Context: an optimization exercise on an open-source flow, tuned for small area. The choices shown serve that exercise and are no tape-out recipe.
In this exercise RTL edits were held to simulation tests only and were not proved equivalent to the original.
Not every run is shown, and edits may drop behaviour that the tests do not exercise.
Power is estimated from default activity; no workload was simulated.

## config.mk

```make
export PLATFORM = sky130hd
export DESIGN_NAME = rv32i_top
export DESIGN_NICKNAME = rv32i_top
export VERILOG_FILES = /design/flow/design.v
export SDC_FILE = /design/flow/constraint.sdc
export NUM_CORES = 4
export LEC_CHECK = 0
export CAP_MARGIN = 30
export CORE_MARGIN = 2
export CORE_UTILIZATION = 40
export SLEW_MARGIN = 30
```

## constraint.sdc

```tcl
create_clock -name core_clock -period 10.0 [get_ports {clk}]
set_input_delay 2.0000 -clock core_clock [delete_from_list [all_inputs] [get_ports {clk}]]
set_output_delay 2.0000 -clock core_clock [all_outputs]
set_load 0.01 [all_outputs]
```

## design.v

```verilog
module instruction_decompressor(
    input  logic         decompressor_en,
    input  logic [31:0]  compressed_inst,
    output logic [31:0]  decompressed_inst
);
    logic [15:0] compressed_instr;
    assign compressed_instr = compressed_inst[15:0];
    always_comb begin
        if (!decompressor_en)
            decompressed_inst = compressed_inst;
        else begin
            case ({compressed_instr[15:13], compressed_instr[1:0]})
                5'b00000: decompressed_inst = {2'b00, compressed_instr[10:7], compressed_instr[12:11],
                                compressed_instr[5], compressed_instr[6], 2'b00,
                                5'd2, 3'b000, 2'b01, compressed_instr[4:2], 7'b0010011};
                5'b01000: decompressed_inst = {5'b00000, compressed_instr[5], compressed_instr[12:10],
                                compressed_instr[6], 2'b00, 2'b01, compressed_instr[9:7],
                                3'b010, 2'b01, compressed_instr[4:2], 7'b0000011};
                5'b11000: decompressed_inst = {5'b00000, compressed_instr[5], compressed_instr[12],
                                2'b01, compressed_instr[4:2], 2'b01, compressed_instr[9:7],
                                3'b010, compressed_instr[11:10], compressed_instr[6], 2'b00,
                                7'b0100011};
                5'b00001: begin
                    if (compressed_instr[12:2] == 11'b0)
                        decompressed_inst = {25'b0, 7'b0010011};
                    else
                        decompressed_inst = {{7{compressed_instr[12]}}, compressed_instr[6:2],
                                compressed_instr[11:7], 3'b000, compressed_instr[11:7],
                                7'b0010011};
                end
                5'b00101: decompressed_inst = {compressed_instr[12], compressed_instr[8],
                                compressed_instr[10:9], compressed_instr[6],
                                compressed_instr[7], compressed_instr[2],
                                compressed_instr[11], compressed_instr[5:3],
                                compressed_instr[12], {8{compressed_instr[12]}},
                                5'd1, 7'b1101111};
                5'b01001: decompressed_inst = {{7{compressed_instr[12]}}, compressed_instr[6:2],
                                5'd0, 3'b000, compressed_instr[11:7],
                                7'b0010011};
                5'b01101: begin
                    if (compressed_instr[11:7] == 5'd2)
                        decompressed_inst = {{3{compressed_instr[12]}}, compressed_instr[4],
                                compressed_instr[3], compressed_instr[5],
                                compressed_instr[2], compressed_instr[6], 4'b0000,
                                5'd2, 3'b000, 5'd2, 7'b0010011};
                    else
                        decompressed_inst = {{15{compressed_instr[12]}}, compressed_instr[6:2],
                                compressed_instr[11:7], 7'b0110111};
                end
                5'b10001: begin
                    if ((compressed_instr[12:10] == 3'b011) && (compressed_instr[6:5] == 2'b00))
                        decompressed_inst = {7'b0100000, 2'b01, compressed_instr[4:2],
                                2'b01, compressed_instr[9:7], 3'b000,
                                2'b01, compressed_instr[9:7], 7'b0110011};
                    else if ((compressed_instr[12:10] == 3'b011) && (compressed_instr[6:5] == 2'b01))
                        decompressed_inst = {7'b0000000, 2'b01, compressed_instr[4:2],
                                2'b01, compressed_instr[9:7], 3'b100,
                                2'b01, compressed_instr[9:7], 7'b0110011};
                    else if ((compressed_instr[12:10] == 3'b011) && (compressed_instr[6:5] == 2'b10))
                        decompressed_inst = {7'b0000000, 2'b01, compressed_instr[4:2],
                                2'b01, compressed_instr[9:7], 3'b110,
                                2'b01, compressed_instr[9:7], 7'b0110011};
                    else if ((compressed_instr[12:10] == 3'b011) && (compressed_instr[6:5] == 2'b11))
                        decompressed_inst = {7'b0000000, 2'b01, compressed_instr[4:2],
                                2'b01, compressed_instr[9:7], 3'b111,
                                2'b01, compressed_instr[9:7], 7'b0110011};
                    else if (compressed_instr[11:10] == 2'b10)
                        decompressed_inst = {{7{compressed_instr[12]}}, compressed_instr[6:2],
                                2'b01, compressed_instr[9:7], 3'b111,
                                2'b01, compressed_instr[9:7], 7'b0010011};
                    else if ((compressed_instr[12] == 1'b0) && (compressed_instr[6:2] == 5'b0))
                        decompressed_inst = 32'b0;
                    else if (compressed_instr[11:10] == 2'b00)
                        decompressed_inst = {7'b0000000, compressed_instr[6:2],
                                2'b01, compressed_instr[9:7], 3'b101,
                                2'b01, compressed_instr[9:7], 7'b0010011};
                    else
                        decompressed_inst = {7'b0100000, compressed_instr[6:2],
                                2'b01, compressed_instr[9:7], 3'b101,
                                2'b01, compressed_instr[9:7], 7'b0010011};
                end
                5'b10101: decompressed_inst = {compressed_instr[12], compressed_instr[8],
                                compressed_instr[10:9], compressed_instr[6],
                                compressed_instr[7], compressed_instr[2],
                                compressed_instr[11], compressed_instr[5:3],
                                compressed_instr[12], {8{compressed_instr[12]}},
                                5'd0, 7'b1101111};
                5'b11001: decompressed_inst = {{4{compressed_instr[12]}}, compressed_instr[6],
                                compressed_instr[5], compressed_instr[2], 5'd0,
                                2'b01, compressed_instr[9:7], 3'b000,
                                compressed_instr[11], compressed_instr[10],
                                compressed_instr[4], compressed_instr[3],
                                compressed_instr[12], 7'b1100011};
                5'b11101: decompressed_inst = {{4{compressed_instr[12]}}, compressed_instr[6],
                                compressed_instr[5], compressed_instr[2], 5'd0,
                                2'b01, compressed_instr[9:7], 3'b001,
                                compressed_instr[11], compressed_instr[10],
                                compressed_instr[4], compressed_instr[3],
                                compressed_instr[12], 7'b1100011};
                5'b00010: decompressed_inst = {7'b0000000, compressed_instr[6:2],
                                compressed_instr[11:7], 3'b001,
                                compressed_instr[11:7], 7'b0010011};
                5'b01010: decompressed_inst = {4'b0000, compressed_instr[3:2],
                                compressed_instr[12], compressed_instr[6:4],
                                2'b0, 5'd2, 3'b010,
                                compressed_instr[11:7], 7'b0000011};
                5'b11010: decompressed_inst = {4'b0000, compressed_instr[8:7],
                                compressed_instr[12], compressed_instr[6:2],
                                5'd2, 3'b010, compressed_instr[11:9],
                                2'b00, 7'b0100011};
                5'b10010: begin
                    if (compressed_instr[6:2] == 5'd0) begin
                        if (compressed_instr[12] && (compressed_instr[11:7] != 5'b0))
                            decompressed_inst = {12'b0, compressed_instr[11:7], 3'b000,
                                   5'd1, 7'b1100111};
                        else
                            decompressed_inst = {12'b0, compressed_instr[11:7], 3'b000,
                                   5'd0, 7'b1100111};
                    end else if (compressed_instr[11:7] != 5'b0) begin
                        if (compressed_instr[12] == 1'b0)
                            decompressed_inst = {7'b0000000, compressed_instr[6:2],
                                   5'd0, 3'b000, compressed_instr[11:7],
                                   7'b0110011};
                        else
                            decompressed_inst = {7'b0000000, compressed_instr[6:2],
                                   compressed_instr[11:7], 3'b000,
                                   compressed_instr[11:7], 7'b0110011};
                    end else begin
                        decompressed_inst = 32'b0;
                    end
                end
                default: decompressed_inst = compressed_inst;
            endcase
        end
    end
endmodule
module rv32i_top #(
    parameter DMEM_DEPTH = 1024,
    parameter IMEM_DEPTH = 1024
)(
    input  logic        clk,
    input  logic        reset_n,
    output logic [31:0] mem_addr_mem,
    output logic [31:0] mem_wdata_mem,
    output logic        mem_write_mem,
    output logic [2:0]  mem_op_mem,
    input  logic [31:0] mem_rdata_mem,
    output logic        mem_read_mem,
    output logic [31:0] current_pc,
    input  logic [31:0] inst,
    input  logic        stall_pipl,
    output logic        if_id_reg_en,
    input  logic        timer_int
);
    logic load_hazard, pc_sel_mem, trap_taken, mret_mem, hold_pc;
    logic flush;
    assign flush        = pc_sel_mem | trap_taken | mret_mem;
    assign if_id_reg_en = ~(stall_pipl | load_hazard);
    logic pipe_en;
    assign pipe_en      = ~stall_pipl;
    logic [31:0] pc, pc_plus_4, trap_pc, pc_jump_mem;
    logic [31:1] mepc;
    logic        ecall_mem;
    logic [31:2] mtvec_hi;
    assign pc_plus_4 = {pc[31:2] + 30'd1, pc[1:0]};
    assign trap_pc   = {mtvec_hi + (ecall_mem ? 30'd11 : 30'd7), 2'b00};
    always_ff @(posedge clk or negedge reset_n) begin
        if (!reset_n)
            pc <= 32'hfffff000;
        else if ((if_id_reg_en | trap_taken | mret_mem) & ~hold_pc) begin
            if (trap_taken)      pc <= trap_pc;
            else if (mret_mem)   pc <= {mepc, 1'b0};
            else if (pc_sel_mem) pc <= pc_jump_mem;
            else                 pc <= pc_plus_4;
        end
    end
    assign current_pc = pc;
    logic        en_ff, clr_ff;
    logic [31:0] pc4_if2, inst_ff, raw;
    always_ff @(posedge clk or negedge reset_n) begin
        if (!reset_n) begin
            en_ff   <= 1'b0;
            clr_ff  <= 1'b0;
            pc4_if2 <= 32'h0;
            inst_ff <= 32'h0;
        end else begin
            en_ff  <= if_id_reg_en;
            clr_ff <= flush;
            if (flush)             pc4_if2 <= 32'h0;
            else if (if_id_reg_en) pc4_if2 <= pc_plus_4;
            if (flush)             inst_ff <= 32'h00000013;
            else if (en_ff)        inst_ff <= inst;
        end
    end
    assign raw = en_ff ? inst : inst_ff;
    localparam logic [1:0] S_NORMAL = 2'd0, S_SECOND16 = 2'd1, S_SPLIT32 = 2'd2;
    logic [1:0]  cstate, cstate_nx;
    logic        v_inst;
    logic [15:0] saved_half, saved_upper;
    logic [31:0] saved_pc;
    logic        lower_c, upper_c;
    assign lower_c = v_inst & (raw[1:0]   != 2'b11);
    assign upper_c = v_inst & (raw[17:16] != 2'b11);
    always_ff @(posedge clk or negedge reset_n) begin
        if (!reset_n) begin
            cstate      <= S_NORMAL;
            v_inst      <= 1'b0;
            saved_half  <= 16'h0;
            saved_upper <= 16'h0;
            saved_pc    <= 32'h0;
        end else begin
            v_inst      <= 1'b1;
            cstate      <= cstate_nx;
            saved_upper <= raw[31:16];
            if (cstate == S_NORMAL && lower_c && !upper_c) begin
                saved_half <= raw[31:16];
                saved_pc   <= pc;
            end
        end
    end
    logic        is_comp;
    logic [31:0] dec_in, corrected_pc;
    always_comb begin
        cstate_nx    = S_NORMAL;
        hold_pc      = 1'b0;
        is_comp      = 1'b0;
        dec_in       = raw;
        corrected_pc = pc;
        case (cstate)
            S_NORMAL: begin
                if (lower_c) begin
                    is_comp = 1'b1;
                    dec_in  = {16'b0, raw[15:0]};
                    if (upper_c) begin
                        cstate_nx = S_SECOND16;
                        hold_pc   = 1'b1;
                    end else
                        cstate_nx = S_SPLIT32;
                end
            end
            S_SECOND16: begin
                is_comp      = 1'b1;
                dec_in       = {16'b0, saved_upper};
                corrected_pc = {pc[31:1] + 31'd1, pc[0]};
            end
            S_SPLIT32: begin
                dec_in       = {raw[15:0], saved_half};
                corrected_pc = saved_pc;
                if (upper_c) begin
                    cstate_nx = S_SECOND16;
                    hold_pc   = 1'b1;
                end
            end
            default: ;
        endcase
    end
    logic [31:0] inst_if;
    instruction_decompressor decomp (
        .decompressor_en  (is_comp),
        .compressed_inst  (dec_in),
        .decompressed_inst(inst_if)
    );
    logic [31:0] pc_id, pc4_id, inst_id;
    always_ff @(posedge clk or negedge reset_n) begin
        if (!reset_n) begin
            pc_id   <= 32'h0;
            pc4_id  <= 32'h0;
            inst_id <= 32'h0;
        end else if (flush | clr_ff) begin
            pc_id   <= 32'h0;
            pc4_id  <= 32'h0;
            inst_id <= 32'h0;
        end else if (if_id_reg_en) begin
            pc_id   <= corrected_pc;
            pc4_id  <= pc4_if2;
            inst_id <= inst_if;
        end
    end
    logic [6:0] opcode_id;
    logic [2:0] f3_id;
    logic [4:0] rs1_id, rs2_id;
    assign opcode_id = inst_id[6:0];
    assign f3_id     = inst_id[14:12];
    assign rs1_id    = inst_id[19:15];
    assign rs2_id    = inst_id[24:20];
    logic is_sys_id, mret_id, ecall_id, csr_id;
    assign is_sys_id = (opcode_id == 7'b1110011);
    assign mret_id   = is_sys_id & (f3_id == 3'b000) & (inst_id[31:20] == 12'h302);
    assign ecall_id  = is_sys_id & (f3_id == 3'b000) & (inst_id[31:20] == 12'h000);
    assign csr_id    = is_sys_id & (f3_id != 3'b000);
    logic rw_id, mw_id, m2r_id, br_id, src_id, jump_id, lui_id, auipc_id, jal_id, rtype_id;
    logic [1:0] aop_id;
    always_comb begin
        rw_id = 0; mw_id = 0; m2r_id = 0; br_id = 0; src_id = 0; jump_id = 0;
        lui_id = 0; auipc_id = 0; jal_id = 0; rtype_id = 0; aop_id = 2'b00;
        case (opcode_id)
            7'b0110011: begin rw_id = 1; aop_id = 2'b11; rtype_id = 1; end
            7'b0010011: begin rw_id = 1; aop_id = 2'b01; src_id = 1; end
            7'b1100111: begin rw_id = 1; src_id = 1; jump_id = 1; end
            7'b0000011: begin rw_id = 1; m2r_id = 1; src_id = 1; end
            7'b0100011: begin mw_id = 1; src_id = 1; end
            7'b1100011: begin aop_id = 2'b10; br_id = 1; end
            7'b1101111: begin rw_id = 1; src_id = 1; jump_id = 1; jal_id = 1; end
            7'b0110111: begin rw_id = 1; src_id = 1; lui_id = 1; end
            7'b0010111: begin rw_id = 1; src_id = 1; auipc_id = 1; end
            7'b1110011: begin rw_id = csr_id; end
            default: ;
        endcase
    end
    logic [4:0]  rd_wb;
    logic        rw_wb;
    logic [31:0] wdata_wb;
    logic [31:1][31:0] rf;
    logic [31:1]       rf_valid;
    logic [31:1]       rf_we;
    always_comb begin
        for (int i = 1; i < 32; i++)
            rf_we[i] = rw_wb & (rd_wb == i[4:0]);
    end
    always_ff @(posedge clk or negedge reset_n) begin
        if (!reset_n)
            rf_valid <= '0;
        else
            rf_valid <= rf_valid | rf_we;
    end
    always_ff @(posedge clk) begin
        for (int i = 1; i < 32; i++)
            if (rf_we[i]) rf[i] <= wdata_wb;
    end
    logic [31:0] rf_rd1, rf_rd2;
    always_comb begin
        rf_rd1 = '0;
        rf_rd2 = '0;
        for (int i = 1; i < 32; i++) begin
            rf_rd1 = rf_rd1 | ({32{rf_valid[i] & (rs1_id == i[4:0])}} & rf[i]);
            rf_rd2 = rf_rd2 | ({32{rf_valid[i] & (rs2_id == i[4:0])}} & rf[i]);
        end
    end
    logic fwd1_id, fwd2_id;
    assign fwd1_id = rw_wb & (rs1_id == rd_wb) & (rd_wb != 5'd0);
    assign fwd2_id = rw_wb & (rs2_id == rd_wb) & (rd_wb != 5'd0);
    logic [31:0] rdata1_id, rdata2_id;
    assign rdata1_id = fwd1_id ? wdata_wb : rf_rd1;
    assign rdata2_id = fwd2_id ? wdata_wb : rf_rd2;
    logic        m2r_exe;
    logic [4:0]  rd_exe;
    assign load_hazard = m2r_exe & (rd_exe != 5'd0) &
                         (((rd_exe == rs1_id) & ~(auipc_id | lui_id)) |
                          ((rd_exe == rs2_id) & (rtype_id | br_id)));
    logic [31:0] pc_exe, pc4_exe, rdata1_exe, rdata2_exe;
    logic [31:7] ir_exe;
    logic rw_exe, mw_exe, br_exe, src_exe, jump_exe, lui_exe, auipc_exe, jal_exe;
    logic csel_exe, csr_exe, mret_exe, ecall_exe;
    logic [1:0] aop_exe;
    always_ff @(posedge clk or negedge reset_n) begin
        if (!reset_n) begin
            pc_exe <= '0; pc4_exe <= '0; rdata1_exe <= '0; rdata2_exe <= '0; ir_exe <= '0;
            rw_exe <= 0; mw_exe <= 0; m2r_exe <= 0; br_exe <= 0; src_exe <= 0; jump_exe <= 0;
            lui_exe <= 0; auipc_exe <= 0; jal_exe <= 0; aop_exe <= '0;
            csel_exe <= 0; csr_exe <= 0; mret_exe <= 0; ecall_exe <= 0;
        end else if (flush | load_hazard) begin
            pc_exe <= '0; pc4_exe <= '0; rdata1_exe <= '0; rdata2_exe <= '0; ir_exe <= '0;
            rw_exe <= 0; mw_exe <= 0; m2r_exe <= 0; br_exe <= 0; src_exe <= 0; jump_exe <= 0;
            lui_exe <= 0; auipc_exe <= 0; jal_exe <= 0; aop_exe <= '0;
            csel_exe <= 0; csr_exe <= 0; mret_exe <= 0; ecall_exe <= 0;
        end else if (pipe_en) begin
            pc_exe <= pc_id; pc4_exe <= pc4_id; rdata1_exe <= rdata1_id; rdata2_exe <= rdata2_id;
            ir_exe <= inst_id[31:7];
            rw_exe <= rw_id; mw_exe <= mw_id; m2r_exe <= m2r_id; br_exe <= br_id; src_exe <= src_id;
            jump_exe <= jump_id; lui_exe <= lui_id; auipc_exe <= auipc_id; jal_exe <= jal_id;
            aop_exe <= aop_id;
            csel_exe <= csr_id & f3_id[2]; csr_exe <= csr_id; mret_exe <= mret_id; ecall_exe <= ecall_id;
        end
    end
    logic [4:0] rs1_exe, rs2_exe;
    logic [2:0] f3_exe;
    assign rs1_exe = ir_exe[19:15];
    assign rs2_exe = ir_exe[24:20];
    assign rd_exe  = ir_exe[11:7];
    assign f3_exe  = ir_exe[14:12];
    logic [31:0] imm_exe;
    logic u_t, i_t;
    assign u_t = lui_exe | auipc_exe;
    assign i_t = ~(jal_exe | br_exe | mw_exe | u_t);
    assign imm_exe[0]     = (ir_exe[20] & i_t) | (ir_exe[7] & mw_exe);
    assign imm_exe[4:1]   = ((ir_exe[24:21] & {4{jal_exe | i_t}}) | (ir_exe[11:8] & {4{br_exe | mw_exe}})) & ~{4{u_t}};
    assign imm_exe[10:5]  = ir_exe[30:25] & ~{6{u_t}};
    assign imm_exe[11]    = (ir_exe[20] & jal_exe) | (ir_exe[7] & br_exe) | (ir_exe[31] & (i_t | mw_exe));
    assign imm_exe[19:12] = (u_t | jal_exe) ? ir_exe[19:12] : {8{ir_exe[31]}};
    assign imm_exe[30:20] = u_t ? ir_exe[30:20] : {11{ir_exe[31]}};
    assign imm_exe[31]    = ir_exe[31];
    logic [4:0]  rd_mem;
    logic        rw_mem;
    logic [31:0] result_mem;
    logic [31:0] a_raw, a_fwd, b_fwd;
    assign a_raw = csel_exe ? {27'b0, rs1_exe} : rdata1_exe;
    always_comb begin
        if (rw_mem & (rs1_exe == rd_mem) & (rd_mem != 5'd0))     a_fwd = result_mem;
        else if (rw_wb & (rs1_exe == rd_wb) & (rd_wb != 5'd0))   a_fwd = wdata_wb;
        else                                                    a_fwd = a_raw;
        if (rw_mem & (rs2_exe == rd_mem) & (rd_mem != 5'd0))     b_fwd = result_mem;
        else if (rw_wb & (rs2_exe == rd_wb) & (rd_wb != 5'd0))   b_fwd = wdata_wb;
        else                                                    b_fwd = rdata2_exe;
    end
    logic [31:0] op1, op2;
    assign op1 = auipc_exe ? pc_exe : a_fwd;
    assign op2 = src_exe ? imm_exe : b_fwd;
    logic [3:0] actl;
    always_comb begin
        case (aop_exe)
            2'b11: actl = {ir_exe[30], f3_exe};
            2'b01: actl = {(f3_exe == 3'b101) & ir_exe[30], f3_exe};
            2'b10: actl = f3_exe[2] ? 4'd2 : 4'd8;
            default: actl = 4'd0;
        endcase
    end
    logic [31:0] alu_out;
    logic [31:0] sum;
    assign sum = op1 + (op2 ^ {32{actl[3]}}) + {31'b0, actl[3]};
    always_comb begin
        case (actl)
            4'd0, 4'd8: alu_out = sum;
            4'd2, 4'd3: alu_out = {31'b0, op1 < op2};
            4'd1:       alu_out = op1 << op2[4:0];
            4'd5:       alu_out = op1 >> op2[4:0];
            4'd13:      alu_out = $signed(op1) >>> op2[4:0];
            4'd4:       alu_out = op1 ^ op2;
            4'd6:       alu_out = op1 | op2;
            4'd7:       alu_out = op1 & op2;
            default:    alu_out = 32'd0;
        endcase
    end
    logic [31:0] pc_jump_exe, result_exe;
    assign pc_jump_exe = ((~jal_exe & jump_exe) ? a_fwd : pc_exe) + imm_exe;
    assign result_exe  = lui_exe ? imm_exe : (jump_exe ? pc4_exe : alu_out);
    logic [2:0] csel_code_exe;
    always_comb begin
        case (ir_exe[31:20])
            12'h300: csel_code_exe = 3'd1;
            12'h304: csel_code_exe = 3'd2;
            12'h305: csel_code_exe = 3'd3;
            12'h340: csel_code_exe = 3'd4;
            12'h341: csel_code_exe = 3'd5;
            12'h342: csel_code_exe = 3'd6;
            12'h344: csel_code_exe = 3'd7;
            default: csel_code_exe = 3'd0;
        endcase
    end
    logic [31:0] b_mem, cwd_mem, pc_mem;
    logic [4:0]  rs1_mem, rs2_mem;
    logic [2:0]  f3_mem, ccode_mem;
    logic mw_mem, m2r_mem, br_mem, jump_mem, zero_mem, csr_mem;
    always_ff @(posedge clk or negedge reset_n) begin
        if (!reset_n) begin
            result_mem <= '0; pc_jump_mem <= '0; b_mem <= '0; cwd_mem <= '0; pc_mem <= '0;
            rs1_mem <= '0; rs2_mem <= '0; rd_mem <= '0; f3_mem <= '0; ccode_mem <= '0;
            rw_mem <= 0; mw_mem <= 0; m2r_mem <= 0; br_mem <= 0; jump_mem <= 0; zero_mem <= 0;
            csr_mem <= 0; mret_mem <= 0; ecall_mem <= 0;
        end else if (flush) begin
            result_mem <= '0; pc_jump_mem <= '0; b_mem <= '0; cwd_mem <= '0; pc_mem <= '0;
            rs1_mem <= '0; rs2_mem <= '0; rd_mem <= '0; f3_mem <= '0; ccode_mem <= '0;
            rw_mem <= 0; mw_mem <= 0; m2r_mem <= 0; br_mem <= 0; jump_mem <= 0; zero_mem <= 0;
            csr_mem <= 0; mret_mem <= 0; ecall_mem <= 0;
        end else if (pipe_en) begin
            result_mem <= result_exe; pc_jump_mem <= pc_jump_exe; b_mem <= b_fwd;
            cwd_mem <= rdata1_exe; pc_mem <= pc_exe;
            rs1_mem <= rs1_exe; rs2_mem <= rs2_exe; rd_mem <= rd_exe; f3_mem <= f3_exe;
            ccode_mem <= csel_code_exe;
            rw_mem <= rw_exe; mw_mem <= mw_exe; m2r_mem <= m2r_exe; br_mem <= br_exe;
            jump_mem <= jump_exe; zero_mem <= (alu_out == 32'd0);
            csr_mem <= csr_exe; mret_mem <= mret_exe; ecall_mem <= ecall_exe;
        end
    end
    assign mem_addr_mem  = result_mem;
    assign mem_op_mem    = f3_mem;
    assign mem_write_mem = mw_mem;
    assign mem_read_mem  = m2r_mem;
    assign mem_wdata_mem = (rw_wb & (rs2_mem == rd_wb) & (rd_wb != 5'd0)) ? wdata_wb : b_mem;
    logic cmp;
    always_comb begin
        case (f3_mem)
            3'd0, 3'd3, 3'd5, 3'd7: cmp = zero_mem;
            default:                cmp = ~zero_mem;
        endcase
    end
    assign pc_sel_mem = (br_mem & cmp) | jump_mem;
    logic [31:0] mstatus, mie, mscratch, mcause, pc_anti_flush;
    logic [1:0]  mtvec_lo;
    logic        mip7;
    logic [31:0] result_wb;
    logic [31:0] csr_wdata, csr_rdata;
    assign csr_wdata = (rs1_mem == rd_wb) ? result_wb : cwd_mem;
    always_comb begin
        case (ccode_mem)
            3'd1: csr_rdata = mstatus;
            3'd2: csr_rdata = mie;
            3'd3: csr_rdata = {mtvec_hi, mtvec_lo};
            3'd4: csr_rdata = mscratch;
            3'd5: csr_rdata = {mepc, 1'b0};
            3'd6: csr_rdata = mcause;
            3'd7: csr_rdata = {24'b0, mip7, 7'b0};
            default: csr_rdata = 32'h0;
        endcase
    end
    assign trap_taken = (mstatus[3] & mip7 & mie[7] & ~mret_mem) | ecall_mem;
    function automatic [31:0] csr_upd(input [31:0] old, input [2:0] op, input [31:0] wd);
        case (op)
            3'b001:  csr_upd = wd;
            3'b010:  csr_upd = old | wd;
            3'b011:  csr_upd = old & ~wd;
            default: csr_upd = old;
        endcase
    endfunction
    always_ff @(posedge clk or negedge reset_n) begin
        if (!reset_n) begin
            mstatus <= '0; mie <= '0; mtvec_hi <= '0; mtvec_lo <= '0; mscratch <= '0;
            mepc <= '0; mcause <= '0; mip7 <= 1'b0; pc_anti_flush <= '0;
        end else begin
            mip7 <= timer_int;
            if (mret_mem) begin
                mstatus[3] <= mstatus[7];
                mstatus[7] <= 1'b1;
            end
            if (pc_mem != 32'd0)
                pc_anti_flush <= pc_mem;
            else if (trap_taken) begin
                mepc       <= pc_anti_flush[31:1];
                mcause     <= ecall_mem ? 32'd11 : 32'h80000007;
                mstatus[7] <= mstatus[3];
                mstatus[3] <= 1'b0;
                mip7       <= 1'b0;
            end
            if (csr_mem) begin
                case (ccode_mem)
                    3'd1: mstatus  <= csr_upd(mstatus, f3_mem, csr_wdata);
                    3'd2: mie      <= csr_upd(mie, f3_mem, csr_wdata);
                    3'd3: {mtvec_hi, mtvec_lo} <= csr_upd({mtvec_hi, mtvec_lo}, f3_mem, csr_wdata);
                    3'd4: mscratch <= csr_upd(mscratch, f3_mem, csr_wdata);
                    3'd5: mepc     <= csr_upd({mepc, 1'b0}, f3_mem, csr_wdata) >> 1;
                    3'd6: mcause   <= csr_upd(mcause, f3_mem, csr_wdata);
                    default: ;
                endcase
            end
        end
    end
    logic [31:0] cdata_wb;
    logic        m2r_wb, c2r_wb;
    always_ff @(posedge clk or negedge reset_n) begin
        if (!reset_n) begin
            rd_wb <= '0; result_wb <= '0; cdata_wb <= '0; rw_wb <= 0; m2r_wb <= 0; c2r_wb <= 0;
        end else if (pipe_en) begin
            rd_wb <= rd_mem; result_wb <= result_mem; cdata_wb <= csr_rdata;
            rw_wb <= rw_mem; m2r_wb <= m2r_mem; c2r_wb <= csr_mem;
        end
    end
    assign wdata_wb = m2r_wb ? mem_rdata_mem : (c2r_wb ? cdata_wb : result_wb);
endmodule
```

## run.sh

```bash
#!/bin/bash
# synth_recipe.tcl (not shown) runs the flow's synth.tcl, then flattens the netlist and writes it again
# the make line also repeats each setting of config.mk as NAME=value (left out here)
make -C /OpenROAD-flow-scripts/flow DESIGN_CONFIG=/design/flow/config.mk WORK_HOME=/design/flow/orfs CLKGATE_MAP_FILE= SYNTH_SCRIPT=/design/flow/synth_recipe.tcl finish
```

Fig. 1: run 1, register map, names as in the netlist
The bar under the picture is 200 um long. Other sequential cells in the stronger grey, the rest of the logic in the fainter grey.
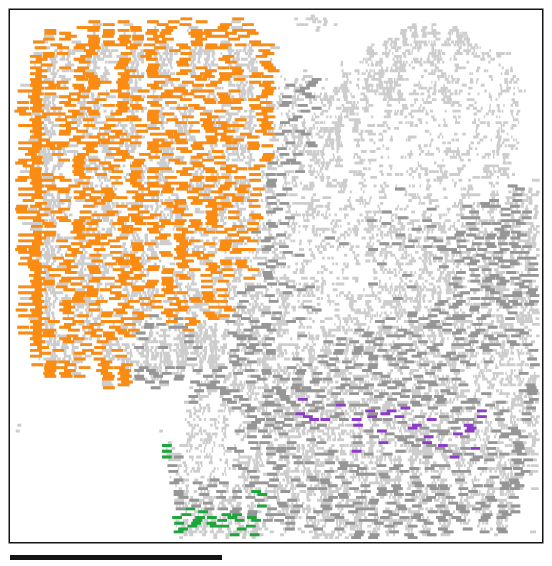
`inst_ff` -> green  # flops 32
`pc_anti_flush` -> purple  # flops 31
`rf` -> orange  # flops 992
not coloured = 882

Fig. 2: run 1, signal wires by layer
The bar under the picture is 200 um long. Only two layers are drawn.
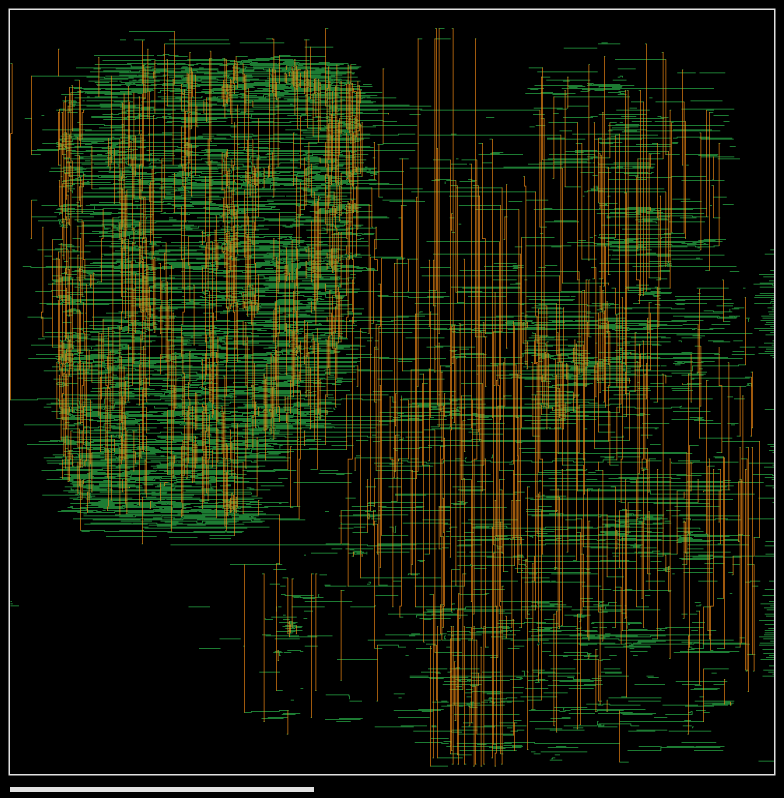
met4 -> orange  # wire length 48.5 mm
met3 -> green  # wire length 69.0 mm

Fig. 3: run 1, cell outlines without signal wires
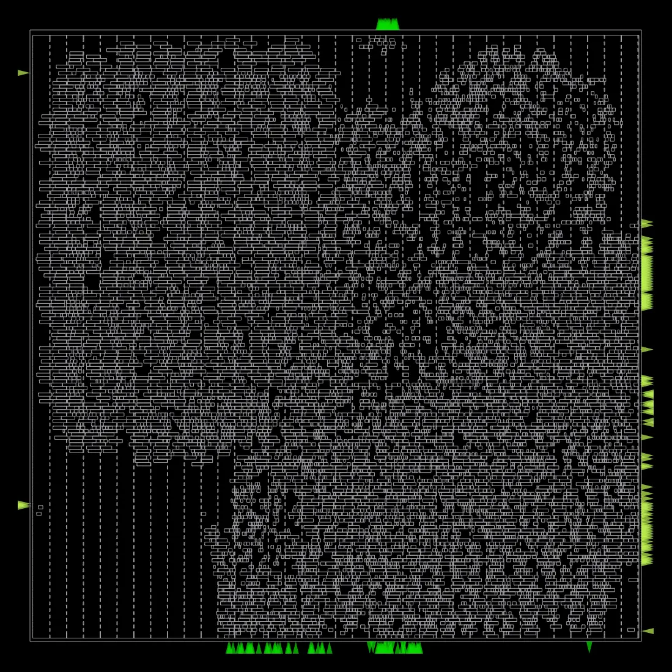
num sequential: 1,937
number of filler cells placed in the layout: 22,700

==> impl_metrics.env, run 1 <==
export IMPL_status="finished clean"
export IMPL_area_sequential_um2=53500
export IMPL_finalSetupViolations=0
export IMPL_clock_skew_ps=128
export IMPL_cp_data_arrival_time_ps=8900
export IMPL_detail_route_wl_per_cell_um=40.9
export IMPL_inv_count=222
export IMPL_met2RoutedLength_mm=212
export IMPL_die_x_um=502
export IMPL_route_met3_wl_mm=69.0
export IMPL_grtUsageMet1_pct=48.8
export IMPL_min_path_type="flip-flop to flip-flop"
export IMPL_max_freq_mhz=124
export IMPL_nonClockBufferCount=498
export IMPL_initial_antenna_violation_count=41
export IMPL_clock_buffer_count=271
export IMPL_timing_critical_path_from_type="input pin"
export IMPL_clkTransAtPathRegs_ps=70
export IMPL_area_taken_by_multi_input_logic_gates_um2=42700
export IMPL_netlist_area_leader_share_pct=30.0
export IMPL_fraction_of_area_in_non_clock_buffers_pct=3.92
export IMPL_path_class="input pin to flip-flop"
export IMPL_row_count=182
export IMPL_max_cap_viol_count=0
export IMPL_sh_seq_area_pct=47.4
export IMPL_crit_slowest_cell="sky130_fd_sc_hd__or4_1"
export IMPL_ant_nets=0
export IMPL_postSynthAreaPerCell_um2=10.9
export IMPL_hold_start="pc_mem[5]$_DFFE_PN0P_"
export IMPL_grt_util_met2_pct=56.5
export IMPL_worst_hold_path_num_cells=1
export IMPL_post_synth_most_frequent_cells="992 x sky130_fd_sc_hd__edfxtp_1, 925 x sky130_fd_sc_hd__dfrtp_1, 705 x sky130_fd_sc_hd__o21ai_0"
export IMPL_postSynthRegisterBits=1937
export IMPL_power_frac_clock_pct=27.0
export IMPL_slew_headroom_pct=21.9
export IMPL_fp_dieH_um=502
export IMPL_finalWirelength_mm=512
export IMPL_layout_drive_gt1_share_pct=11.7
export IMPL_synth_fa_ha_area_share_pct=2.15
export IMPL_post_route_min_period_ps=8090
export IMPL_io_pin_count=170
export IMPL_post_synth_top_area_cell="sky130_fd_sc_hd__edfxtp_1"
export IMPL_worstReg2RegStart="lui_exe$_DFFE_PN0P_"
export IMPL_core_area_um2=246000
export IMPL_cp_max_fo=13
export IMPL_critical_path_reg2reg_endpoint="zero_mem$_DFFE_PN0P_"
export IMPL_viasPerCell=7.24
export IMPL_switching_share_pct=41.1
export IMPL_post_route_cell_area_um2=113000
export IMPL_number_of_sinks_on_the_clock_net=1937
export IMPL_largest_reg_flops=992
export IMPL_area_growth_pct=13.8
export IMPL_routedLengthMet1_mm=182
export IMPL_initial_utilization_pct=40.3
export IMPL_p_switching_mw=12.4
export IMPL_placement_cell_area_um2=105000
export IMPL_synth_xor_xnor_area_share_pct=1.60
export IMPL_muxShareOfSynthArea_pct=4.99
export IMPL_hold_buffers=0
export IMPL_grt_setup_unrepaired="no"
export IMPL_largest_cell_class="sequential cells"
export IMPL_synth_edf_count=992
export IMPL_tightestPinTransition_ps=1170
export IMPL_p_comb_mw=10.7
export IMPL_synth_top_family_by_area="compound AO/OA/AOI/OAI gates"
export IMPL_ctsLongestPathBuffers=3
export IMPL_final_layout_setup_total_negative_slack_ps=0
export IMPL_clockNetworkAreaShare_pct=6.40
export IMPL_clock_tree_from_tritoncts="done"
export IMPL_synth_seq_area_share_pct=53.9
export IMPL_final_core_utilization_pct=45.8
export IMPL_worst_supply_voltage_drop_on_vdd_v=0.000204
export IMPL_hold_end="pc_anti_flush[5]$_DFFE_PN0P_"
export IMPL_nNetsFinal=9246
export IMPL_num_antenna_cells=25
export IMPL_critPathRequiredTime_ps=10810
export IMPL_detail_route_iter0_violations=17000
export IMPL_final_max_slew_viol_count=0
export IMPL_power_frac_seq_pct=37.8
export IMPL_ys_dominant_reg_cell="sky130_fd_sc_hd__edfxtp_1"
export IMPL_die_area_um2=252000
export IMPL_placement_setup_worst_slack_ps=1200
export IMPL_grtUsageMet3_pct=13.4
export IMPL_drt_pass1_iterations=10
export IMPL_crit_cells=24
export IMPL_fin_total_pwr_mw=30.3
export IMPL_synth_cell_area_um2=99200
## Run 2: files that changed since run 1, shown whole
==> design.v <==
module instruction_decompressor(
    input  logic         decompressor_en,
    input  logic [31:0]  compressed_inst,
    output logic [31:0]  decompressed_inst
);
    logic [15:0] compressed_instr;
    assign compressed_instr = compressed_inst[15:0];
    always_comb begin
        if (!decompressor_en)
            decompressed_inst = compressed_inst;
        else begin
            case ({compressed_instr[15:13], compressed_instr[1:0]})
                5'b00000: decompressed_inst = {2'b00, compressed_instr[10:7], compressed_instr[12:11],
                                compressed_instr[5], compressed_instr[6], 2'b00,
                                5'd2, 3'b000, 2'b01, compressed_instr[4:2], 7'b0010011};
                5'b01000: decompressed_inst = {5'b00000, compressed_instr[5], compressed_instr[12:10],
                                compressed_instr[6], 2'b00, 2'b01, compressed_instr[9:7],
                                3'b010, 2'b01, compressed_instr[4:2], 7'b0000011};
                5'b11000: decompressed_inst = {5'b00000, compressed_instr[5], compressed_instr[12],
                                2'b01, compressed_instr[4:2], 2'b01, compressed_instr[9:7],
                                3'b010, compressed_instr[11:10], compressed_instr[6], 2'b00,
                                7'b0100011};
                5'b00001: begin
                    if (compressed_instr[12:2] == 11'b0)
                        decompressed_inst = {25'b0, 7'b0010011};
                    else
                        decompressed_inst = {{7{compressed_instr[12]}}, compressed_instr[6:2],
                                compressed_instr[11:7], 3'b000, compressed_instr[11:7],
                                7'b0010011};
                end
                5'b00101: decompressed_inst = {compressed_instr[12], compressed_instr[8],
                                compressed_instr[10:9], compressed_instr[6],
                                compressed_instr[7], compressed_instr[2],
                                compressed_instr[11], compressed_instr[5:3],
                                compressed_instr[12], {8{compressed_instr[12]}},
                                5'd1, 7'b1101111};
                5'b01001: decompressed_inst = {{7{compressed_instr[12]}}, compressed_instr[6:2],
                                5'd0, 3'b000, compressed_instr[11:7],
                                7'b0010011};
                5'b01101: begin
                    if (compressed_instr[11:7] == 5'd2)
                        decompressed_inst = {{3{compressed_instr[12]}}, compressed_instr[4],
                                compressed_instr[3], compressed_instr[5],
                                compressed_instr[2], compressed_instr[6], 4'b0000,
                                5'd2, 3'b000, 5'd2, 7'b0010011};
                    else
                        decompressed_inst = {{15{compressed_instr[12]}}, compressed_instr[6:2],
                                compressed_instr[11:7], 7'b0110111};
                end
                5'b10001: begin
                    if ((compressed_instr[12:10] == 3'b011) && (compressed_instr[6:5] == 2'b00))
                        decompressed_inst = {7'b0100000, 2'b01, compressed_instr[4:2],
                                2'b01, compressed_instr[9:7], 3'b000,
                                2'b01, compressed_instr[9:7], 7'b0110011};
                    else if ((compressed_instr[12:10] == 3'b011) && (compressed_instr[6:5] == 2'b01))
                        decompressed_inst = {7'b0000000, 2'b01, compressed_instr[4:2],
                                2'b01, compressed_instr[9:7], 3'b100,
                                2'b01, compressed_instr[9:7], 7'b0110011};
                    else if ((compressed_instr[12:10] == 3'b011) && (compressed_instr[6:5] == 2'b10))
                        decompressed_inst = {7'b0000000, 2'b01, compressed_instr[4:2],
                                2'b01, compressed_instr[9:7], 3'b110,
                                2'b01, compressed_instr[9:7], 7'b0110011};
                    else if ((compressed_instr[12:10] == 3'b011) && (compressed_instr[6:5] == 2'b11))
                        decompressed_inst = {7'b0000000, 2'b01, compressed_instr[4:2],
                                2'b01, compressed_instr[9:7], 3'b111,
                                2'b01, compressed_instr[9:7], 7'b0110011};
                    else if (compressed_instr[11:10] == 2'b10)
                        decompressed_inst = {{7{compressed_instr[12]}}, compressed_instr[6:2],
                                2'b01, compressed_instr[9:7], 3'b111,
                                2'b01, compressed_instr[9:7], 7'b0010011};
                    else if ((compressed_instr[12] == 1'b0) && (compressed_instr[6:2] == 5'b0))
                        decompressed_inst = 32'b0;
                    else if (compressed_instr[11:10] == 2'b00)
                        decompressed_inst = {7'b0000000, compressed_instr[6:2],
                                2'b01, compressed_instr[9:7], 3'b101,
                                2'b01, compressed_instr[9:7], 7'b0010011};
                    else
                        decompressed_inst = {7'b0100000, compressed_instr[6:2],
                                2'b01, compressed_instr[9:7], 3'b101,
                                2'b01, compressed_instr[9:7], 7'b0010011};
                end
                5'b10101: decompressed_inst = {compressed_instr[12], compressed_instr[8],
                                compressed_instr[10:9], compressed_instr[6],
                                compressed_instr[7], compressed_instr[2],
                                compressed_instr[11], compressed_instr[5:3],
                                compressed_instr[12], {8{compressed_instr[12]}},
                                5'd0, 7'b1101111};
                5'b11001: decompressed_inst = {{4{compressed_instr[12]}}, compressed_instr[6],
                                compressed_instr[5], compressed_instr[2], 5'd0,
                                2'b01, compressed_instr[9:7], 3'b000,
                                compressed_instr[11], compressed_instr[10],
                                compressed_instr[4], compressed_instr[3],
                                compressed_instr[12], 7'b1100011};
                5'b11101: decompressed_inst = {{4{compressed_instr[12]}}, compressed_instr[6],
                                compressed_instr[5], compressed_instr[2], 5'd0,
                                2'b01, compressed_instr[9:7], 3'b001,
                                compressed_instr[11], compressed_instr[10],
                                compressed_instr[4], compressed_instr[3],
                                compressed_instr[12], 7'b1100011};
                5'b00010: decompressed_inst = {7'b0000000, compressed_instr[6:2],
                                compressed_instr[11:7], 3'b001,
                                compressed_instr[11:7], 7'b0010011};
                5'b01010: decompressed_inst = {4'b0000, compressed_instr[3:2],
                                compressed_instr[12], compressed_instr[6:4],
                                2'b0, 5'd2, 3'b010,
                                compressed_instr[11:7], 7'b0000011};
                5'b11010: decompressed_inst = {4'b0000, compressed_instr[8:7],
                                compressed_instr[12], compressed_instr[6:2],
                                5'd2, 3'b010, compressed_instr[11:9],
                                2'b00, 7'b0100011};
                5'b10010: begin
                    if (compressed_instr[6:2] == 5'd0) begin
                        if (compressed_instr[12] && (compressed_instr[11:7] != 5'b0))
                            decompressed_inst = {12'b0, compressed_instr[11:7], 3'b000,
                                   5'd1, 7'b1100111};
                        else
                            decompressed_inst = {12'b0, compressed_instr[11:7], 3'b000,
                                   5'd0, 7'b1100111};
                    end else if (compressed_instr[11:7] != 5'b0) begin
                        if (compressed_instr[12] == 1'b0)
                            decompressed_inst = {7'b0000000, compressed_instr[6:2],
                                   5'd0, 3'b000, compressed_instr[11:7],
                                   7'b0110011};
                        else
                            decompressed_inst = {7'b0000000, compressed_instr[6:2],
                                   compressed_instr[11:7], 3'b000,
                                   compressed_instr[11:7], 7'b0110011};
                    end else begin
                        decompressed_inst = 32'b0;
                    end
                end
                default: decompressed_inst = compressed_inst;
            endcase
        end
    end
endmodule
module rv32i_top #(
    parameter DMEM_DEPTH = 1024,
    parameter IMEM_DEPTH = 1024
)(
    input  logic        clk,
    input  logic        reset_n,
    output logic [31:0] mem_addr_mem,
    output logic [31:0] mem_wdata_mem,
    output logic        mem_write_mem,
    output logic [2:0]  mem_op_mem,
    input  logic [31:0] mem_rdata_mem,
    output logic        mem_read_mem,
    output logic [31:0] current_pc,
    input  logic [31:0] inst,
    input  logic        stall_pipl,
    output logic        if_id_reg_en,
    input  logic        timer_int
);
    logic load_hazard, pc_sel_mem, trap_taken, mret_mem, hold_pc;
    logic flush;
    assign flush        = pc_sel_mem | trap_taken | mret_mem;
    assign if_id_reg_en = ~(stall_pipl | load_hazard);
    logic pipe_en;
    assign pipe_en      = ~stall_pipl;
    logic [31:0] pc, pc_plus_4, trap_pc, pc_jump_mem;
    logic [31:1] mepc;
    logic        ecall_mem;
    logic [31:2] mtvec_hi;
    assign pc_plus_4 = {pc[31:2] + 30'd1, pc[1:0]};
    assign trap_pc   = {mtvec_hi + (ecall_mem ? 30'd11 : 30'd7), 2'b00};
    always_ff @(posedge clk or negedge reset_n) begin
        if (!reset_n)
            pc <= 32'hfffff000;
        else if ((if_id_reg_en | trap_taken | mret_mem) & ~hold_pc) begin
            if (trap_taken)      pc <= trap_pc;
            else if (mret_mem)   pc <= {mepc, 1'b0};
            else if (pc_sel_mem) pc <= pc_jump_mem;
            else                 pc <= pc_plus_4;
        end
    end
    assign current_pc = pc;
    logic        en_ff, clr_ff;
    logic [31:0] inst_ff, raw;
    logic        z_if, h_if;
    always_ff @(posedge clk or negedge reset_n) begin
        if (!reset_n) begin
            en_ff   <= 1'b0;
            clr_ff  <= 1'b0;
            z_if    <= 1'b1;
            h_if    <= 1'b0;
            inst_ff <= 32'h0;
        end else begin
            en_ff  <= if_id_reg_en;
            clr_ff <= flush;
            if (flush)             z_if <= 1'b1;
            else if (if_id_reg_en) begin
                z_if <= 1'b0;
                h_if <= hold_pc;
            end
            if (flush)             inst_ff <= 32'h00000013;
            else if (en_ff)        inst_ff <= inst;
        end
    end
    assign raw = en_ff ? inst : inst_ff;
    localparam logic [1:0] S_NORMAL = 2'd0, S_SECOND16 = 2'd1, S_SPLIT32 = 2'd2;
    logic [1:0]  cstate, cstate_nx;
    logic        v_inst;
    logic [15:0] saved_upper;
    logic        lower_c, upper_c;
    assign lower_c = v_inst & (raw[1:0]   != 2'b11);
    assign upper_c = v_inst & (raw[17:16] != 2'b11);
    always_ff @(posedge clk or negedge reset_n) begin
        if (!reset_n) begin
            cstate      <= S_NORMAL;
            v_inst      <= 1'b0;
        end else begin
            v_inst      <= 1'b1;
            cstate      <= cstate_nx;
        end
    end
    always_ff @(posedge clk) begin
        saved_upper <= raw[31:16];
    end
    logic        is_comp;
    logic [31:0] dec_in, corrected_pc;
    logic [1:0]  pc_off;    
    always_comb begin
        cstate_nx    = S_NORMAL;
        hold_pc      = 1'b0;
        is_comp      = 1'b0;
        dec_in       = raw;
        pc_off       = 2'd0;
        case (cstate)
            S_NORMAL: begin
                if (lower_c) begin
                    is_comp = 1'b1;
                    dec_in  = {16'b0, raw[15:0]};
                    if (upper_c) begin
                        cstate_nx = S_SECOND16;
                        hold_pc   = 1'b1;
                    end else
                        cstate_nx = S_SPLIT32;
                end
            end
            S_SECOND16: begin
                is_comp      = 1'b1;
                dec_in       = {16'b0, saved_upper};
                pc_off       = 2'd1;
            end
            S_SPLIT32: begin
                dec_in       = {raw[15:0], saved_upper};
                pc_off       = {en_ff, 1'b0};
                if (upper_c) begin
                    cstate_nx = S_SECOND16;
                    hold_pc   = 1'b1;
                end
            end
            default: ;
        endcase
    end
    assign corrected_pc = pc + (pc_off[1] ? 32'hFFFF_FFFC : {30'b0, pc_off[0], 1'b0});
    logic [31:0] inst_if;
    instruction_decompressor decomp (
        .decompressor_en  (is_comp),
        .compressed_inst  (dec_in),
        .decompressed_inst(inst_if)
    );
    logic [31:0] pc_id, inst_id;
    logic [3:0]  lk_if, lk_id;
    assign lk_if = {z_if, cstate == S_SECOND16,
                    2'(((cstate == S_SPLIT32) & en_ff)) + 2'(h_if)};
    always_ff @(posedge clk or negedge reset_n) begin
        if (!reset_n) begin
            pc_id   <= 32'h0;
            inst_id <= 32'h0;
        end else if (flush | clr_ff) begin
            pc_id   <= 32'h0;
            inst_id <= 32'h0;
        end else if (if_id_reg_en) begin
            pc_id   <= corrected_pc;
            inst_id <= inst_if;
        end
    end
    always_ff @(posedge clk)
        if (if_id_reg_en & ~(flush | clr_ff)) lk_id <= lk_if;
    logic [6:0] opcode_id;
    logic [2:0] f3_id;
    logic [4:0] rs1_id, rs2_id;
    assign opcode_id = inst_id[6:0];
    assign f3_id     = inst_id[14:12];
    assign rs1_id    = inst_id[19:15];
    assign rs2_id    = inst_id[24:20];
    logic is_sys_id, mret_id, ecall_id, csr_id;
    assign is_sys_id = (opcode_id == 7'b1110011);
    assign mret_id   = is_sys_id & (f3_id == 3'b000) & (inst_id[31:20] == 12'h302);
    assign ecall_id  = is_sys_id & (f3_id == 3'b000) & (inst_id[31:20] == 12'h000);
    assign csr_id    = is_sys_id & (f3_id != 3'b000);
    logic rw_id, mw_id, m2r_id, br_id, src_id, jump_id, lui_id, auipc_id, jal_id, rtype_id;
    logic [1:0] aop_id;
    always_comb begin
        rw_id = 0; mw_id = 0; m2r_id = 0; br_id = 0; src_id = 0; jump_id = 0;
        lui_id = 0; auipc_id = 0; jal_id = 0; rtype_id = 0; aop_id = 2'b00;
        case (opcode_id)
            7'b0110011: begin rw_id = 1; aop_id = 2'b11; rtype_id = 1; end
            7'b0010011: begin rw_id = 1; aop_id = 2'b01; src_id = 1; end
            7'b1100111: begin rw_id = 1; src_id = 1; jump_id = 1; end
            7'b0000011: begin rw_id = 1; m2r_id = 1; src_id = 1; end
            7'b0100011: begin mw_id = 1; src_id = 1; end
            7'b1100011: begin aop_id = 2'b10; br_id = 1; end
            7'b1101111: begin rw_id = 1; src_id = 1; jump_id = 1; jal_id = 1; end
            7'b0110111: begin rw_id = 1; src_id = 1; lui_id = 1; end
            7'b0010111: begin rw_id = 1; src_id = 1; auipc_id = 1; end
            7'b1110011: begin rw_id = csr_id; end
            default: ;
        endcase
    end
    logic [4:0]  rd_wb;
    logic        rw_wb;
    logic [31:0] wdata_wb;
    logic [31:1][31:0] rf;
    logic [31:1]       rf_valid;
    logic [31:1]       rf_we;
    always_comb begin
        for (int i = 1; i < 32; i++)
            rf_we[i] = rw_wb & (rd_wb == i[4:0]);
    end
    always_ff @(posedge clk or negedge reset_n) begin
        if (!reset_n)
            rf_valid <= '0;
        else
            rf_valid <= rf_valid | rf_we;
    end
    always_ff @(posedge clk) begin
        for (int i = 1; i < 32; i++)
            if (rf_we[i]) rf[i] <= wdata_wb;
    end
    logic [4:0]  rs2_exe;
    logic [31:0] rf_rd1, rf_rd2;
    always_comb begin
        rf_rd1 = '0;
        rf_rd2 = '0;
        for (int i = 1; i < 32; i++) begin
            rf_rd1 = rf_rd1 | ({32{rf_valid[i] & (rs1_id == i[4:0])}} & rf[i]);
            rf_rd2 = rf_rd2 | ({32{rf_valid[i] & (rs2_exe == i[4:0])}} & rf[i]);
        end
    end
    logic fwd1_id;
    assign fwd1_id = rw_wb & (rs1_id == rd_wb) & (rd_wb != 5'd0);
    logic [31:0] rdata1_id;
    assign rdata1_id = fwd1_id ? wdata_wb : rf_rd1;
    logic        m2r_exe;
    logic [4:0]  rd_exe;
    assign load_hazard = m2r_exe & (rd_exe != 5'd0) &
                         (((rd_exe == rs1_id) & ~(auipc_id | lui_id)) |
                          ((rd_exe == rs2_id) & (rtype_id | br_id)));
    logic [31:0] pc_exe, rdata1_exe;
    logic [3:0]  lk_exe;
    logic [31:7] ir_exe;
    logic rw_exe, mw_exe, br_exe, src_exe, jump_exe, lui_exe, auipc_exe, jal_exe;
    logic csel_exe, csr_exe, mret_exe, ecall_exe;
    logic [1:0] aop_exe;
    always_ff @(posedge clk) begin
        if (flush | load_hazard) begin
            rdata1_exe <= '0; ir_exe <= '0;
        end else if (pipe_en) begin
            rdata1_exe <= rdata1_id; ir_exe <= inst_id[31:7];
        end
        if (pipe_en & ~(flush | load_hazard)) lk_exe <= lk_id;
    end
    always_ff @(posedge clk or negedge reset_n) begin
        if (!reset_n) begin
            pc_exe <= '0;
            rw_exe <= 0; mw_exe <= 0; m2r_exe <= 0; br_exe <= 0; src_exe <= 0; jump_exe <= 0;
            lui_exe <= 0; auipc_exe <= 0; jal_exe <= 0; aop_exe <= '0;
            csel_exe <= 0; csr_exe <= 0; mret_exe <= 0; ecall_exe <= 0;
        end else if (flush | load_hazard) begin
            pc_exe <= '0;
            rw_exe <= 0; mw_exe <= 0; m2r_exe <= 0; br_exe <= 0; src_exe <= 0; jump_exe <= 0;
            lui_exe <= 0; auipc_exe <= 0; jal_exe <= 0; aop_exe <= '0;
            csel_exe <= 0; csr_exe <= 0; mret_exe <= 0; ecall_exe <= 0;
        end else if (pipe_en) begin
            pc_exe <= pc_id;
            rw_exe <= rw_id; mw_exe <= mw_id; m2r_exe <= m2r_id; br_exe <= br_id; src_exe <= src_id;
            jump_exe <= jump_id; lui_exe <= lui_id; auipc_exe <= auipc_id; jal_exe <= jal_id;
            aop_exe <= aop_id;
            csel_exe <= csr_id & f3_id[2]; csr_exe <= csr_id; mret_exe <= mret_id; ecall_exe <= ecall_id;
        end
    end
    logic [4:0] rs1_exe;
    logic [2:0] f3_exe;
    assign rs1_exe = ir_exe[19:15];
    assign rs2_exe = ir_exe[24:20];
    assign rd_exe  = ir_exe[11:7];
    assign f3_exe  = ir_exe[14:12];
    logic [31:0] imm_exe;
    logic u_t, i_t;
    assign u_t = lui_exe | auipc_exe;
    assign i_t = ~(jal_exe | br_exe | mw_exe | u_t);
    assign imm_exe[0]     = (ir_exe[20] & i_t) | (ir_exe[7] & mw_exe);
    assign imm_exe[4:1]   = ((ir_exe[24:21] & {4{jal_exe | i_t}}) | (ir_exe[11:8] & {4{br_exe | mw_exe}})) & ~{4{u_t}};
    assign imm_exe[10:5]  = ir_exe[30:25] & ~{6{u_t}};
    assign imm_exe[11]    = (ir_exe[20] & jal_exe) | (ir_exe[7] & br_exe) | (ir_exe[31] & (i_t | mw_exe));
    assign imm_exe[19:12] = (u_t | jal_exe) ? ir_exe[19:12] : {8{ir_exe[31]}};
    assign imm_exe[30:20] = u_t ? ir_exe[30:20] : {11{ir_exe[31]}};
    assign imm_exe[31]    = ir_exe[31];
    logic [4:0]  rd_mem;
    logic        rw_mem;
    logic [31:0] result_mem;
    logic [31:0] a_raw, a_fwd, b_fwd;
    assign a_raw = csel_exe ? {27'b0, rs1_exe} : rdata1_exe;
    always_comb begin
        if (rw_mem & (rs1_exe == rd_mem) & (rd_mem != 5'd0))     a_fwd = result_mem;
        else if (rw_wb & (rs1_exe == rd_wb) & (rd_wb != 5'd0))   a_fwd = wdata_wb;
        else                                                    a_fwd = a_raw;
        if (rw_mem & (rs2_exe == rd_mem) & (rd_mem != 5'd0))     b_fwd = result_mem;
        else if (rw_wb & (rs2_exe == rd_wb) & (rd_wb != 5'd0))   b_fwd = wdata_wb;
        else                                                    b_fwd = rf_rd2;
    end
    logic [31:0] op1, op2;
    assign op1 = auipc_exe ? pc_exe : a_fwd;
    assign op2 = src_exe ? imm_exe : b_fwd;
    logic [3:0] actl;
    always_comb begin
        case (aop_exe)
            2'b11: actl = {ir_exe[30], f3_exe};
            2'b01: actl = {(f3_exe == 3'b101) & ir_exe[30], f3_exe};
            2'b10: actl = f3_exe[2] ? 4'd2 : 4'd8;
            default: actl = 4'd0;
        endcase
    end
    logic [31:0] alu_out;
    logic [31:0] sum;
    logic        sub, cout;
    assign sub = actl[3] | (actl[3:1] == 3'b001);
    assign {cout, sum} = {1'b0, op1} + {1'b0, op2 ^ {32{sub}}} + {32'b0, sub};
    logic        shl;
    logic [31:0] sh_in, sh_out, sh_rev;
    assign shl = (actl == 4'd1);
    always_comb
        for (int i = 0; i < 32; i++) sh_in[i] = shl ? op1[31 - i] : op1[i];
    assign sh_out = 32'($signed({(actl == 4'd13) & op1[31], sh_in}) >>> op2[4:0]);
    always_comb
        for (int i = 0; i < 32; i++) sh_rev[i] = sh_out[31 - i];
    always_comb begin
        case (actl)
            4'd0, 4'd8: alu_out = sum;
            4'd2, 4'd3: alu_out = {31'b0, ~cout};
            4'd1:       alu_out = sh_rev;
            4'd5, 4'd13: alu_out = sh_out;
            4'd4:       alu_out = op1 ^ op2;
            4'd6:       alu_out = op1 | op2;
            4'd7:       alu_out = op1 & op2;
            default:    alu_out = 32'd0;
        endcase
    end
    logic [31:0] pc_jump_exe, result_exe;
    assign pc_jump_exe = ((~jal_exe & jump_exe) ? a_fwd : pc_exe) + imm_exe;
    logic [31:0] lk_off, pc4_exe;
    assign lk_off  = lk_exe[2] ? (lk_exe[0] ? 32'd2 : 32'hFFFF_FFFE) : {28'b0, lk_exe[1:0], 2'b00};
    assign pc4_exe = lk_exe[3] ? 32'd0 : pc_exe + lk_off;
    assign result_exe  = lui_exe ? imm_exe : (jump_exe ? pc4_exe : alu_out);
    logic [2:0] csel_code_exe;
    always_comb begin
        case (ir_exe[31:20])
            12'h300: csel_code_exe = 3'd1;
            12'h304: csel_code_exe = 3'd2;
            12'h305: csel_code_exe = 3'd3;
            12'h340: csel_code_exe = 3'd4;
            12'h341: csel_code_exe = 3'd5;
            12'h342: csel_code_exe = 3'd6;
            12'h344: csel_code_exe = 3'd7;
            default: csel_code_exe = 3'd0;
        endcase
    end
    logic [31:0] x_exe, x_mem;
    logic [4:0]  rs2_mem;
    logic [2:0]  f3_mem, ccode_mem;
    logic mw_mem, m2r_mem, br_mem, jump_mem, zero_mem, csr_mem, nz_mem;
    logic [31:0] last_pc;    
    assign x_exe = csr_exe ? ((rs1_exe == rd_mem) ? result_mem : rdata1_exe)
                 : (mw_exe ? b_fwd : pc_jump_exe);
    always_ff @(posedge clk) begin
        if (pipe_en & ~flush) begin
            result_mem <= result_exe; x_mem <= x_exe;
            rs2_mem <= rs2_exe; rd_mem <= rd_exe; f3_mem <= f3_exe;
            ccode_mem <= csel_code_exe; zero_mem <= (alu_out == 32'd0);
        end
    end
    always_ff @(posedge clk or negedge reset_n) begin
        if (!reset_n) begin
            rw_mem <= 0; mw_mem <= 0; m2r_mem <= 0; br_mem <= 0; jump_mem <= 0;
            csr_mem <= 0; mret_mem <= 0; ecall_mem <= 0; nz_mem <= 0;
            last_pc <= '0;
        end else if (flush) begin
            rw_mem <= 0; mw_mem <= 0; m2r_mem <= 0; br_mem <= 0; jump_mem <= 0;
            csr_mem <= 0; mret_mem <= 0; ecall_mem <= 0; nz_mem <= 0;
        end else if (pipe_en) begin
            rw_mem <= rw_exe; mw_mem <= mw_exe; m2r_mem <= m2r_exe; br_mem <= br_exe;
            jump_mem <= jump_exe; csr_mem <= csr_exe; mret_mem <= mret_exe; ecall_mem <= ecall_exe;
            nz_mem <= (pc_exe != 32'd0);
            if (pc_exe != 32'd0) last_pc <= pc_exe;
        end
    end
    assign mem_addr_mem  = result_mem;
    assign mem_op_mem    = f3_mem;
    assign mem_write_mem = mw_mem;
    assign mem_read_mem  = m2r_mem;
    assign mem_wdata_mem = (rw_wb & (rs2_mem == rd_wb) & (rd_wb != 5'd0)) ? wdata_wb : x_mem;
    assign pc_jump_mem   = x_mem;
    logic cmp;
    always_comb begin
        case (f3_mem)
            3'd0, 3'd3, 3'd5, 3'd7: cmp = zero_mem;
            default:                cmp = ~zero_mem;
        endcase
    end
    assign pc_sel_mem = (br_mem & cmp) | jump_mem;
    logic [31:0] mstatus, mie, mscratch, mcause;
    logic [1:0]  mtvec_lo;
    logic        mip7;
    logic [31:0] csr_wdata, csr_rdata;
    assign csr_wdata = x_mem;
    always_comb begin
        case (ccode_mem)
            3'd1: csr_rdata = mstatus;
            3'd2: csr_rdata = mie;
            3'd3: csr_rdata = {mtvec_hi, mtvec_lo};
            3'd4: csr_rdata = mscratch;
            3'd5: csr_rdata = {mepc, 1'b0};
            3'd6: csr_rdata = mcause;
            3'd7: csr_rdata = {24'b0, mip7, 7'b0};
            default: csr_rdata = 32'h0;
        endcase
    end
    function automatic [31:0] csr_upd(input [31:0] old, input [2:0] op, input [31:0] wd);
        case (op)
            3'b001:  csr_upd = wd;
            3'b010:  csr_upd = old | wd;
            3'b011:  csr_upd = old & ~wd;
            default: csr_upd = old;
        endcase
    endfunction
    logic [31:0] csr_new;
    assign csr_new = csr_upd(csr_rdata, f3_mem, csr_wdata);
    assign trap_taken = (mstatus[3] & mip7 & mie[7] & ~mret_mem) | ecall_mem;
    always_ff @(posedge clk or negedge reset_n) begin
        if (!reset_n) begin
            mstatus <= '0; mie <= '0; mtvec_hi <= '0; mtvec_lo <= '0; mscratch <= '0;
            mepc <= '0; mcause <= '0; mip7 <= 1'b0;
        end else begin
            mip7 <= timer_int;
            if (mret_mem) begin
                mstatus[3] <= mstatus[7];
                mstatus[7] <= 1'b1;
            end
            if (!nz_mem && trap_taken) begin
                mepc       <= last_pc[31:1];
                mcause     <= ecall_mem ? 32'd11 : 32'h80000007;
                mstatus[7] <= mstatus[3];
                mstatus[3] <= 1'b0;
                mip7       <= 1'b0;
            end
            if (csr_mem && (f3_mem == 3'b001 || f3_mem == 3'b010 || f3_mem == 3'b011)) begin
                case (ccode_mem)
                    3'd1: mstatus  <= csr_new;
                    3'd2: mie      <= csr_new;
                    3'd3: {mtvec_hi, mtvec_lo} <= csr_new;
                    3'd4: mscratch <= csr_new;
                    3'd5: mepc     <= csr_new[31:1];
                    3'd6: mcause   <= csr_new;
                    default: ;
                endcase
            end
        end
    end
    logic [31:0] val_wb;
    logic        m2r_wb;
    always_ff @(posedge clk or negedge reset_n) begin
        if (!reset_n) begin
            rw_wb <= 0; m2r_wb <= 0;
        end else if (pipe_en) begin
            rw_wb <= rw_mem; m2r_wb <= m2r_mem;
        end
    end
    always_ff @(posedge clk)
        if (pipe_en) begin
            rd_wb  <= rd_mem;
            val_wb <= csr_mem ? csr_rdata : result_mem;
        end
    assign wdata_wb = m2r_wb ? mem_rdata_mem : val_wb;
endmodule
==> config.mk <==
export PLATFORM = sky130hd
export DESIGN_NAME = rv32i_top
export DESIGN_NICKNAME = rv32i_top
export VERILOG_FILES = /design/flow/design.v
export SDC_FILE = /design/flow/constraint.sdc
export NUM_CORES = 4
export LEC_CHECK = 0
export CAP_MARGIN = 20
export CORE_MARGIN = 2
export CORE_UTILIZATION = 45
export CTS_BUF_LIST = sky130_fd_sc_hd__clkbuf_16
export CTS_CLUSTER_DIAMETER = 100
export CTS_CLUSTER_SIZE = 20
export SLEW_MARGIN = 20
Fig. 4: run 2, met2 routing
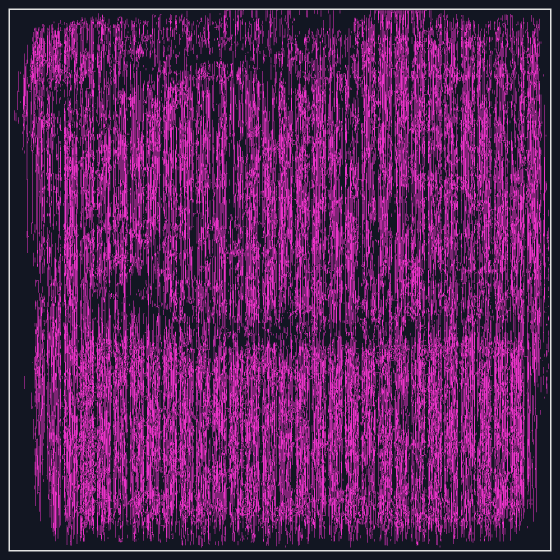
nets with wire on the layer = 6,883
share of all routed wire = 39%
longest straight run = 162 um
main direction = vertical
wire length on this layer = 180 mm

Fig. 5: run 2, cell outlines without signal wires
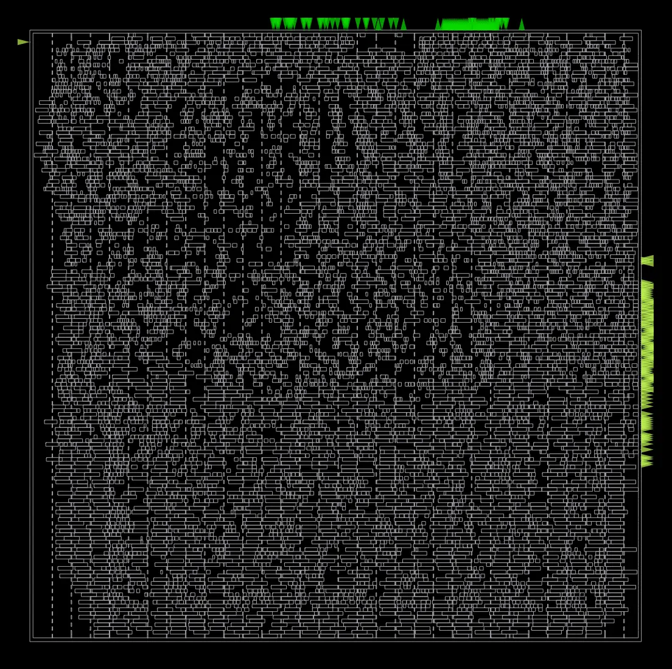
utilization of the core after routing: 49.7%
non-filler cells, final: 10,600
share of cell area taken by flip-flops and latches: 48.5%
number of well taps: 2,526

==> run 2 against run 1 <==
Flip-flop and latch count decreased by 299. Clock-buffer cell count decreased by 171. Register-to-register slack got worse by 930 ps. Non-clock buffer count increased by 14. Worst setup slack got worse by 820 ps. Largest power group unchanged.
==> impl_metrics.env, run 2 <==
export IMPL_initial_utilization_pct=45.1
export IMPL_finalSetupViolations=0
export IMPL_tightestPinTransition_ps=1210
export IMPL_critPathRequiredTime_ps=10530
export IMPL_ctsLongestPathBuffers=3
export IMPL_initial_antenna_violation_count=30
export IMPL_grt_setup_unrepaired="no"
export IMPL_clockNetworkAreaShare_pct=3.17
export IMPL_detail_route_iter0_violations=18100
export IMPL_area_growth_pct=10.1
export IMPL_cp_data_arrival_time_ps=9430
export IMPL_nonClockBufferCount=512
export IMPL_ys_dominant_reg_cell="sky130_fd_sc_hd__edfxtp_1"
export IMPL_slew_headroom_pct=18.3
export IMPL_clock_skew_ps=105
export IMPL_layout_drive_gt1_share_pct=10.3
export IMPL_hold_buffers=0
export IMPL_nNetsFinal=8234
export IMPL_num_antenna_cells=28
export IMPL_synth_cell_area_um2=86700
export IMPL_grt_util_met2_pct=60.8
export IMPL_viasPerCell=7.66
export IMPL_path_class="flip-flop to flip-flop"
export IMPL_area_taken_by_multi_input_logic_gates_um2=37800
export IMPL_post_route_min_period_ps=8910
export IMPL_worst_hold_path_num_cells=0
export IMPL_netlist_area_leader_share_pct=38.7
export IMPL_row_count=161
export IMPL_synth_seq_area_share_pct=53.4
export IMPL_synth_fa_ha_area_share_pct=2.95
export IMPL_cp_max_fo=19
export IMPL_area_sequential_um2=46300
export IMPL_worstReg2RegStart="ir_exe[23]$_SDFFE_PN0N_"
export IMPL_post_route_cell_area_um2=95500
export IMPL_fin_total_pwr_mw=22.7
export IMPL_status="finished clean"
export IMPL_fillCellCount=17300
export IMPL_post_synth_top_area_cell="sky130_fd_sc_hd__edfxtp_1"
export IMPL_route_met3_wl_mm=79.2
export IMPL_postSynthAreaPerCell_um2=10.9
export IMPL_fp_dieH_um=443
export IMPL_largest_reg_flops=992
export IMPL_grtUsageMet1_pct=62.7
export IMPL_synth_xor_xnor_area_share_pct=2.17
export IMPL_finalWirelength_mm=465
export IMPL_synth_edf_count=1118
export IMPL_muxShareOfSynthArea_pct=3.89
export IMPL_placement_setup_worst_slack_ps=1260
export IMPL_clkTransAtPathRegs_ps=90
export IMPL_largest_cell_class="sequential cells"
export IMPL_power_frac_clock_pct=19.7
export IMPL_detail_route_wl_per_cell_um=44.0
export IMPL_grtUsageMet3_pct=20.0
export IMPL_flops_and_latches=1638
export IMPL_core_area_um2=192000
export IMPL_hold_end="lk_exe[2]$_DFFE_PP_"
export IMPL_die_area_um2=196000
export IMPL_number_of_sinks_on_the_clock_net=1638
Fig. 6: run 2, register map, names as in the netlist
The bar under the picture is 100 um long. Other sequential cells in the stronger grey, the rest of the logic in the fainter grey.
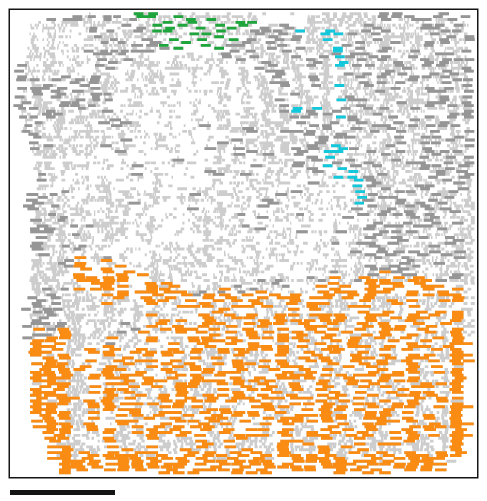
`last_pc` -> cyan  # flops 31
`inst_ff` -> green  # flops 32, where north
`rf` -> orange  # flops 992
not coloured = 583

## Run 3: what changed since run 2
--- a/design.v
+++ b/design.v
@@ -162,14 +162,18 @@
     logic [31:1] mepc;
     logic        ecall_mem;
     logic [31:2] mtvec_hi;
+    logic        v_mie, v_mtvec, v_mscratch, v_mepc, v_mcause;
+    logic        mie7_g;
+    logic [31:2] mtvec_g;
+    logic [31:1] mepc_g;
     assign pc_plus_4 = {pc[31:2] + 30'd1, pc[1:0]};
-    assign trap_pc   = {mtvec_hi + (ecall_mem ? 30'd11 : 30'd7), 2'b00};
+    assign trap_pc   = {mtvec_g + (ecall_mem ? 30'd11 : 30'd7), 2'b00};
     always_ff @(posedge clk or negedge reset_n) begin
         if (!reset_n)
             pc <= 32'hfffff000;
         else if ((if_id_reg_en | trap_taken | mret_mem) & ~hold_pc) begin
             if (trap_taken)      pc <= trap_pc;
-            else if (mret_mem)   pc <= {mepc, 1'b0};
+            else if (mret_mem)   pc <= {mepc_g, 1'b0};
             else if (pc_sel_mem) pc <= pc_jump_mem;
             else                 pc <= pc_plus_4;
         end
@@ -265,20 +269,24 @@
     logic [3:0]  lk_if, lk_id;
     assign lk_if = {z_if, cstate == S_SECOND16,
                     2'(((cstate == S_SPLIT32) & en_ff)) + 2'(h_if)};
+    logic nz_id;
     always_ff @(posedge clk or negedge reset_n) begin
         if (!reset_n) begin
-            pc_id   <= 32'h0;
+            nz_id   <= 1'b0;
             inst_id <= 32'h0;
         end else if (flush | clr_ff) begin
-            pc_id   <= 32'h0;
+            nz_id   <= 1'b0;
             inst_id <= 32'h0;
         end else if (if_id_reg_en) begin
-            pc_id   <= corrected_pc;
+            nz_id   <= (corrected_pc != 32'd0);
             inst_id <= inst_if;
         end
     end
     always_ff @(posedge clk)
-        if (if_id_reg_en & ~(flush | clr_ff)) lk_id <= lk_if;
+        if (if_id_reg_en & ~(flush | clr_ff)) begin
+            lk_id <= lk_if;
+            pc_id <= corrected_pc;
+        end
     logic [6:0] opcode_id;
     logic [2:0] f3_id;
     logic [4:0] rs1_id, rs2_id;
@@ -353,7 +361,7 @@
     logic [3:0]  lk_exe;
     logic [31:7] ir_exe;
     logic rw_exe, mw_exe, br_exe, src_exe, jump_exe, lui_exe, auipc_exe, jal_exe;
-    logic csel_exe, csr_exe, mret_exe, ecall_exe;
+    logic csel_exe, csr_exe, mret_exe, ecall_exe, nz_exe;
     logic [1:0] aop_exe;
     always_ff @(posedge clk) begin
         if (flush | load_hazard) begin
@@ -361,21 +369,24 @@
         end else if (pipe_en) begin
             rdata1_exe <= rdata1_id; ir_exe <= inst_id[31:7];
         end
-        if (pipe_en & ~(flush | load_hazard)) lk_exe <= lk_id;
+        if (pipe_en & ~(flush | load_hazard)) begin
+            lk_exe <= lk_id;
+            pc_exe <= pc_id;
+        end
     end
     always_ff @(posedge clk or negedge reset_n) begin
         if (!reset_n) begin
-            pc_exe <= '0;
+            nz_exe <= 1'b0;
             rw_exe <= 0; mw_exe <= 0; m2r_exe <= 0; br_exe <= 0; src_exe <= 0; jump_exe <= 0;
             lui_exe <= 0; auipc_exe <= 0; jal_exe <= 0; aop_exe <= '0;
             csel_exe <= 0; csr_exe <= 0; mret_exe <= 0; ecall_exe <= 0;
         end else if (flush | load_hazard) begin
-            pc_exe <= '0;
+            nz_exe <= 1'b0;
             rw_exe <= 0; mw_exe <= 0; m2r_exe <= 0; br_exe <= 0; src_exe <= 0; jump_exe <= 0;
             lui_exe <= 0; auipc_exe <= 0; jal_exe <= 0; aop_exe <= '0;
             csel_exe <= 0; csr_exe <= 0; mret_exe <= 0; ecall_exe <= 0;
         end else if (pipe_en) begin
-            pc_exe <= pc_id;
+            nz_exe <= nz_id;
             rw_exe <= rw_id; mw_exe <= mw_id; m2r_exe <= m2r_id; br_exe <= br_id; src_exe <= src_id;
             jump_exe <= jump_id; lui_exe <= lui_id; auipc_exe <= auipc_id; jal_exe <= jal_id;
             aop_exe <= aop_id;
@@ -493,8 +504,8 @@
         end else if (pipe_en) begin
             rw_mem <= rw_exe; mw_mem <= mw_exe; m2r_mem <= m2r_exe; br_mem <= br_exe;
             jump_mem <= jump_exe; csr_mem <= csr_exe; mret_mem <= mret_exe; ecall_mem <= ecall_exe;
-            nz_mem <= (pc_exe != 32'd0);
-            if (pc_exe != 32'd0) last_pc <= pc_exe;
+            nz_mem <= nz_exe;
+            if (nz_exe) last_pc <= pc_exe;
         end
     end
     assign mem_addr_mem  = result_mem;
@@ -512,6 +523,9 @@
     end
     assign pc_sel_mem = (br_mem & cmp) | jump_mem;
     logic [31:0] mstatus, mie, mscratch, mcause;
+    assign mie7_g  = v_mie & mie[7];
+    assign mtvec_g = v_mtvec ? mtvec_hi : 30'd0;
+    assign mepc_g  = v_mepc ? mepc : 31'd0;
     logic [1:0]  mtvec_lo;
     logic        mip7;
     logic [31:0] csr_wdata, csr_rdata;
@@ -519,11 +533,11 @@
     always_comb begin
         case (ccode_mem)
             3'd1: csr_rdata = mstatus;
-            3'd2: csr_rdata = mie;
-            3'd3: csr_rdata = {mtvec_hi, mtvec_lo};
-            3'd4: csr_rdata = mscratch;
-            3'd5: csr_rdata = {mepc, 1'b0};
-            3'd6: csr_rdata = mcause;
+            3'd2: csr_rdata = v_mie ? mie : 32'd0;
+            3'd3: csr_rdata = v_mtvec ? {mtvec_hi, mtvec_lo} : 32'd0;
+            3'd4: csr_rdata = v_mscratch ? mscratch : 32'd0;
+            3'd5: csr_rdata = {mepc_g, 1'b0};
+            3'd6: csr_rdata = v_mcause ? mcause : 32'd0;
             3'd7: csr_rdata = {24'b0, mip7, 7'b0};
             default: csr_rdata = 32'h0;
         endcase
@@ -538,37 +552,56 @@
     endfunction
     logic [31:0] csr_new;
     assign csr_new = csr_upd(csr_rdata, f3_mem, csr_wdata);
-    assign trap_taken = (mstatus[3] & mip7 & mie[7] & ~mret_mem) | ecall_mem;
+    assign trap_taken = (mstatus[3] & mip7 & mie7_g & ~mret_mem) | ecall_mem;
+    logic trap_upd, csr_wr;
+    assign trap_upd = !nz_mem && trap_taken;
+    assign csr_wr   = csr_mem && (f3_mem == 3'b001 || f3_mem == 3'b010 || f3_mem == 3'b011);
     always_ff @(posedge clk or negedge reset_n) begin
         if (!reset_n) begin
-            mstatus <= '0; mie <= '0; mtvec_hi <= '0; mtvec_lo <= '0; mscratch <= '0;
-            mepc <= '0; mcause <= '0; mip7 <= 1'b0;
+            mstatus <= '0; mip7 <= 1'b0;
+            v_mie <= 1'b0; v_mtvec <= 1'b0; v_mscratch <= 1'b0; v_mepc <= 1'b0; v_mcause <= 1'b0;
         end else begin
             mip7 <= timer_int;
             if (mret_mem) begin
                 mstatus[3] <= mstatus[7];
                 mstatus[7] <= 1'b1;
             end
-            if (!nz_mem && trap_taken) begin
-                mepc       <= last_pc[31:1];
-                mcause     <= ecall_mem ? 32'd11 : 32'h80000007;
+            if (trap_upd) begin
+                v_mepc     <= 1'b1;
+                v_mcause   <= 1'b1;
                 mstatus[7] <= mstatus[3];
                 mstatus[3] <= 1'b0;
                 mip7       <= 1'b0;
             end
-            if (csr_mem && (f3_mem == 3'b001 || f3_mem == 3'b010 || f3_mem == 3'b011)) begin
+            if (csr_wr) begin
                 case (ccode_mem)
-                    3'd1: mstatus  <= csr_new;
-                    3'd2: mie      <= csr_new;
-                    3'd3: {mtvec_hi, mtvec_lo} <= csr_new;
-                    3'd4: mscratch <= csr_new;
-                    3'd5: mepc     <= csr_new[31:1];
-                    3'd6: mcause   <= csr_new;
+                    3'd1: mstatus    <= csr_new;
+                    3'd2: v_mie      <= 1'b1;
+                    3'd3: v_mtvec    <= 1'b1;
+                    3'd4: v_mscratch <= 1'b1;
+                    3'd5: v_mepc     <= 1'b1;
+                    3'd6: v_mcause   <= 1'b1;
                     default: ;
                 endcase
             end
         end
     end
+    always_ff @(posedge clk) begin
+        if (trap_upd) begin
+            mepc   <= last_pc[31:1];
+            mcause <= ecall_mem ? 32'd11 : 32'h80000007;
+        end
+        if (csr_wr) begin
+            case (ccode_mem)
+                3'd2: mie      <= csr_new;
+                3'd3: {mtvec_hi, mtvec_lo} <= csr_new;
+                3'd4: mscratch <= csr_new;
+                3'd5: mepc     <= csr_new[31:1];
+                3'd6: mcause   <= csr_new;
+                default: ;
+            endcase
+        end
+    end
     logic [31:0] val_wb;
     logic        m2r_wb;
     always_ff @(posedge clk or negedge reset_n) begin
==> flow/run.sh (new file) <==
#!/bin/bash
# The standard layout (standard.sh), except that the synthesis step
# reads a copy of the ORFS scripts whose ABC script maps with a large delay
# relaxation (&nf -R 1000), i.e. area-oriented mapping. Registers, the
# synthesis passes around ABC and every later step are unchanged.
set -euo pipefail
HERE=$(pwd)
rm -rf "$HERE/orfs_scripts"
cp -r "$FLOW_HOME/scripts" "$HERE/orfs_scripts"
sed -i 's/^&nf$/\&nf -R 1000/' "$HERE/orfs_scripts/abc_speed.script"
cp "$HERE/orfs_scripts/abc_speed.script" "$HERE/abc_script_used.log"
bash standard.sh SCRIPTS_DIR="$HERE/orfs_scripts" synth > "$HERE/synth_make.log" 2>&1
bash standard.sh > "$HERE/layout_make.log" 2>&1
==> standard.sh (new file) <==
#!/bin/bash
# synth_recipe.tcl (not shown) runs the flow's synth.tcl, then flattens the netlist and writes it again
# the make line also repeats each setting of config.mk as NAME=value (left out here)
make -C /OpenROAD-flow-scripts/flow DESIGN_CONFIG=/design/flow/config.mk WORK_HOME=/design/flow/orfs CLKGATE_MAP_FILE= SYNTH_SCRIPT=/design/flow/synth_recipe.tcl "${@:-finish}"
--- a/config.mk
+++ b/config.mk
@@ -7,7 +7,7 @@
 export LEC_CHECK = 0
 export CAP_MARGIN = 20
 export CORE_MARGIN = 2
-export CORE_UTILIZATION = 45
+export CORE_UTILIZATION = 50
 export CTS_BUF_LIST = sky130_fd_sc_hd__clkbuf_16
 export CTS_CLUSTER_DIAMETER = 100
 export CTS_CLUSTER_SIZE = 20
removed: run.sh
Fig. 7: run 3, met2 routing
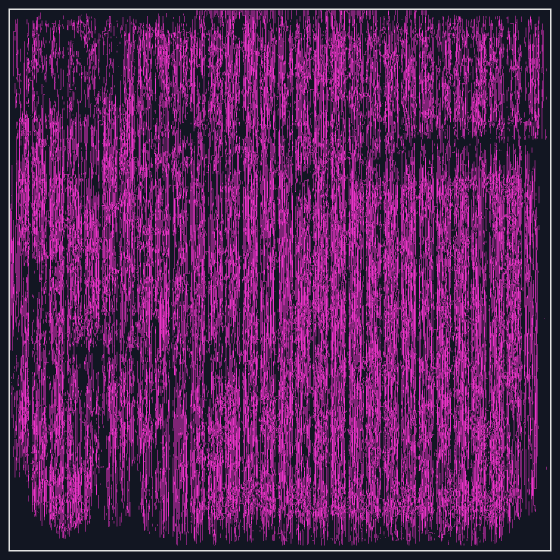
wire length on this layer = 166 mm
longest straight run = 112 um
nets with wire on the layer = 6,541
share of all routed wire = 39%
main direction = vertical

Fig. 8: run 3, signal wires by layer
The bar under the picture is 100 um long. Only two layers are drawn.
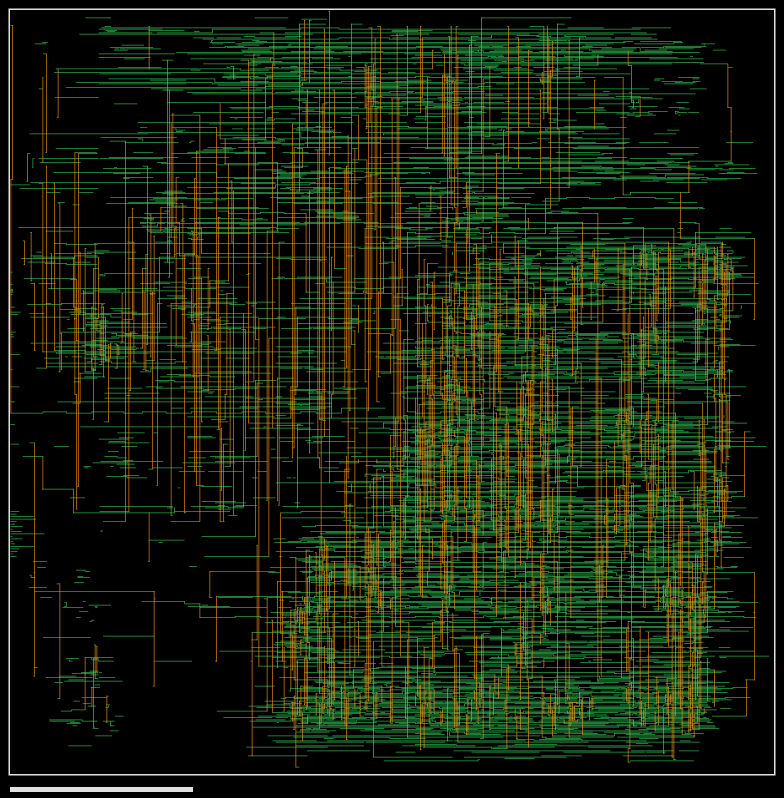
met4 -> orange  # wire length 35.5 mm
met3 -> green  # wire length 71.2 mm

==> run 3 against run 2 <==
Cell count shrank 5.8%. Largest cell class unchanged. Global-route usage grew 1.6 points. Clock-buffer cell count shrank 5. Die area shrank 11%. Critical endpoint is now result_mem[30]$_DFFE_PP_. Final area shrank 2.5%.
==> impl_metrics.env, run 3 <==
export IMPL_status="finished clean"
export IMPL_num_antenna_cells=16
export IMPL_synth_xor_xnor_area_share_pct=2.22
export IMPL_synth_top_family_by_area="compound AO/OA/AOI/OAI gates"
export IMPL_fin_total_pwr_mw=25.0
export IMPL_cp_max_fo=23
export IMPL_row_count=151
export IMPL_switching_share_pct=44.4
export IMPL_synth_edf_count=1278
export IMPL_placement_setup_worst_slack_ps=285
export IMPL_detail_route_wl_per_cell_um=42.5
export IMPL_synth_fa_ha_area_share_pct=3.00
export IMPL_detail_route_iter0_violations=17800
export IMPL_cp_data_arrival_time_ps=10020
export IMPL_min_path_type="flip-flop to flip-flop"
export IMPL_area_growth_pct=9.33
export IMPL_grtUsageMet3_pct=20.1
export IMPL_fin_cells=9961
export IMPL_grtUsageMet1_pct=61.9
export IMPL_final_layout_setup_total_negative_slack_ps=0
export IMPL_ant_nets=0
export IMPL_clock_buffer_count=95
export IMPL_die_x_um=417
export IMPL_core_area_um2=169000
export IMPL_initial_antenna_violation_count=35
export IMPL_worst_hold_path_num_cells=0
export IMPL_ctsLongestPathBuffers=3
export IMPL_ys_dominant_reg_cell="sky130_fd_sc_hd__edfxtp_1"
export IMPL_fp_dieH_um=417
export IMPL_muxShareOfSynthArea_pct=3.78
export IMPL_largest_cell_class="sequential cells"
export IMPL_met2RoutedLength_mm=166
export IMPL_crit_cells=40
export IMPL_netlist_area_leader_share_pct=45.1
export IMPL_post_route_min_period_ps=9480
export IMPL_flops_and_latches=1645
export IMPL_grt_setup_unrepaired="no"
export IMPL_finalSetupViolations=0
export IMPL_p_comb_mw=10.8
export IMPL_clkTransAtPathRegs_ps=90
export IMPL_synth_seq_area_share_pct=55.1
export IMPL_hold_buffers=0
export IMPL_hold_end="pc_exe[3]$_DFFE_PP_"
export IMPL_routedLengthMet1_mm=150
export IMPL_tightestPinTransition_ps=1330
export IMPL_worst_supply_voltage_drop_on_vdd_v=0.000267
export IMPL_route_met3_wl_mm=71.2
export IMPL_n_tap_cell=2218
export IMPL_power_frac_seq_pct=40.3
export IMPL_nonClockBufferCount=467
export IMPL_worstReg2RegStart="ir_exe[20]$_SDFFE_PN0N_"
export IMPL_inv_count=207
export IMPL_initial_utilization_pct=50.3
export IMPL_post_route_cell_area_um2=93100
export IMPL_path_class="flip-flop to flip-flop"
Fig. 9: run 3, CTS result over the die
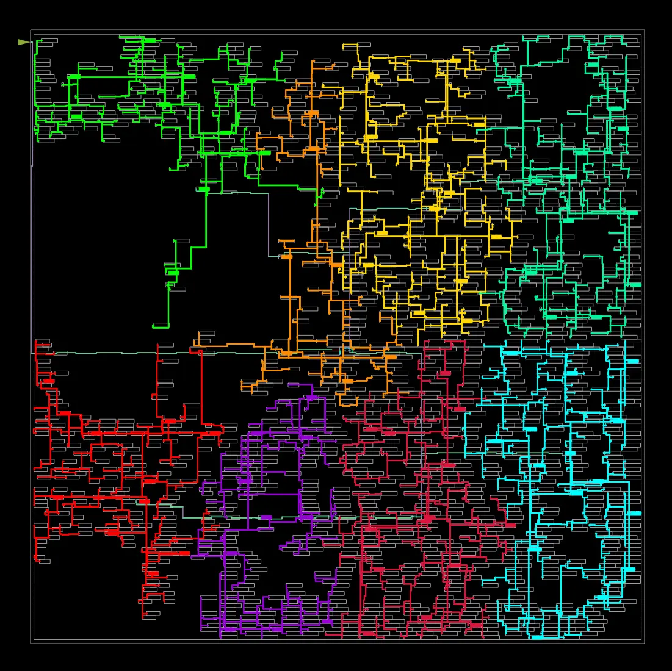
CTS buffer count: 94
Clock Tree Root: sky130_fd_sc_hd__clkbuf_16

## Run 4: what changed since run 3
--- a/design.v
+++ b/design.v
@@ -1,3 +1,25 @@
+module rf_aoi222 (
+    input  logic a0, b0, a1, b1, a2, b2,
+    output logic y
+);
+    assign y = ~((a0 & b0) | (a1 & b1) | (a2 & b2));
+endmodule
+module rf_read_bit (
+    input  logic [32:0] sel,
+    input  logic [32:0] d,
+    output logic        q
+);
+    logic [10:0] y;
+    for (genvar k = 0; k < 11; k++) begin : g
+        rf_aoi222 u (
+            .a0(sel[3*k]),   .b0(d[3*k]),
+            .a1(sel[3*k+1]), .b1(d[3*k+1]),
+            .a2(sel[3*k+2]), .b2(d[3*k+2]),
+            .y(y[k])
+        );
+    end
+    assign q = ~&y;
+endmodule
 module instruction_decompressor(
     input  logic         decompressor_en,
     input  logic [31:0]  compressed_inst,
@@ -339,19 +361,33 @@
             if (rf_we[i]) rf[i] <= wdata_wb;
     end
     logic [4:0]  rs2_exe;
-    logic [31:0] rf_rd1, rf_rd2;
+    logic [31:0] rdata1_id, rf_rd2;
+    logic        fwd1_id;
+    assign fwd1_id  = rw_wb & (rs1_id == rd_wb) & (rd_wb != 5'd0);
+    logic [32:0] rf_sel1, rf_sel2;    
     always_comb begin
-        rf_rd1 = '0;
-        rf_rd2 = '0;
+        rf_sel1 = '0;
+        rf_sel2 = '0;
+        rf_sel1[0]  = fwd1_id;
         for (int i = 1; i < 32; i++) begin
-            rf_rd1 = rf_rd1 | ({32{rf_valid[i] & (rs1_id == i[4:0])}} & rf[i]);
-            rf_rd2 = rf_rd2 | ({32{rf_valid[i] & (rs2_exe == i[4:0])}} & rf[i]);
+            rf_sel1[i] = rf_valid[i] & (rs1_id == i[4:0]) & ~fwd1_id;
+            rf_sel2[i] = rf_valid[i] & (rs2_exe == i[4:0]);
         end
     end
-    logic fwd1_id;
-    assign fwd1_id = rw_wb & (rs1_id == rd_wb) & (rd_wb != 5'd0);
-    logic [31:0] rdata1_id;
-    assign rdata1_id = fwd1_id ? wdata_wb : rf_rd1;
+    for (genvar b = 0; b < 32; b++) begin : rf_rd
+        logic [32:0] col1, col2;
+        always_comb begin
+            col1 = '0;
+            col2 = '0;
+            for (int i = 1; i < 32; i++) begin
+                col1[i] = rf[i][b];
+                col2[i] = rf[i][b];
+            end
+            col1[0]  = wdata_wb[b];
+        end
+        rf_read_bit port1 (.sel(rf_sel1), .d(col1), .q(rdata1_id[b]));
+        rf_read_bit port2 (.sel(rf_sel2), .d(col2), .q(rf_rd2[b]));
+    end
     logic        m2r_exe;
     logic [4:0]  rd_exe;
     assign load_hazard = m2r_exe & (rd_exe != 5'd0) &
@@ -483,7 +519,9 @@
     logic [4:0]  rs2_mem;
     logic [2:0]  f3_mem, ccode_mem;
     logic mw_mem, m2r_mem, br_mem, jump_mem, zero_mem, csr_mem, nz_mem;
-    logic [31:0] last_pc;    
+    logic [31:0] last_pc;
+    always_ff @(posedge clk)
+        if (pipe_en & ~flush & nz_exe) last_pc <= pc_exe;
     assign x_exe = csr_exe ? ((rs1_exe == rd_mem) ? result_mem : rdata1_exe)
                  : (mw_exe ? b_fwd : pc_jump_exe);
     always_ff @(posedge clk) begin
@@ -497,7 +535,6 @@
         if (!reset_n) begin
             rw_mem <= 0; mw_mem <= 0; m2r_mem <= 0; br_mem <= 0; jump_mem <= 0;
             csr_mem <= 0; mret_mem <= 0; ecall_mem <= 0; nz_mem <= 0;
-            last_pc <= '0;
         end else if (flush) begin
             rw_mem <= 0; mw_mem <= 0; m2r_mem <= 0; br_mem <= 0; jump_mem <= 0;
             csr_mem <= 0; mret_mem <= 0; ecall_mem <= 0; nz_mem <= 0;
@@ -505,7 +542,6 @@
             rw_mem <= rw_exe; mw_mem <= mw_exe; m2r_mem <= m2r_exe; br_mem <= br_exe;
             jump_mem <= jump_exe; csr_mem <= csr_exe; mret_mem <= mret_exe; ecall_mem <= ecall_exe;
             nz_mem <= nz_exe;
-            if (nz_exe) last_pc <= pc_exe;
         end
     end
     assign mem_addr_mem  = result_mem;
==> run.sh (new file) <==
#!/bin/bash
# synth_recipe.tcl (not shown) runs the flow's synth.tcl, then flattens the netlist and writes it again
# the make line also repeats each setting of config.mk as NAME=value (left out here)
make -C /OpenROAD-flow-scripts/flow DESIGN_CONFIG=/design/flow/config.mk WORK_HOME=/design/flow/orfs CLKGATE_MAP_FILE= SYNTH_SCRIPT=/design/flow/synth_recipe.tcl finish
--- a/config.mk
+++ b/config.mk
@@ -12,3 +12,5 @@
 export CTS_CLUSTER_DIAMETER = 100
 export CTS_CLUSTER_SIZE = 20
 export SLEW_MARGIN = 20
+export SYNTH_HIERARCHICAL = 1
+export SYNTH_MINIMUM_KEEP_SIZE = 0
removed: flow/run.sh
removed: standard.sh
Fig. 10: run 4, register map, names as in the netlist
The bar under the picture is 100 um long. Other sequential cells in the stronger grey, the rest of the logic in the fainter grey.
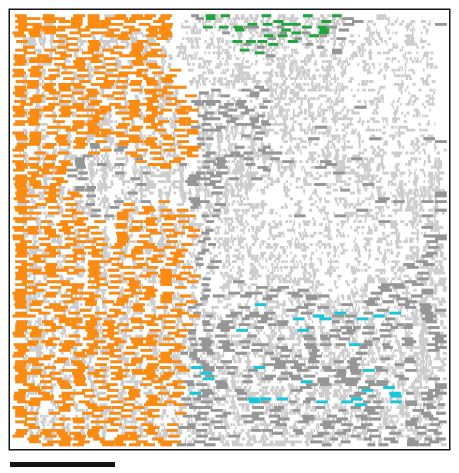
`inst_ff` -> green  # flops 32, where north
`rf` -> orange  # flops 992
`last_pc` -> cyan  # flops 31
not coloured = 590

Fig. 11: run 4, cell outlines without signal wires
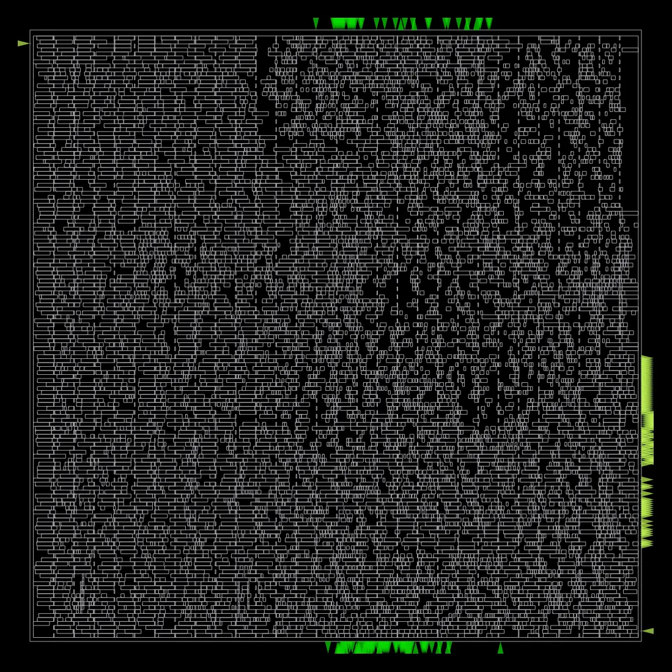
Placeable Area: 170,000 um2
share of cell area taken by flip-flops and latches: 49.5%
non-filler cells, final: 10,400

==> run 4 against run 3 <==
Die area increased by 0.42%. Clock power is essentially flat. First-iteration DRC count shrank 4.5%. Synthesized cell count is 0.62% lower. Critical path depth is 14 lower. Still clean. Global-route usage down 3.1 points. Register-to-register slack improved by 280 ps. Critical endpoint is now zero_mem$_DFFE_PP_. Power down 9.0%.
==> impl_metrics.env, run 4 <==
export IMPL_viasPerCell=7.41
export IMPL_fin_total_pwr_mw=22.8
export IMPL_hold_end="pc_exe[7]$_DFFE_PP_"
export IMPL_initial_antenna_violation_count=57
export IMPL_critical_path_reg2reg_endpoint="zero_mem$_DFFE_PP_"
export IMPL_post_cts_repair_setup_buffers=0
export IMPL_grt_util_met2_pct=65.3
export IMPL_clock_skew_ps=46.1
export IMPL_inv_count=234
export IMPL_synth_xor_xnor_area_share_pct=2.27
export IMPL_numPortBuffers=169
export IMPL_worstReg2RegStart="ir_exe[23]$_SDFFE_PN0N_"
export IMPL_crit_slowest_cell="sky130_fd_sc_hd__and3_1"
export IMPL_max_freq_mhz=109
export IMPL_mostFrequentLayoutCell="sky130_fd_sc_hd__edfxtp_1"
export IMPL_flops_and_latches=1645
export IMPL_fraction_of_area_in_non_clock_buffers_pct=4.41
export IMPL_placement_setup_worst_slack_ps=1360
export IMPL_synth_edf_count=1309
export IMPL_postSynthAreaPerCell_um2=11.2
export IMPL_max_cap_viol_count=0
export IMPL_number_of_sinks_on_the_clock_net=1645
export IMPL_cp_max_fo=15
export IMPL_num_antenna_cells=54
export IMPL_power_frac_clock_pct=18.4
export IMPL_largest_cell_class="sequential cells"
export IMPL_layout_drive_gt1_share_pct=8.84
export IMPL_postSynth_asyncResetShare_pct=12.2
export IMPL_cpPeakStageDelay_ps=950
export IMPL_critical_path_n_buffers_inverters=1
export IMPL_grtUsageMet3_pct=11.0
export IMPL_worst_supply_voltage_drop_on_vdd_v=0.000169
export IMPL_nonClockBufferCount=499
export IMPL_critical_path_capture_point="zero_mem$_DFFE_PP_"
export IMPL_post_synth_and_or_nand_nor_area_fraction_pct=12.9
export IMPL_root_buffer="sky130_fd_sc_hd__clkbuf_16"
export IMPL_crit_cells=26
export IMPL_path_class="flip-flop to flip-flop"
export IMPL_p_switching_mw=9.67
export IMPL_ys_dominant_reg_cell="sky130_fd_sc_hd__edfxtp_1"
export IMPL_power_frac_seq_pct=42.4
export IMPL_worst_hold_path_num_cells=0
export IMPL_grt_setup_unrepaired="no"
export IMPL_critPathRequiredTime_ps=10650
export IMPL_synth_top_family_by_area="compound AO/OA/AOI/OAI gates"
export IMPL_clock_buffer_count=97
export IMPL_cp_data_arrival_time_ps=9860
export IMPL_initial_utilization_pct=50.4
export IMPL_die_area_um2=174000
export IMPL_met2RoutedLength_mm=169
export IMPL_p_comb_mw=8.94
export IMPL_hold_buffers=0
export IMPL_detail_route_wl_per_cell_um=38.2
export IMPL_final_max_slew_viol_count=0
export IMPL_switching_share_pct=42.4
export IMPL_synth_cell_area_um2=85500
export IMPL_drt_pass1_iterations=14
export IMPL_synth_fa_ha_area_share_pct=2.90
export IMPL_area_sequential_um2=47100
export IMPL_fp_dieH_um=418
export IMPL_largest_reg_flops=992
export IMPL_io_pin_count=170
export IMPL_placement_cell_area_um2=92200
export IMPL_netlist_area_leader_share_pct=46.0
export IMPL_post_route_min_period_ps=9200
export IMPL_final_layout_setup_total_negative_slack_ps=0
export IMPL_pg_seq_mw=9.65
export IMPL_finalSetupViolations=0
export IMPL_synth_seq_area_share_pct=55.0
export IMPL_row_count=151
export IMPL_clock_tree_from_tritoncts="done"
export IMPL_tightestPinTransition_ps=1360
export IMPL_routedLengthMet1_mm=138
export IMPL_grtUsageMet1_pct=56.6
export IMPL_final_core_utilization_pct=56.1
export IMPL_area_taken_by_multi_input_logic_gates_um2=37300
export IMPL_ctsLongestPathBuffers=3
export IMPL_slew_headroom_pct=9.46
export IMPL_hold_start="pc_id[7]$_DFFE_PP_"
export IMPL_post_synth_most_frequent_cells="1,309 x sky130_fd_sc_hd__edfxtp_1, 719 x sky130_fd_sc_hd__nand2_1, 717 x sky130_fd_sc_hd__a222oi_1"
export IMPL_status="finished clean"
export IMPL_synth_compound_gate_area_share_pct=21.0
export IMPL_clockNetworkAreaShare_pct=3.02
export IMPL_postSynthRegisterBits=1645
export IMPL_fillCellCount=14600
export IMPL_finalWirelength_mm=397
export IMPL_muxShareOfSynthArea_pct=3.04
export IMPL_post_route_cell_area_um2=95200
export IMPL_drcViolationCount=0
export IMPL_ant_nets=0
export IMPL_route_met3_wl_mm=53.2
export IMPL_area_growth_pct=11.3
export IMPL_detail_route_iter0_violations=17000
export IMPL_die_x_um=418
export IMPL_nNetsFinal=8307
export IMPL_n_tap_cell=2218
export IMPL_post_synth_top_area_cell="sky130_fd_sc_hd__edfxtp_1"
export IMPL_min_path_type="flip-flop to flip-flop"
export IMPL_detailedPlacementHpwl_mm=273
export IMPL_cts_buffers_inserted=95
export IMPL_clkTransAtPathRegs_ps=90
export IMPL_regToRegSetupSlack_ps=800
export IMPL_timing_critical_path_from_type="flip-flop"
Fig. 12: run 4, met2 routing
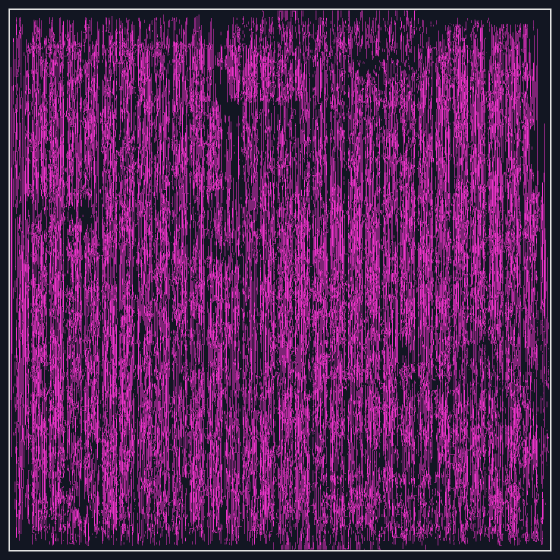
longest straight run = 257 um
nets with wire on the layer = 7,054
share of all routed wire = 43%
main direction = vertical

## Run 5: what changed since run 4
==> flow/run.sh (new file) <==
#!/bin/bash
# The standard layout (standard.sh) with two changes:
#  - the synthesis step reads a copy of the ORFS scripts whose ABC script
#    maps with a large delay relaxation (&nf -R 1000), i.e. area-oriented;
#    registers and the synthesis passes around ABC are unchanged;
#  - the port buffers that placement inserts on every input and output are
#    the smallest buffer (buf_1) instead of the default cell; the resizer
#    may still size them up.
set -euo pipefail
HERE=$(pwd)
rm -rf "$HERE/orfs_scripts"
cp -r "$FLOW_HOME/scripts" "$HERE/orfs_scripts"
sed -i 's/^&nf$/\&nf -R 1000/' "$HERE/orfs_scripts/abc_speed.script"
cp "$HERE/orfs_scripts/abc_speed.script" "$HERE/abc_script_used.log"
bash standard.sh SCRIPTS_DIR="$HERE/orfs_scripts" synth > "$HERE/synth_make.log" 2>&1
export BUFFER_PORTS_ARGS="-buffer_cell sky130_fd_sc_hd__buf_1"
bash standard.sh > "$HERE/layout_make.log" 2>&1
==> standard.sh (new file) <==
#!/bin/bash
# synth_recipe.tcl (not shown) runs the flow's synth.tcl, then flattens the netlist and writes it again
# the make line also repeats each setting of config.mk as NAME=value (left out here)
make -C /OpenROAD-flow-scripts/flow DESIGN_CONFIG=/design/flow/config.mk WORK_HOME=/design/flow/orfs CLKGATE_MAP_FILE= SYNTH_SCRIPT=/design/flow/synth_recipe.tcl "${@:-finish}"
removed: run.sh
Fig. 13: run 5, signal wires by layer
The bar under the picture is 100 um long. Only two layers are drawn.
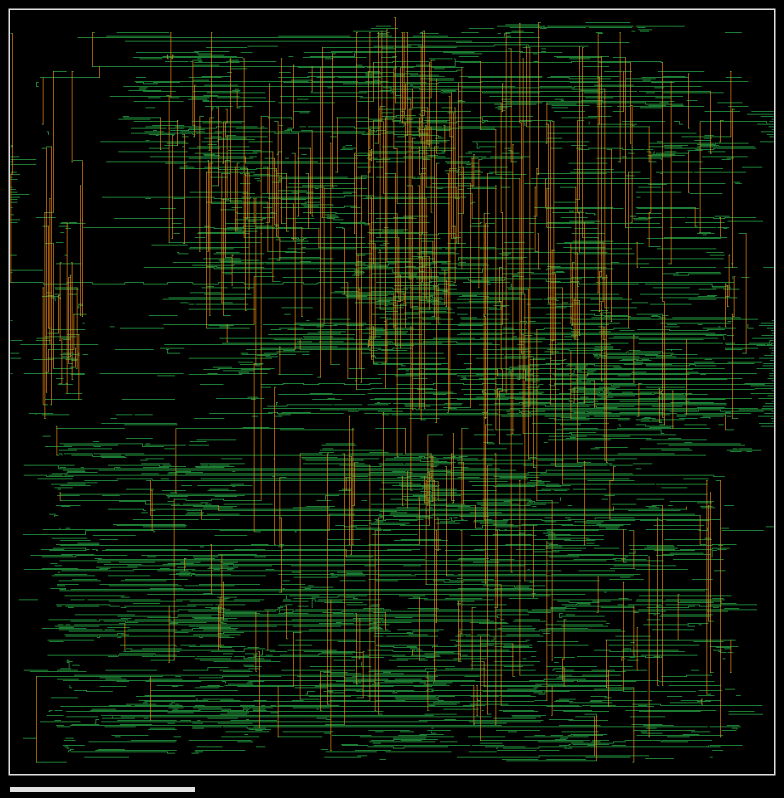
met4 -> orange  # wire length 21.0 mm
met3 -> green  # wire length 56.5 mm

Fig. 14: run 5, selected gate families
The bar under the picture is 100 um long.
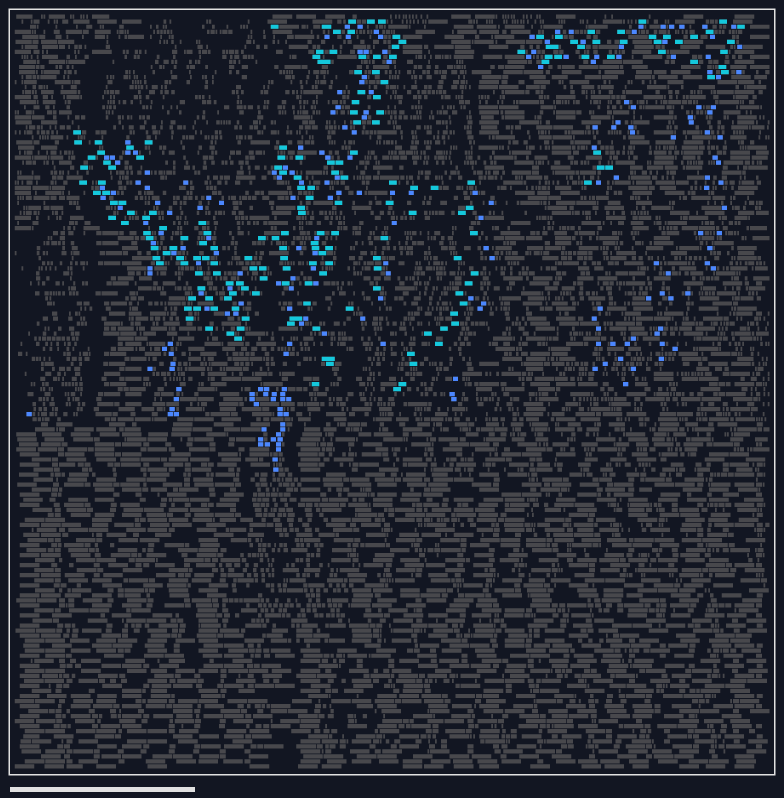
adder and majority cells -> cyan  # cells 196
XOR/XNOR gates -> blue  # cells 224

==> run 5 against run 4 <==
Routed wire length is 6.8% lower. Clock skew is 16 ps higher. Core utilization is 0.81 points lower. Sequential share of layout area is 1.6 points higher. Combinational power is 12% lower. Clock-buffer cell count is 1 higher. Worst hold slack worse by 4.3 ps. Die area is 2.2% lower. First-iteration DRC count is 5.7% lower. Via count is 5.9% lower. Clock power is 2% higher. Critical endpoint is now result_mem[30]$_DFFE_PP_.
==> impl_metrics.env, run 5 <==
export IMPL_status="finished clean"
export IMPL_sh_seq_area_pct=51.1
export IMPL_die_x_um=413
export IMPL_critical_path_reg2reg_endpoint="result_mem[30]$_DFFE_PP_"
export IMPL_grt_setup_unrepaired="no"
export IMPL_finalWirelength_mm=370
export IMPL_viasPerCell=7.20
export IMPL_detail_route_iter0_violations=16000
export IMPL_initial_utilization_pct=50.2
export IMPL_grtUsageMet1_pct=57.8
export IMPL_synth_seq_area_share_pct=56.3
export IMPL_dp_cells=9869
export IMPL_largest_register="rf"
export IMPL_synth_xor_xnor_area_share_pct=2.35
export IMPL_clock_buffer_count=98
export IMPL_pg_seq_mw=9.62
export IMPL_path_class="flip-flop to flip-flop"
export IMPL_post_route_min_period_ps=9450
export IMPL_clockNetworkAreaShare_pct=3.22
export IMPL_power_frac_seq_pct=44.3
export IMPL_drcViolationCount=0
export IMPL_timing_critical_path_from_type="flip-flop"
export IMPL_post_synth_most_frequent_cells="1,309 x sky130_fd_sc_hd__edfxtp_1, 725 x sky130_fd_sc_hd__nor2_1, 719 x sky130_fd_sc_hd__a222oi_1"
export IMPL_nNetsFinal=8028
export IMPL_nonClockBufferCount=476
export IMPL_n_tap_cell=2204
export IMPL_clock_tree_from_tritoncts="done"
export IMPL_fraction_of_area_in_non_clock_buffers_pct=3.21
export IMPL_largest_reg_flops=992
export IMPL_ctsLongestPathBuffers=3
export IMPL_ys_dominant_reg_cell="sky130_fd_sc_hd__edfxtp_1"
export IMPL_initial_antenna_violation_count=23
export IMPL_fin_total_pwr_mw=21.7
export IMPL_clkTransAtPathRegs_ps=100
export IMPL_met2RoutedLength_mm=153
export IMPL_worstReg2RegStart="ir_exe[24]$_SDFFE_PN0N_"
export IMPL_crit_cells=35
export IMPL_post_cts_repair_setup_buffers=0
export IMPL_synth_distinct_cells=103
export IMPL_final_core_utilization_pct=55.3
export IMPL_slew_headroom_pct=11.7
export IMPL_cp_max_fo=21
export IMPL_route_met3_wl_mm=56.5
export IMPL_postSynthRegisterBits=1645
export IMPL_cp_data_arrival_time_ps=9960
export IMPL_grtUsageMet3_pct=14.1
export IMPL_postSynthAreaPerCell_um2=11.3
export IMPL_die_area_um2=171000
export IMPL_grt_util_met2_pct=59.7
export IMPL_maxUsedRoutingLayer="met5"
export IMPL_final_layout_setup_total_negative_slack_ps=0
export IMPL_numPortBuffers=169
export IMPL_critPathRequiredTime_ps=10500
export IMPL_row_count=150
export IMPL_power_frac_clock_pct=19.6
export IMPL_post_route_cell_area_um2=92100
export IMPL_postSynth_asyncResetShare_pct=12.2
export IMPL_switching_share_pct=41.5
export IMPL_hold_buffers=0
export IMPL_worst_supply_voltage_drop_on_vdd_v=0.000164
export IMPL_max_freq_mhz=106
export IMPL_synth_edf_count=1309
export IMPL_clock_skew_ps=62.3
export IMPL_post_synth_and_or_nand_nor_area_fraction_pct=12.0
export IMPL_fp_dieH_um=413
export IMPL_tightestPinTransition_ps=1310
export IMPL_io_pin_count=170
export IMPL_post_synth_top_area_cell="sky130_fd_sc_hd__edfxtp_1"
export IMPL_critical_path_capture_point="result_mem[30]$_DFFE_PP_"
export IMPL_fin_cells=10100
export IMPL_synth_compound_gate_area_share_pct=20.0
export IMPL_groute_usage_overall_pct=42.1
export IMPL_root_buffer="sky130_fd_sc_hd__clkbuf_16"
export IMPL_synth_fa_ha_area_share_pct=2.97
export IMPL_layout_drive_gt1_share_pct=8.89
export IMPL_hold_start="pc_id[31]$_DFFE_PP_"
export IMPL_finalSetupViolations=0
export IMPL_synth_cell_area_um2=83600
export IMPL_muxShareOfSynthArea_pct=3.65
export IMPL_crit_slowest_cell="sky130_fd_sc_hd__o21ai_0"
export IMPL_mostFrequentLayoutCell="sky130_fd_sc_hd__edfxtp_1"
export IMPL_ant_nets=0
export IMPL_area_sequential_um2=47100
export IMPL_routedLengthMet1_mm=140
export IMPL_min_path_type="flip-flop to flip-flop"
export IMPL_detail_route_wl_per_cell_um=36.8
export IMPL_num_antenna_cells=8
export IMPL_max_cap_viol_count=0
export IMPL_placement_cell_area_um2=89100
export IMPL_detailedPlacementHpwl_mm=254
export IMPL_placement_setup_worst_slack_ps=882
export IMPL_synth_top_family_by_area="compound AO/OA/AOI/OAI gates"
export IMPL_critical_path_n_buffers_inverters=2
export IMPL_drt_pass1_iterations=13
export IMPL_area_taken_by_multi_input_logic_gates_um2=35600
export IMPL_worst_hold_path_num_cells=0
export IMPL_core_area_um2=167000
export IMPL_cpPeakStageDelay_ps=830
export IMPL_regToRegSetupSlack_ps=550
export IMPL_inv_count=217
export IMPL_area_growth_pct=10.2
export IMPL_power_share_combinational_pct=36.1
export IMPL_netlist_area_leader_share_pct=47.0
Fig. 15: run 5, CTS result over the die
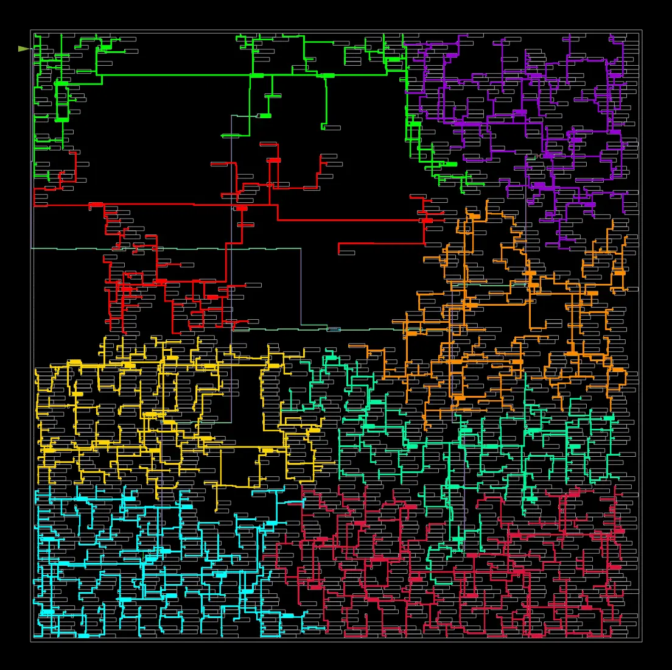
number of H-tree levels: 3
CTS buffer count: 96
number of sinks on the clock net: 1,645
num sequential: 1,645

## Run 6: what changed since run 5
--- a/design.v
+++ b/design.v
@@ -1,3 +1,28 @@
+module aoi22_cell (
+    input  logic a0, b0, a1, b1,
+    output logic y
+);
+    assign y = ~((a0 & b0) | (a1 & b1));
+endmodule
+module onehot3_bit (
+    input  logic [2:0] s,
+    input  logic [2:0] d,
+    output logic       q
+);
+    logic y;
+    rf_aoi222 u (.a0(s[0]), .b0(d[0]), .a1(s[1]), .b1(d[1]), .a2(s[2]), .b2(d[2]), .y(y));
+    assign q = ~y;
+endmodule
+module onehot4_bit (
+    input  logic [3:0] s,
+    input  logic [3:0] d,
+    output logic       q
+);
+    logic y0, y1;
+    aoi22_cell u0 (.a0(s[0]), .b0(d[0]), .a1(s[1]), .b1(d[1]), .y(y0));
+    aoi22_cell u1 (.a0(s[2]), .b0(d[2]), .a1(s[3]), .b1(d[3]), .y(y1));
+    assign q = ~(y0 & y1);
+endmodule
 module rf_aoi222 (
     input  logic a0, b0, a1, b1, a2, b2,
     output logic y
@@ -451,13 +476,16 @@
     logic [31:0] result_mem;
     logic [31:0] a_raw, a_fwd, b_fwd;
     assign a_raw = csel_exe ? {27'b0, rs1_exe} : rdata1_exe;
-    always_comb begin
-        if (rw_mem & (rs1_exe == rd_mem) & (rd_mem != 5'd0))     a_fwd = result_mem;
-        else if (rw_wb & (rs1_exe == rd_wb) & (rd_wb != 5'd0))   a_fwd = wdata_wb;
-        else                                                    a_fwd = a_raw;
-        if (rw_mem & (rs2_exe == rd_mem) & (rd_mem != 5'd0))     b_fwd = result_mem;
-        else if (rw_wb & (rs2_exe == rd_wb) & (rd_wb != 5'd0))   b_fwd = wdata_wb;
-        else                                                    b_fwd = rf_rd2;
+    logic [2:0] a_sel, b_sel;
+    assign a_sel[0] = rw_mem & (rs1_exe == rd_mem) & (rd_mem != 5'd0);
+    assign a_sel[1] = ~a_sel[0] & rw_wb & (rs1_exe == rd_wb) & (rd_wb != 5'd0);
+    assign a_sel[2] = ~a_sel[0] & ~a_sel[1];
+    assign b_sel[0] = rw_mem & (rs2_exe == rd_mem) & (rd_mem != 5'd0);
+    assign b_sel[1] = ~b_sel[0] & rw_wb & (rs2_exe == rd_wb) & (rd_wb != 5'd0);
+    assign b_sel[2] = ~b_sel[0] & ~b_sel[1];
+    for (genvar b = 0; b < 32; b++) begin : fwd_mux
+        onehot3_bit ma (.s(a_sel), .d({a_raw[b],  wdata_wb[b], result_mem[b]}), .q(a_fwd[b]));
+        onehot3_bit mb (.s(b_sel), .d({rf_rd2[b], wdata_wb[b], result_mem[b]}), .q(b_fwd[b]));
     end
     logic [31:0] op1, op2;
     assign op1 = auipc_exe ? pc_exe : a_fwd;
@@ -501,7 +529,11 @@
     logic [31:0] lk_off, pc4_exe;
     assign lk_off  = lk_exe[2] ? (lk_exe[0] ? 32'd2 : 32'hFFFF_FFFE) : {28'b0, lk_exe[1:0], 2'b00};
     assign pc4_exe = lk_exe[3] ? 32'd0 : pc_exe + lk_off;
-    assign result_exe  = lui_exe ? imm_exe : (jump_exe ? pc4_exe : alu_out);
+    logic [2:0] r_sel;
+    assign r_sel = {~lui_exe & ~jump_exe, ~lui_exe & jump_exe, lui_exe};
+    for (genvar b = 0; b < 32; b++) begin : res_mux
+        onehot3_bit mr (.s(r_sel), .d({alu_out[b], pc4_exe[b], imm_exe[b]}), .q(result_exe[b]));
+    end
     logic [2:0] csel_code_exe;
     always_comb begin
         case (ir_exe[31:20])
@@ -522,8 +554,13 @@
     logic [31:0] last_pc;
     always_ff @(posedge clk)
         if (pipe_en & ~flush & nz_exe) last_pc <= pc_exe;
-    assign x_exe = csr_exe ? ((rs1_exe == rd_mem) ? result_mem : rdata1_exe)
-                 : (mw_exe ? b_fwd : pc_jump_exe);
+    logic [3:0] x_sel;
+    logic       x_fwd;
+    assign x_fwd = (rs1_exe == rd_mem);
+    assign x_sel = {~csr_exe & ~mw_exe, ~csr_exe & mw_exe, csr_exe & ~x_fwd, csr_exe & x_fwd};
+    for (genvar b = 0; b < 32; b++) begin : x_mux
+        onehot4_bit mx (.s(x_sel), .d({pc_jump_exe[b], b_fwd[b], rdata1_exe[b], result_mem[b]}), .q(x_exe[b]));
+    end
     always_ff @(posedge clk) begin
         if (pipe_en & ~flush) begin
             result_mem <= result_exe; x_mem <= x_exe;
Fig. 16: run 6, CTS result over the die
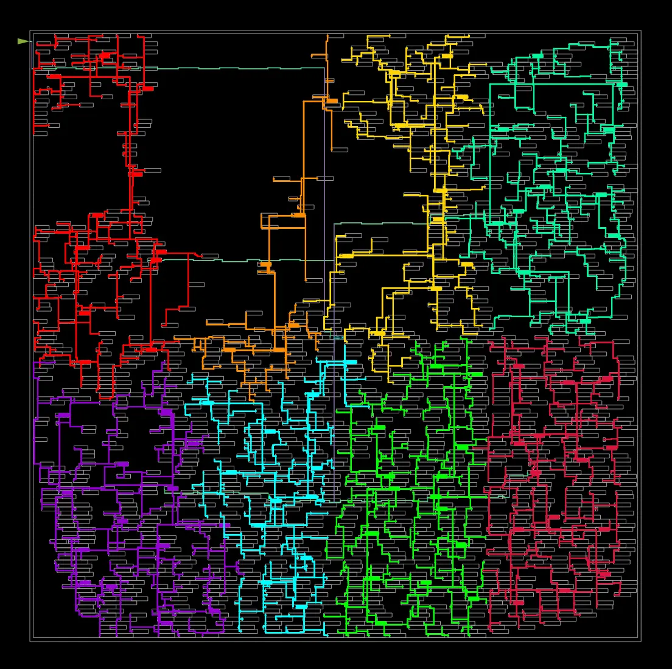
CTS buffer count: 95

Fig. 17: run 6, register map, names as in the netlist
The bar under the picture is 100 um long. Other sequential cells in the stronger grey, the rest of the logic in the fainter grey.
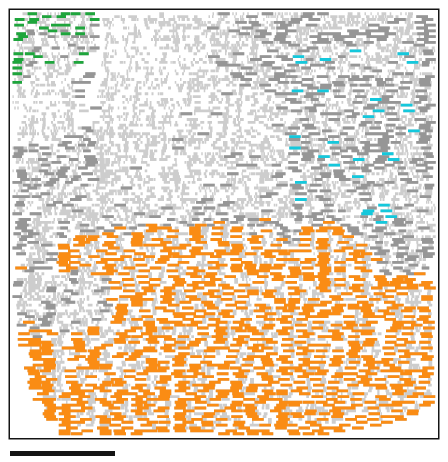
`inst_ff` -> green  # flops 32, where north-west
`last_pc` -> cyan  # flops 31
`rf` -> orange  # flops 992
not coloured = 590

==> run 6 against run 5 <==
Register-to-register slack got worse by 80 ps. Highest routed layer unchanged. Still clean. Worst setup slack got worse by 83 ps. Routed wire length fell by 6.7%. Cell count fell by 6.4%. Critical endpoint is now zero_mem$_DFFE_PP_. Non-clock buffer count fell by 40.
==> impl_metrics.env, run 6 <==
export IMPL_status="finished clean"
export IMPL_p_comb_mw=6.29
export IMPL_netlist_area_leader_share_pct=48.3
export IMPL_post_route_min_period_ps=9540
export IMPL_fillCellCount=13900
export IMPL_finalWirelength_mm=345
export IMPL_post_synth_and_or_nand_nor_area_fraction_pct=10.8
export IMPL_hold_start="pc_id[20]$_DFFE_PP_"
export IMPL_grt_util_met2_pct=59.6
export IMPL_muxShareOfSynthArea_pct=2.93
export IMPL_path_class="flip-flop to flip-flop"
export IMPL_switching_share_pct=38.5
export IMPL_p_switching_mw=7.67
export IMPL_dp_cells=9242
export IMPL_drcViolationCount=0
export IMPL_ant_nets=0
export IMPL_io_pin_count=170
export IMPL_cp_data_arrival_time_ps=10080
export IMPL_critPathRequiredTime_ps=10550
export IMPL_tightestPinTransition_ps=1170
export IMPL_ctsLongestPathBuffers=3
export IMPL_crit_cells=36
export IMPL_row_count=148
export IMPL_numPortBuffers=169
export IMPL_grtUsageMet3_pct=10.8
export IMPL_met2RoutedLength_mm=149
export IMPL_grt_setup_unrepaired="no"
export IMPL_area_growth_pct=10.3
export IMPL_fin_total_pwr_mw=19.9
export IMPL_area_sequential_um2=47100
export IMPL_post_route_cell_area_um2=89800
export IMPL_clkTransAtPathRegs_ps=90
export IMPL_power_frac_clock_pct=20.9
export IMPL_cpPeakStageDelay_ps=570
export IMPL_area_taken_by_multi_input_logic_gates_um2=33500
export IMPL_postSynth_asyncResetShare_pct=12.2
export IMPL_power_share_combinational_pct=31.5
export IMPL_largest_register="rf"
export IMPL_worst_hold_path_num_cells=0
export IMPL_critical_path_n_buffers_inverters=4
export IMPL_num_antenna_cells=9
export IMPL_mostFrequentLayoutCell="sky130_fd_sc_hd__edfxtp_1"
export IMPL_fin_cells=9421
export IMPL_synth_seq_area_share_pct=57.8
export IMPL_route_met3_wl_mm=47.3
export IMPL_detail_route_wl_per_cell_um=36.6
export IMPL_layout_drive_gt1_share_pct=10.5
export IMPL_synth_distinct_cells=95
export IMPL_detail_route_iter0_violations=15500
export IMPL_number_of_sinks_on_the_clock_net=1645
export IMPL_final_layout_setup_total_negative_slack_ps=0
Fig. 18: run 6, met2 routing
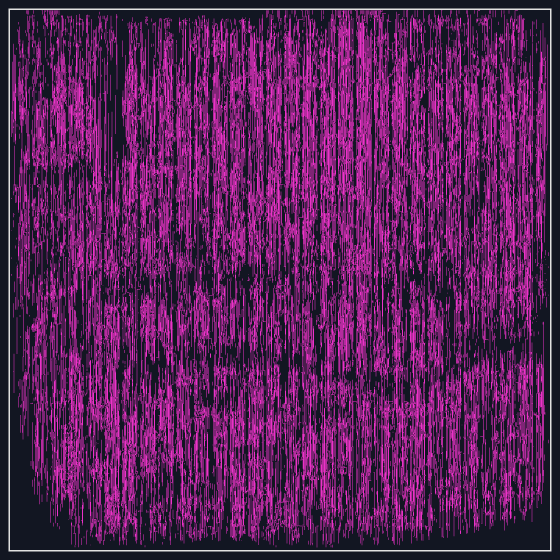
wire length on this layer = 149 mm
nets with wire on the layer = 6,329
main direction = vertical

## Run 7: what changed since run 6
--- a/config.mk
+++ b/config.mk
@@ -7,7 +7,7 @@
 export LEC_CHECK = 0
 export CAP_MARGIN = 20
 export CORE_MARGIN = 2
-export CORE_UTILIZATION = 50
+export CORE_UTILIZATION = 58
 export CTS_BUF_LIST = sky130_fd_sc_hd__clkbuf_16
 export CTS_CLUSTER_DIAMETER = 100
 export CTS_CLUSTER_SIZE = 20
Fig. 19: run 7, selected gate families
The bar under the picture is 100 um long.
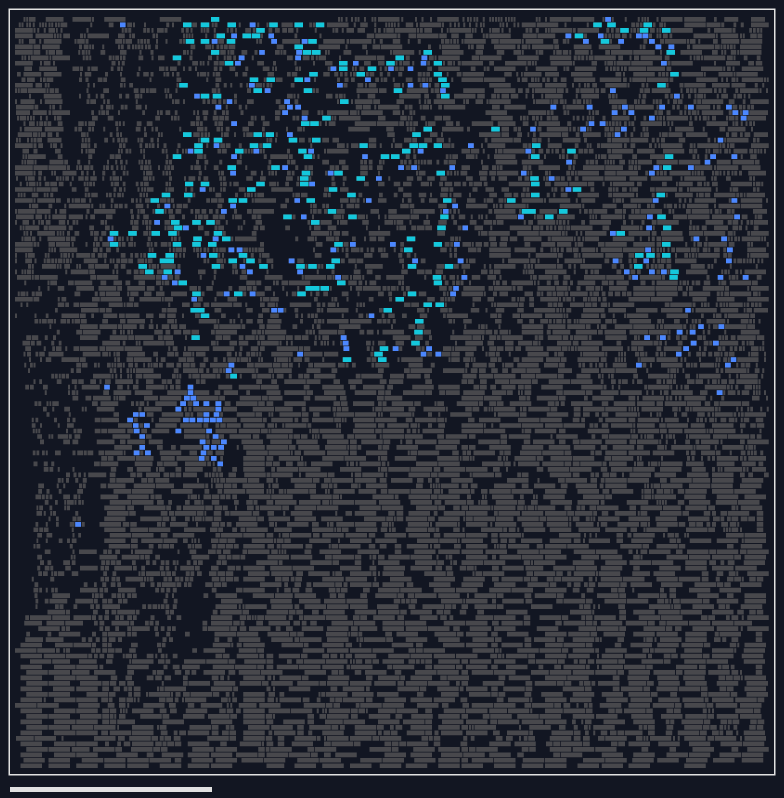
XOR/XNOR gates -> blue  # cells 222
adder and majority cells -> cyan  # cells 197

Fig. 20: run 7, met2 routing
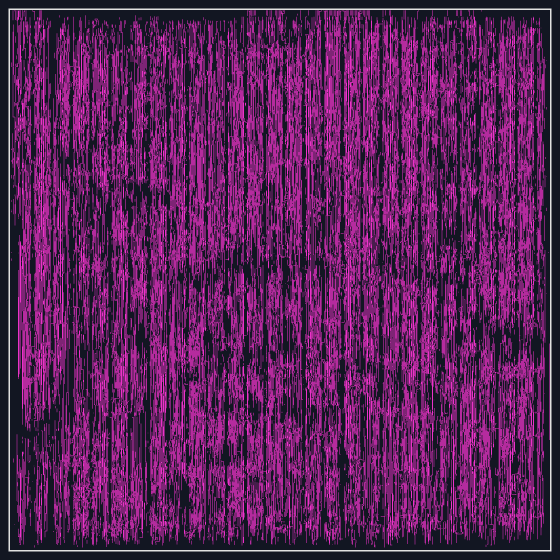
wire length on this layer = 141 mm
nets with wire on the layer = 6,399
main direction = vertical
share of all routed wire = 42%

==> run 7 against run 6 <==
Clock power decreased by 2%. Worst setup slack better by 430 ps. Via count is 1.3% higher. Worst hold slack got worse by 17 ps. Critical endpoint unchanged. Clock-buffer cell count fell by 2. Critical path depth decreased by 2. Maximum frequency up 4.7%. Largest power group unchanged. Final area is 0.62% lower. Cell count down 3.4%. Still clean on timing, DRC and antenna.
==> impl_metrics.env, run 7 <==
export IMPL_crit_slowest_cell="sky130_fd_sc_hd__or4_1"
export IMPL_post_cts_repair_setup_buffers=0
export IMPL_grt_setup_unrepaired="no"
export IMPL_netlist_area_leader_share_pct=48.3
export IMPL_detailedPlacementHpwl_mm=224
export IMPL_min_path_type="flip-flop to flip-flop"
export IMPL_placement_setup_worst_slack_ps=1030
export IMPL_placement_cell_area_um2=86400
export IMPL_post_route_cell_area_um2=89200
export IMPL_grtUsageMet1_pct=58.9
export IMPL_tightestPinTransition_ps=1160
export IMPL_cts_htree_levels=3
export IMPL_power_share_combinational_pct=31.8
export IMPL_layout_drive_gt1_share_pct=10.3
export IMPL_area_taken_by_multi_input_logic_gates_um2=33500
export IMPL_io_pin_count=170
export IMPL_fin_cells=9100
export IMPL_max_cap_viol_count=0
export IMPL_final_core_utilization_pct=64.0
export IMPL_post_synth_top_area_cell="sky130_fd_sc_hd__edfxtp_1"
export IMPL_ctsLongestPathBuffers=3
export IMPL_postSynthRegisterBits=1645
export IMPL_pg_seq_mw=9.42
export IMPL_route_met3_wl_mm=56.0
export IMPL_finalWirelength_mm=333
export IMPL_viasPerCell=7.66
export IMPL_post_synth_and_or_nand_nor_area_fraction_pct=10.8
export IMPL_hold_buffers=0
export IMPL_flops_and_latches=1645
export IMPL_drcViolationCount=0
export IMPL_p_comb_mw=6.28
export IMPL_n_tap_cell=1876
export IMPL_die_area_um2=143000
export IMPL_dp_cells=8929
export IMPL_power_frac_clock_pct=20.6
export IMPL_die_x_um=379
export IMPL_cp_data_arrival_time_ps=9730
export IMPL_max_freq_mhz=110
export IMPL_synth_xor_xnor_area_share_pct=2.39
export IMPL_fin_total_pwr_mw=19.8
export IMPL_synth_distinct_cells=95
export IMPL_status="finished clean"
export IMPL_finalSetupViolations=0
export IMPL_groute_usage_overall_pct=45.3
export IMPL_fp_dieH_um=379
Fig. 21: run 7, signal wires by layer
The bar under the picture is 100 um long. Only two layers are drawn.
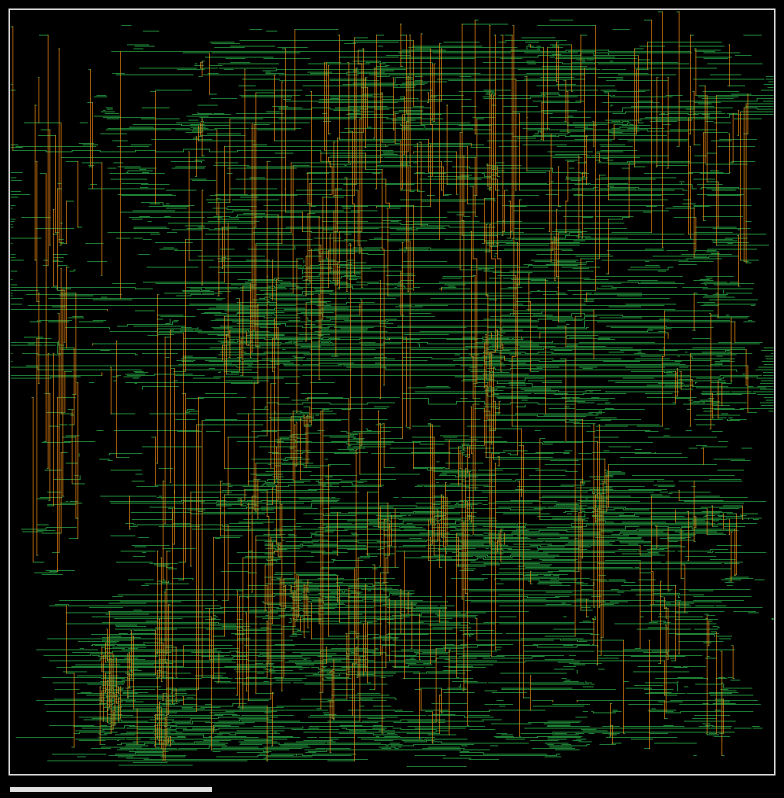
met3 -> green  # wire length 56.0 mm
met4 -> orange  # wire length 22.8 mm

## what the ideal ports hide
No port has a modelled driver above. Below, the same layouts with a new extraction and two added sets of constraints.
Step 1: set_driving_cell puts a clkbuf_16 on clk and a buf_2 on each other input, an assumption about the parent block.
Step 2 moves the port delays by t, midway between the first and last clock arrival at a register: inputs arrive t later, outputs are due t later. That takes back most of the time a late clock gives input paths.
Slacks: ideal / step 1 / step 2; pairs: ideal / step 1.
run | t (ns) | setup slack, ns | worst setup path after step 2
run 1 | 0.978 | 1.912 / 1.990 / 1.011 | input to register
run 2 | 0.890 | 1.095 / 1.095 / 0.914 | input to register
run 3 | 0.878 | 0.519 / 0.519 / 0.105 | input to register
run 4 | 0.873 | 0.796 / 0.796 / 0.796 | register to register
run 5 | 0.875 | 0.545 / 0.545 / 0.545 | register to register
run 6 | 0.834 | 0.462 / 0.462 / 0.462 | register to register
run 7 | 0.836 | 0.891 / 0.891 / 0.891 | register to register
After both steps every run listed still meets setup and hold. The setup slack of run 1, which loses most, moves by +0.078 ns with the drivers and by -0.901 ns with both steps.
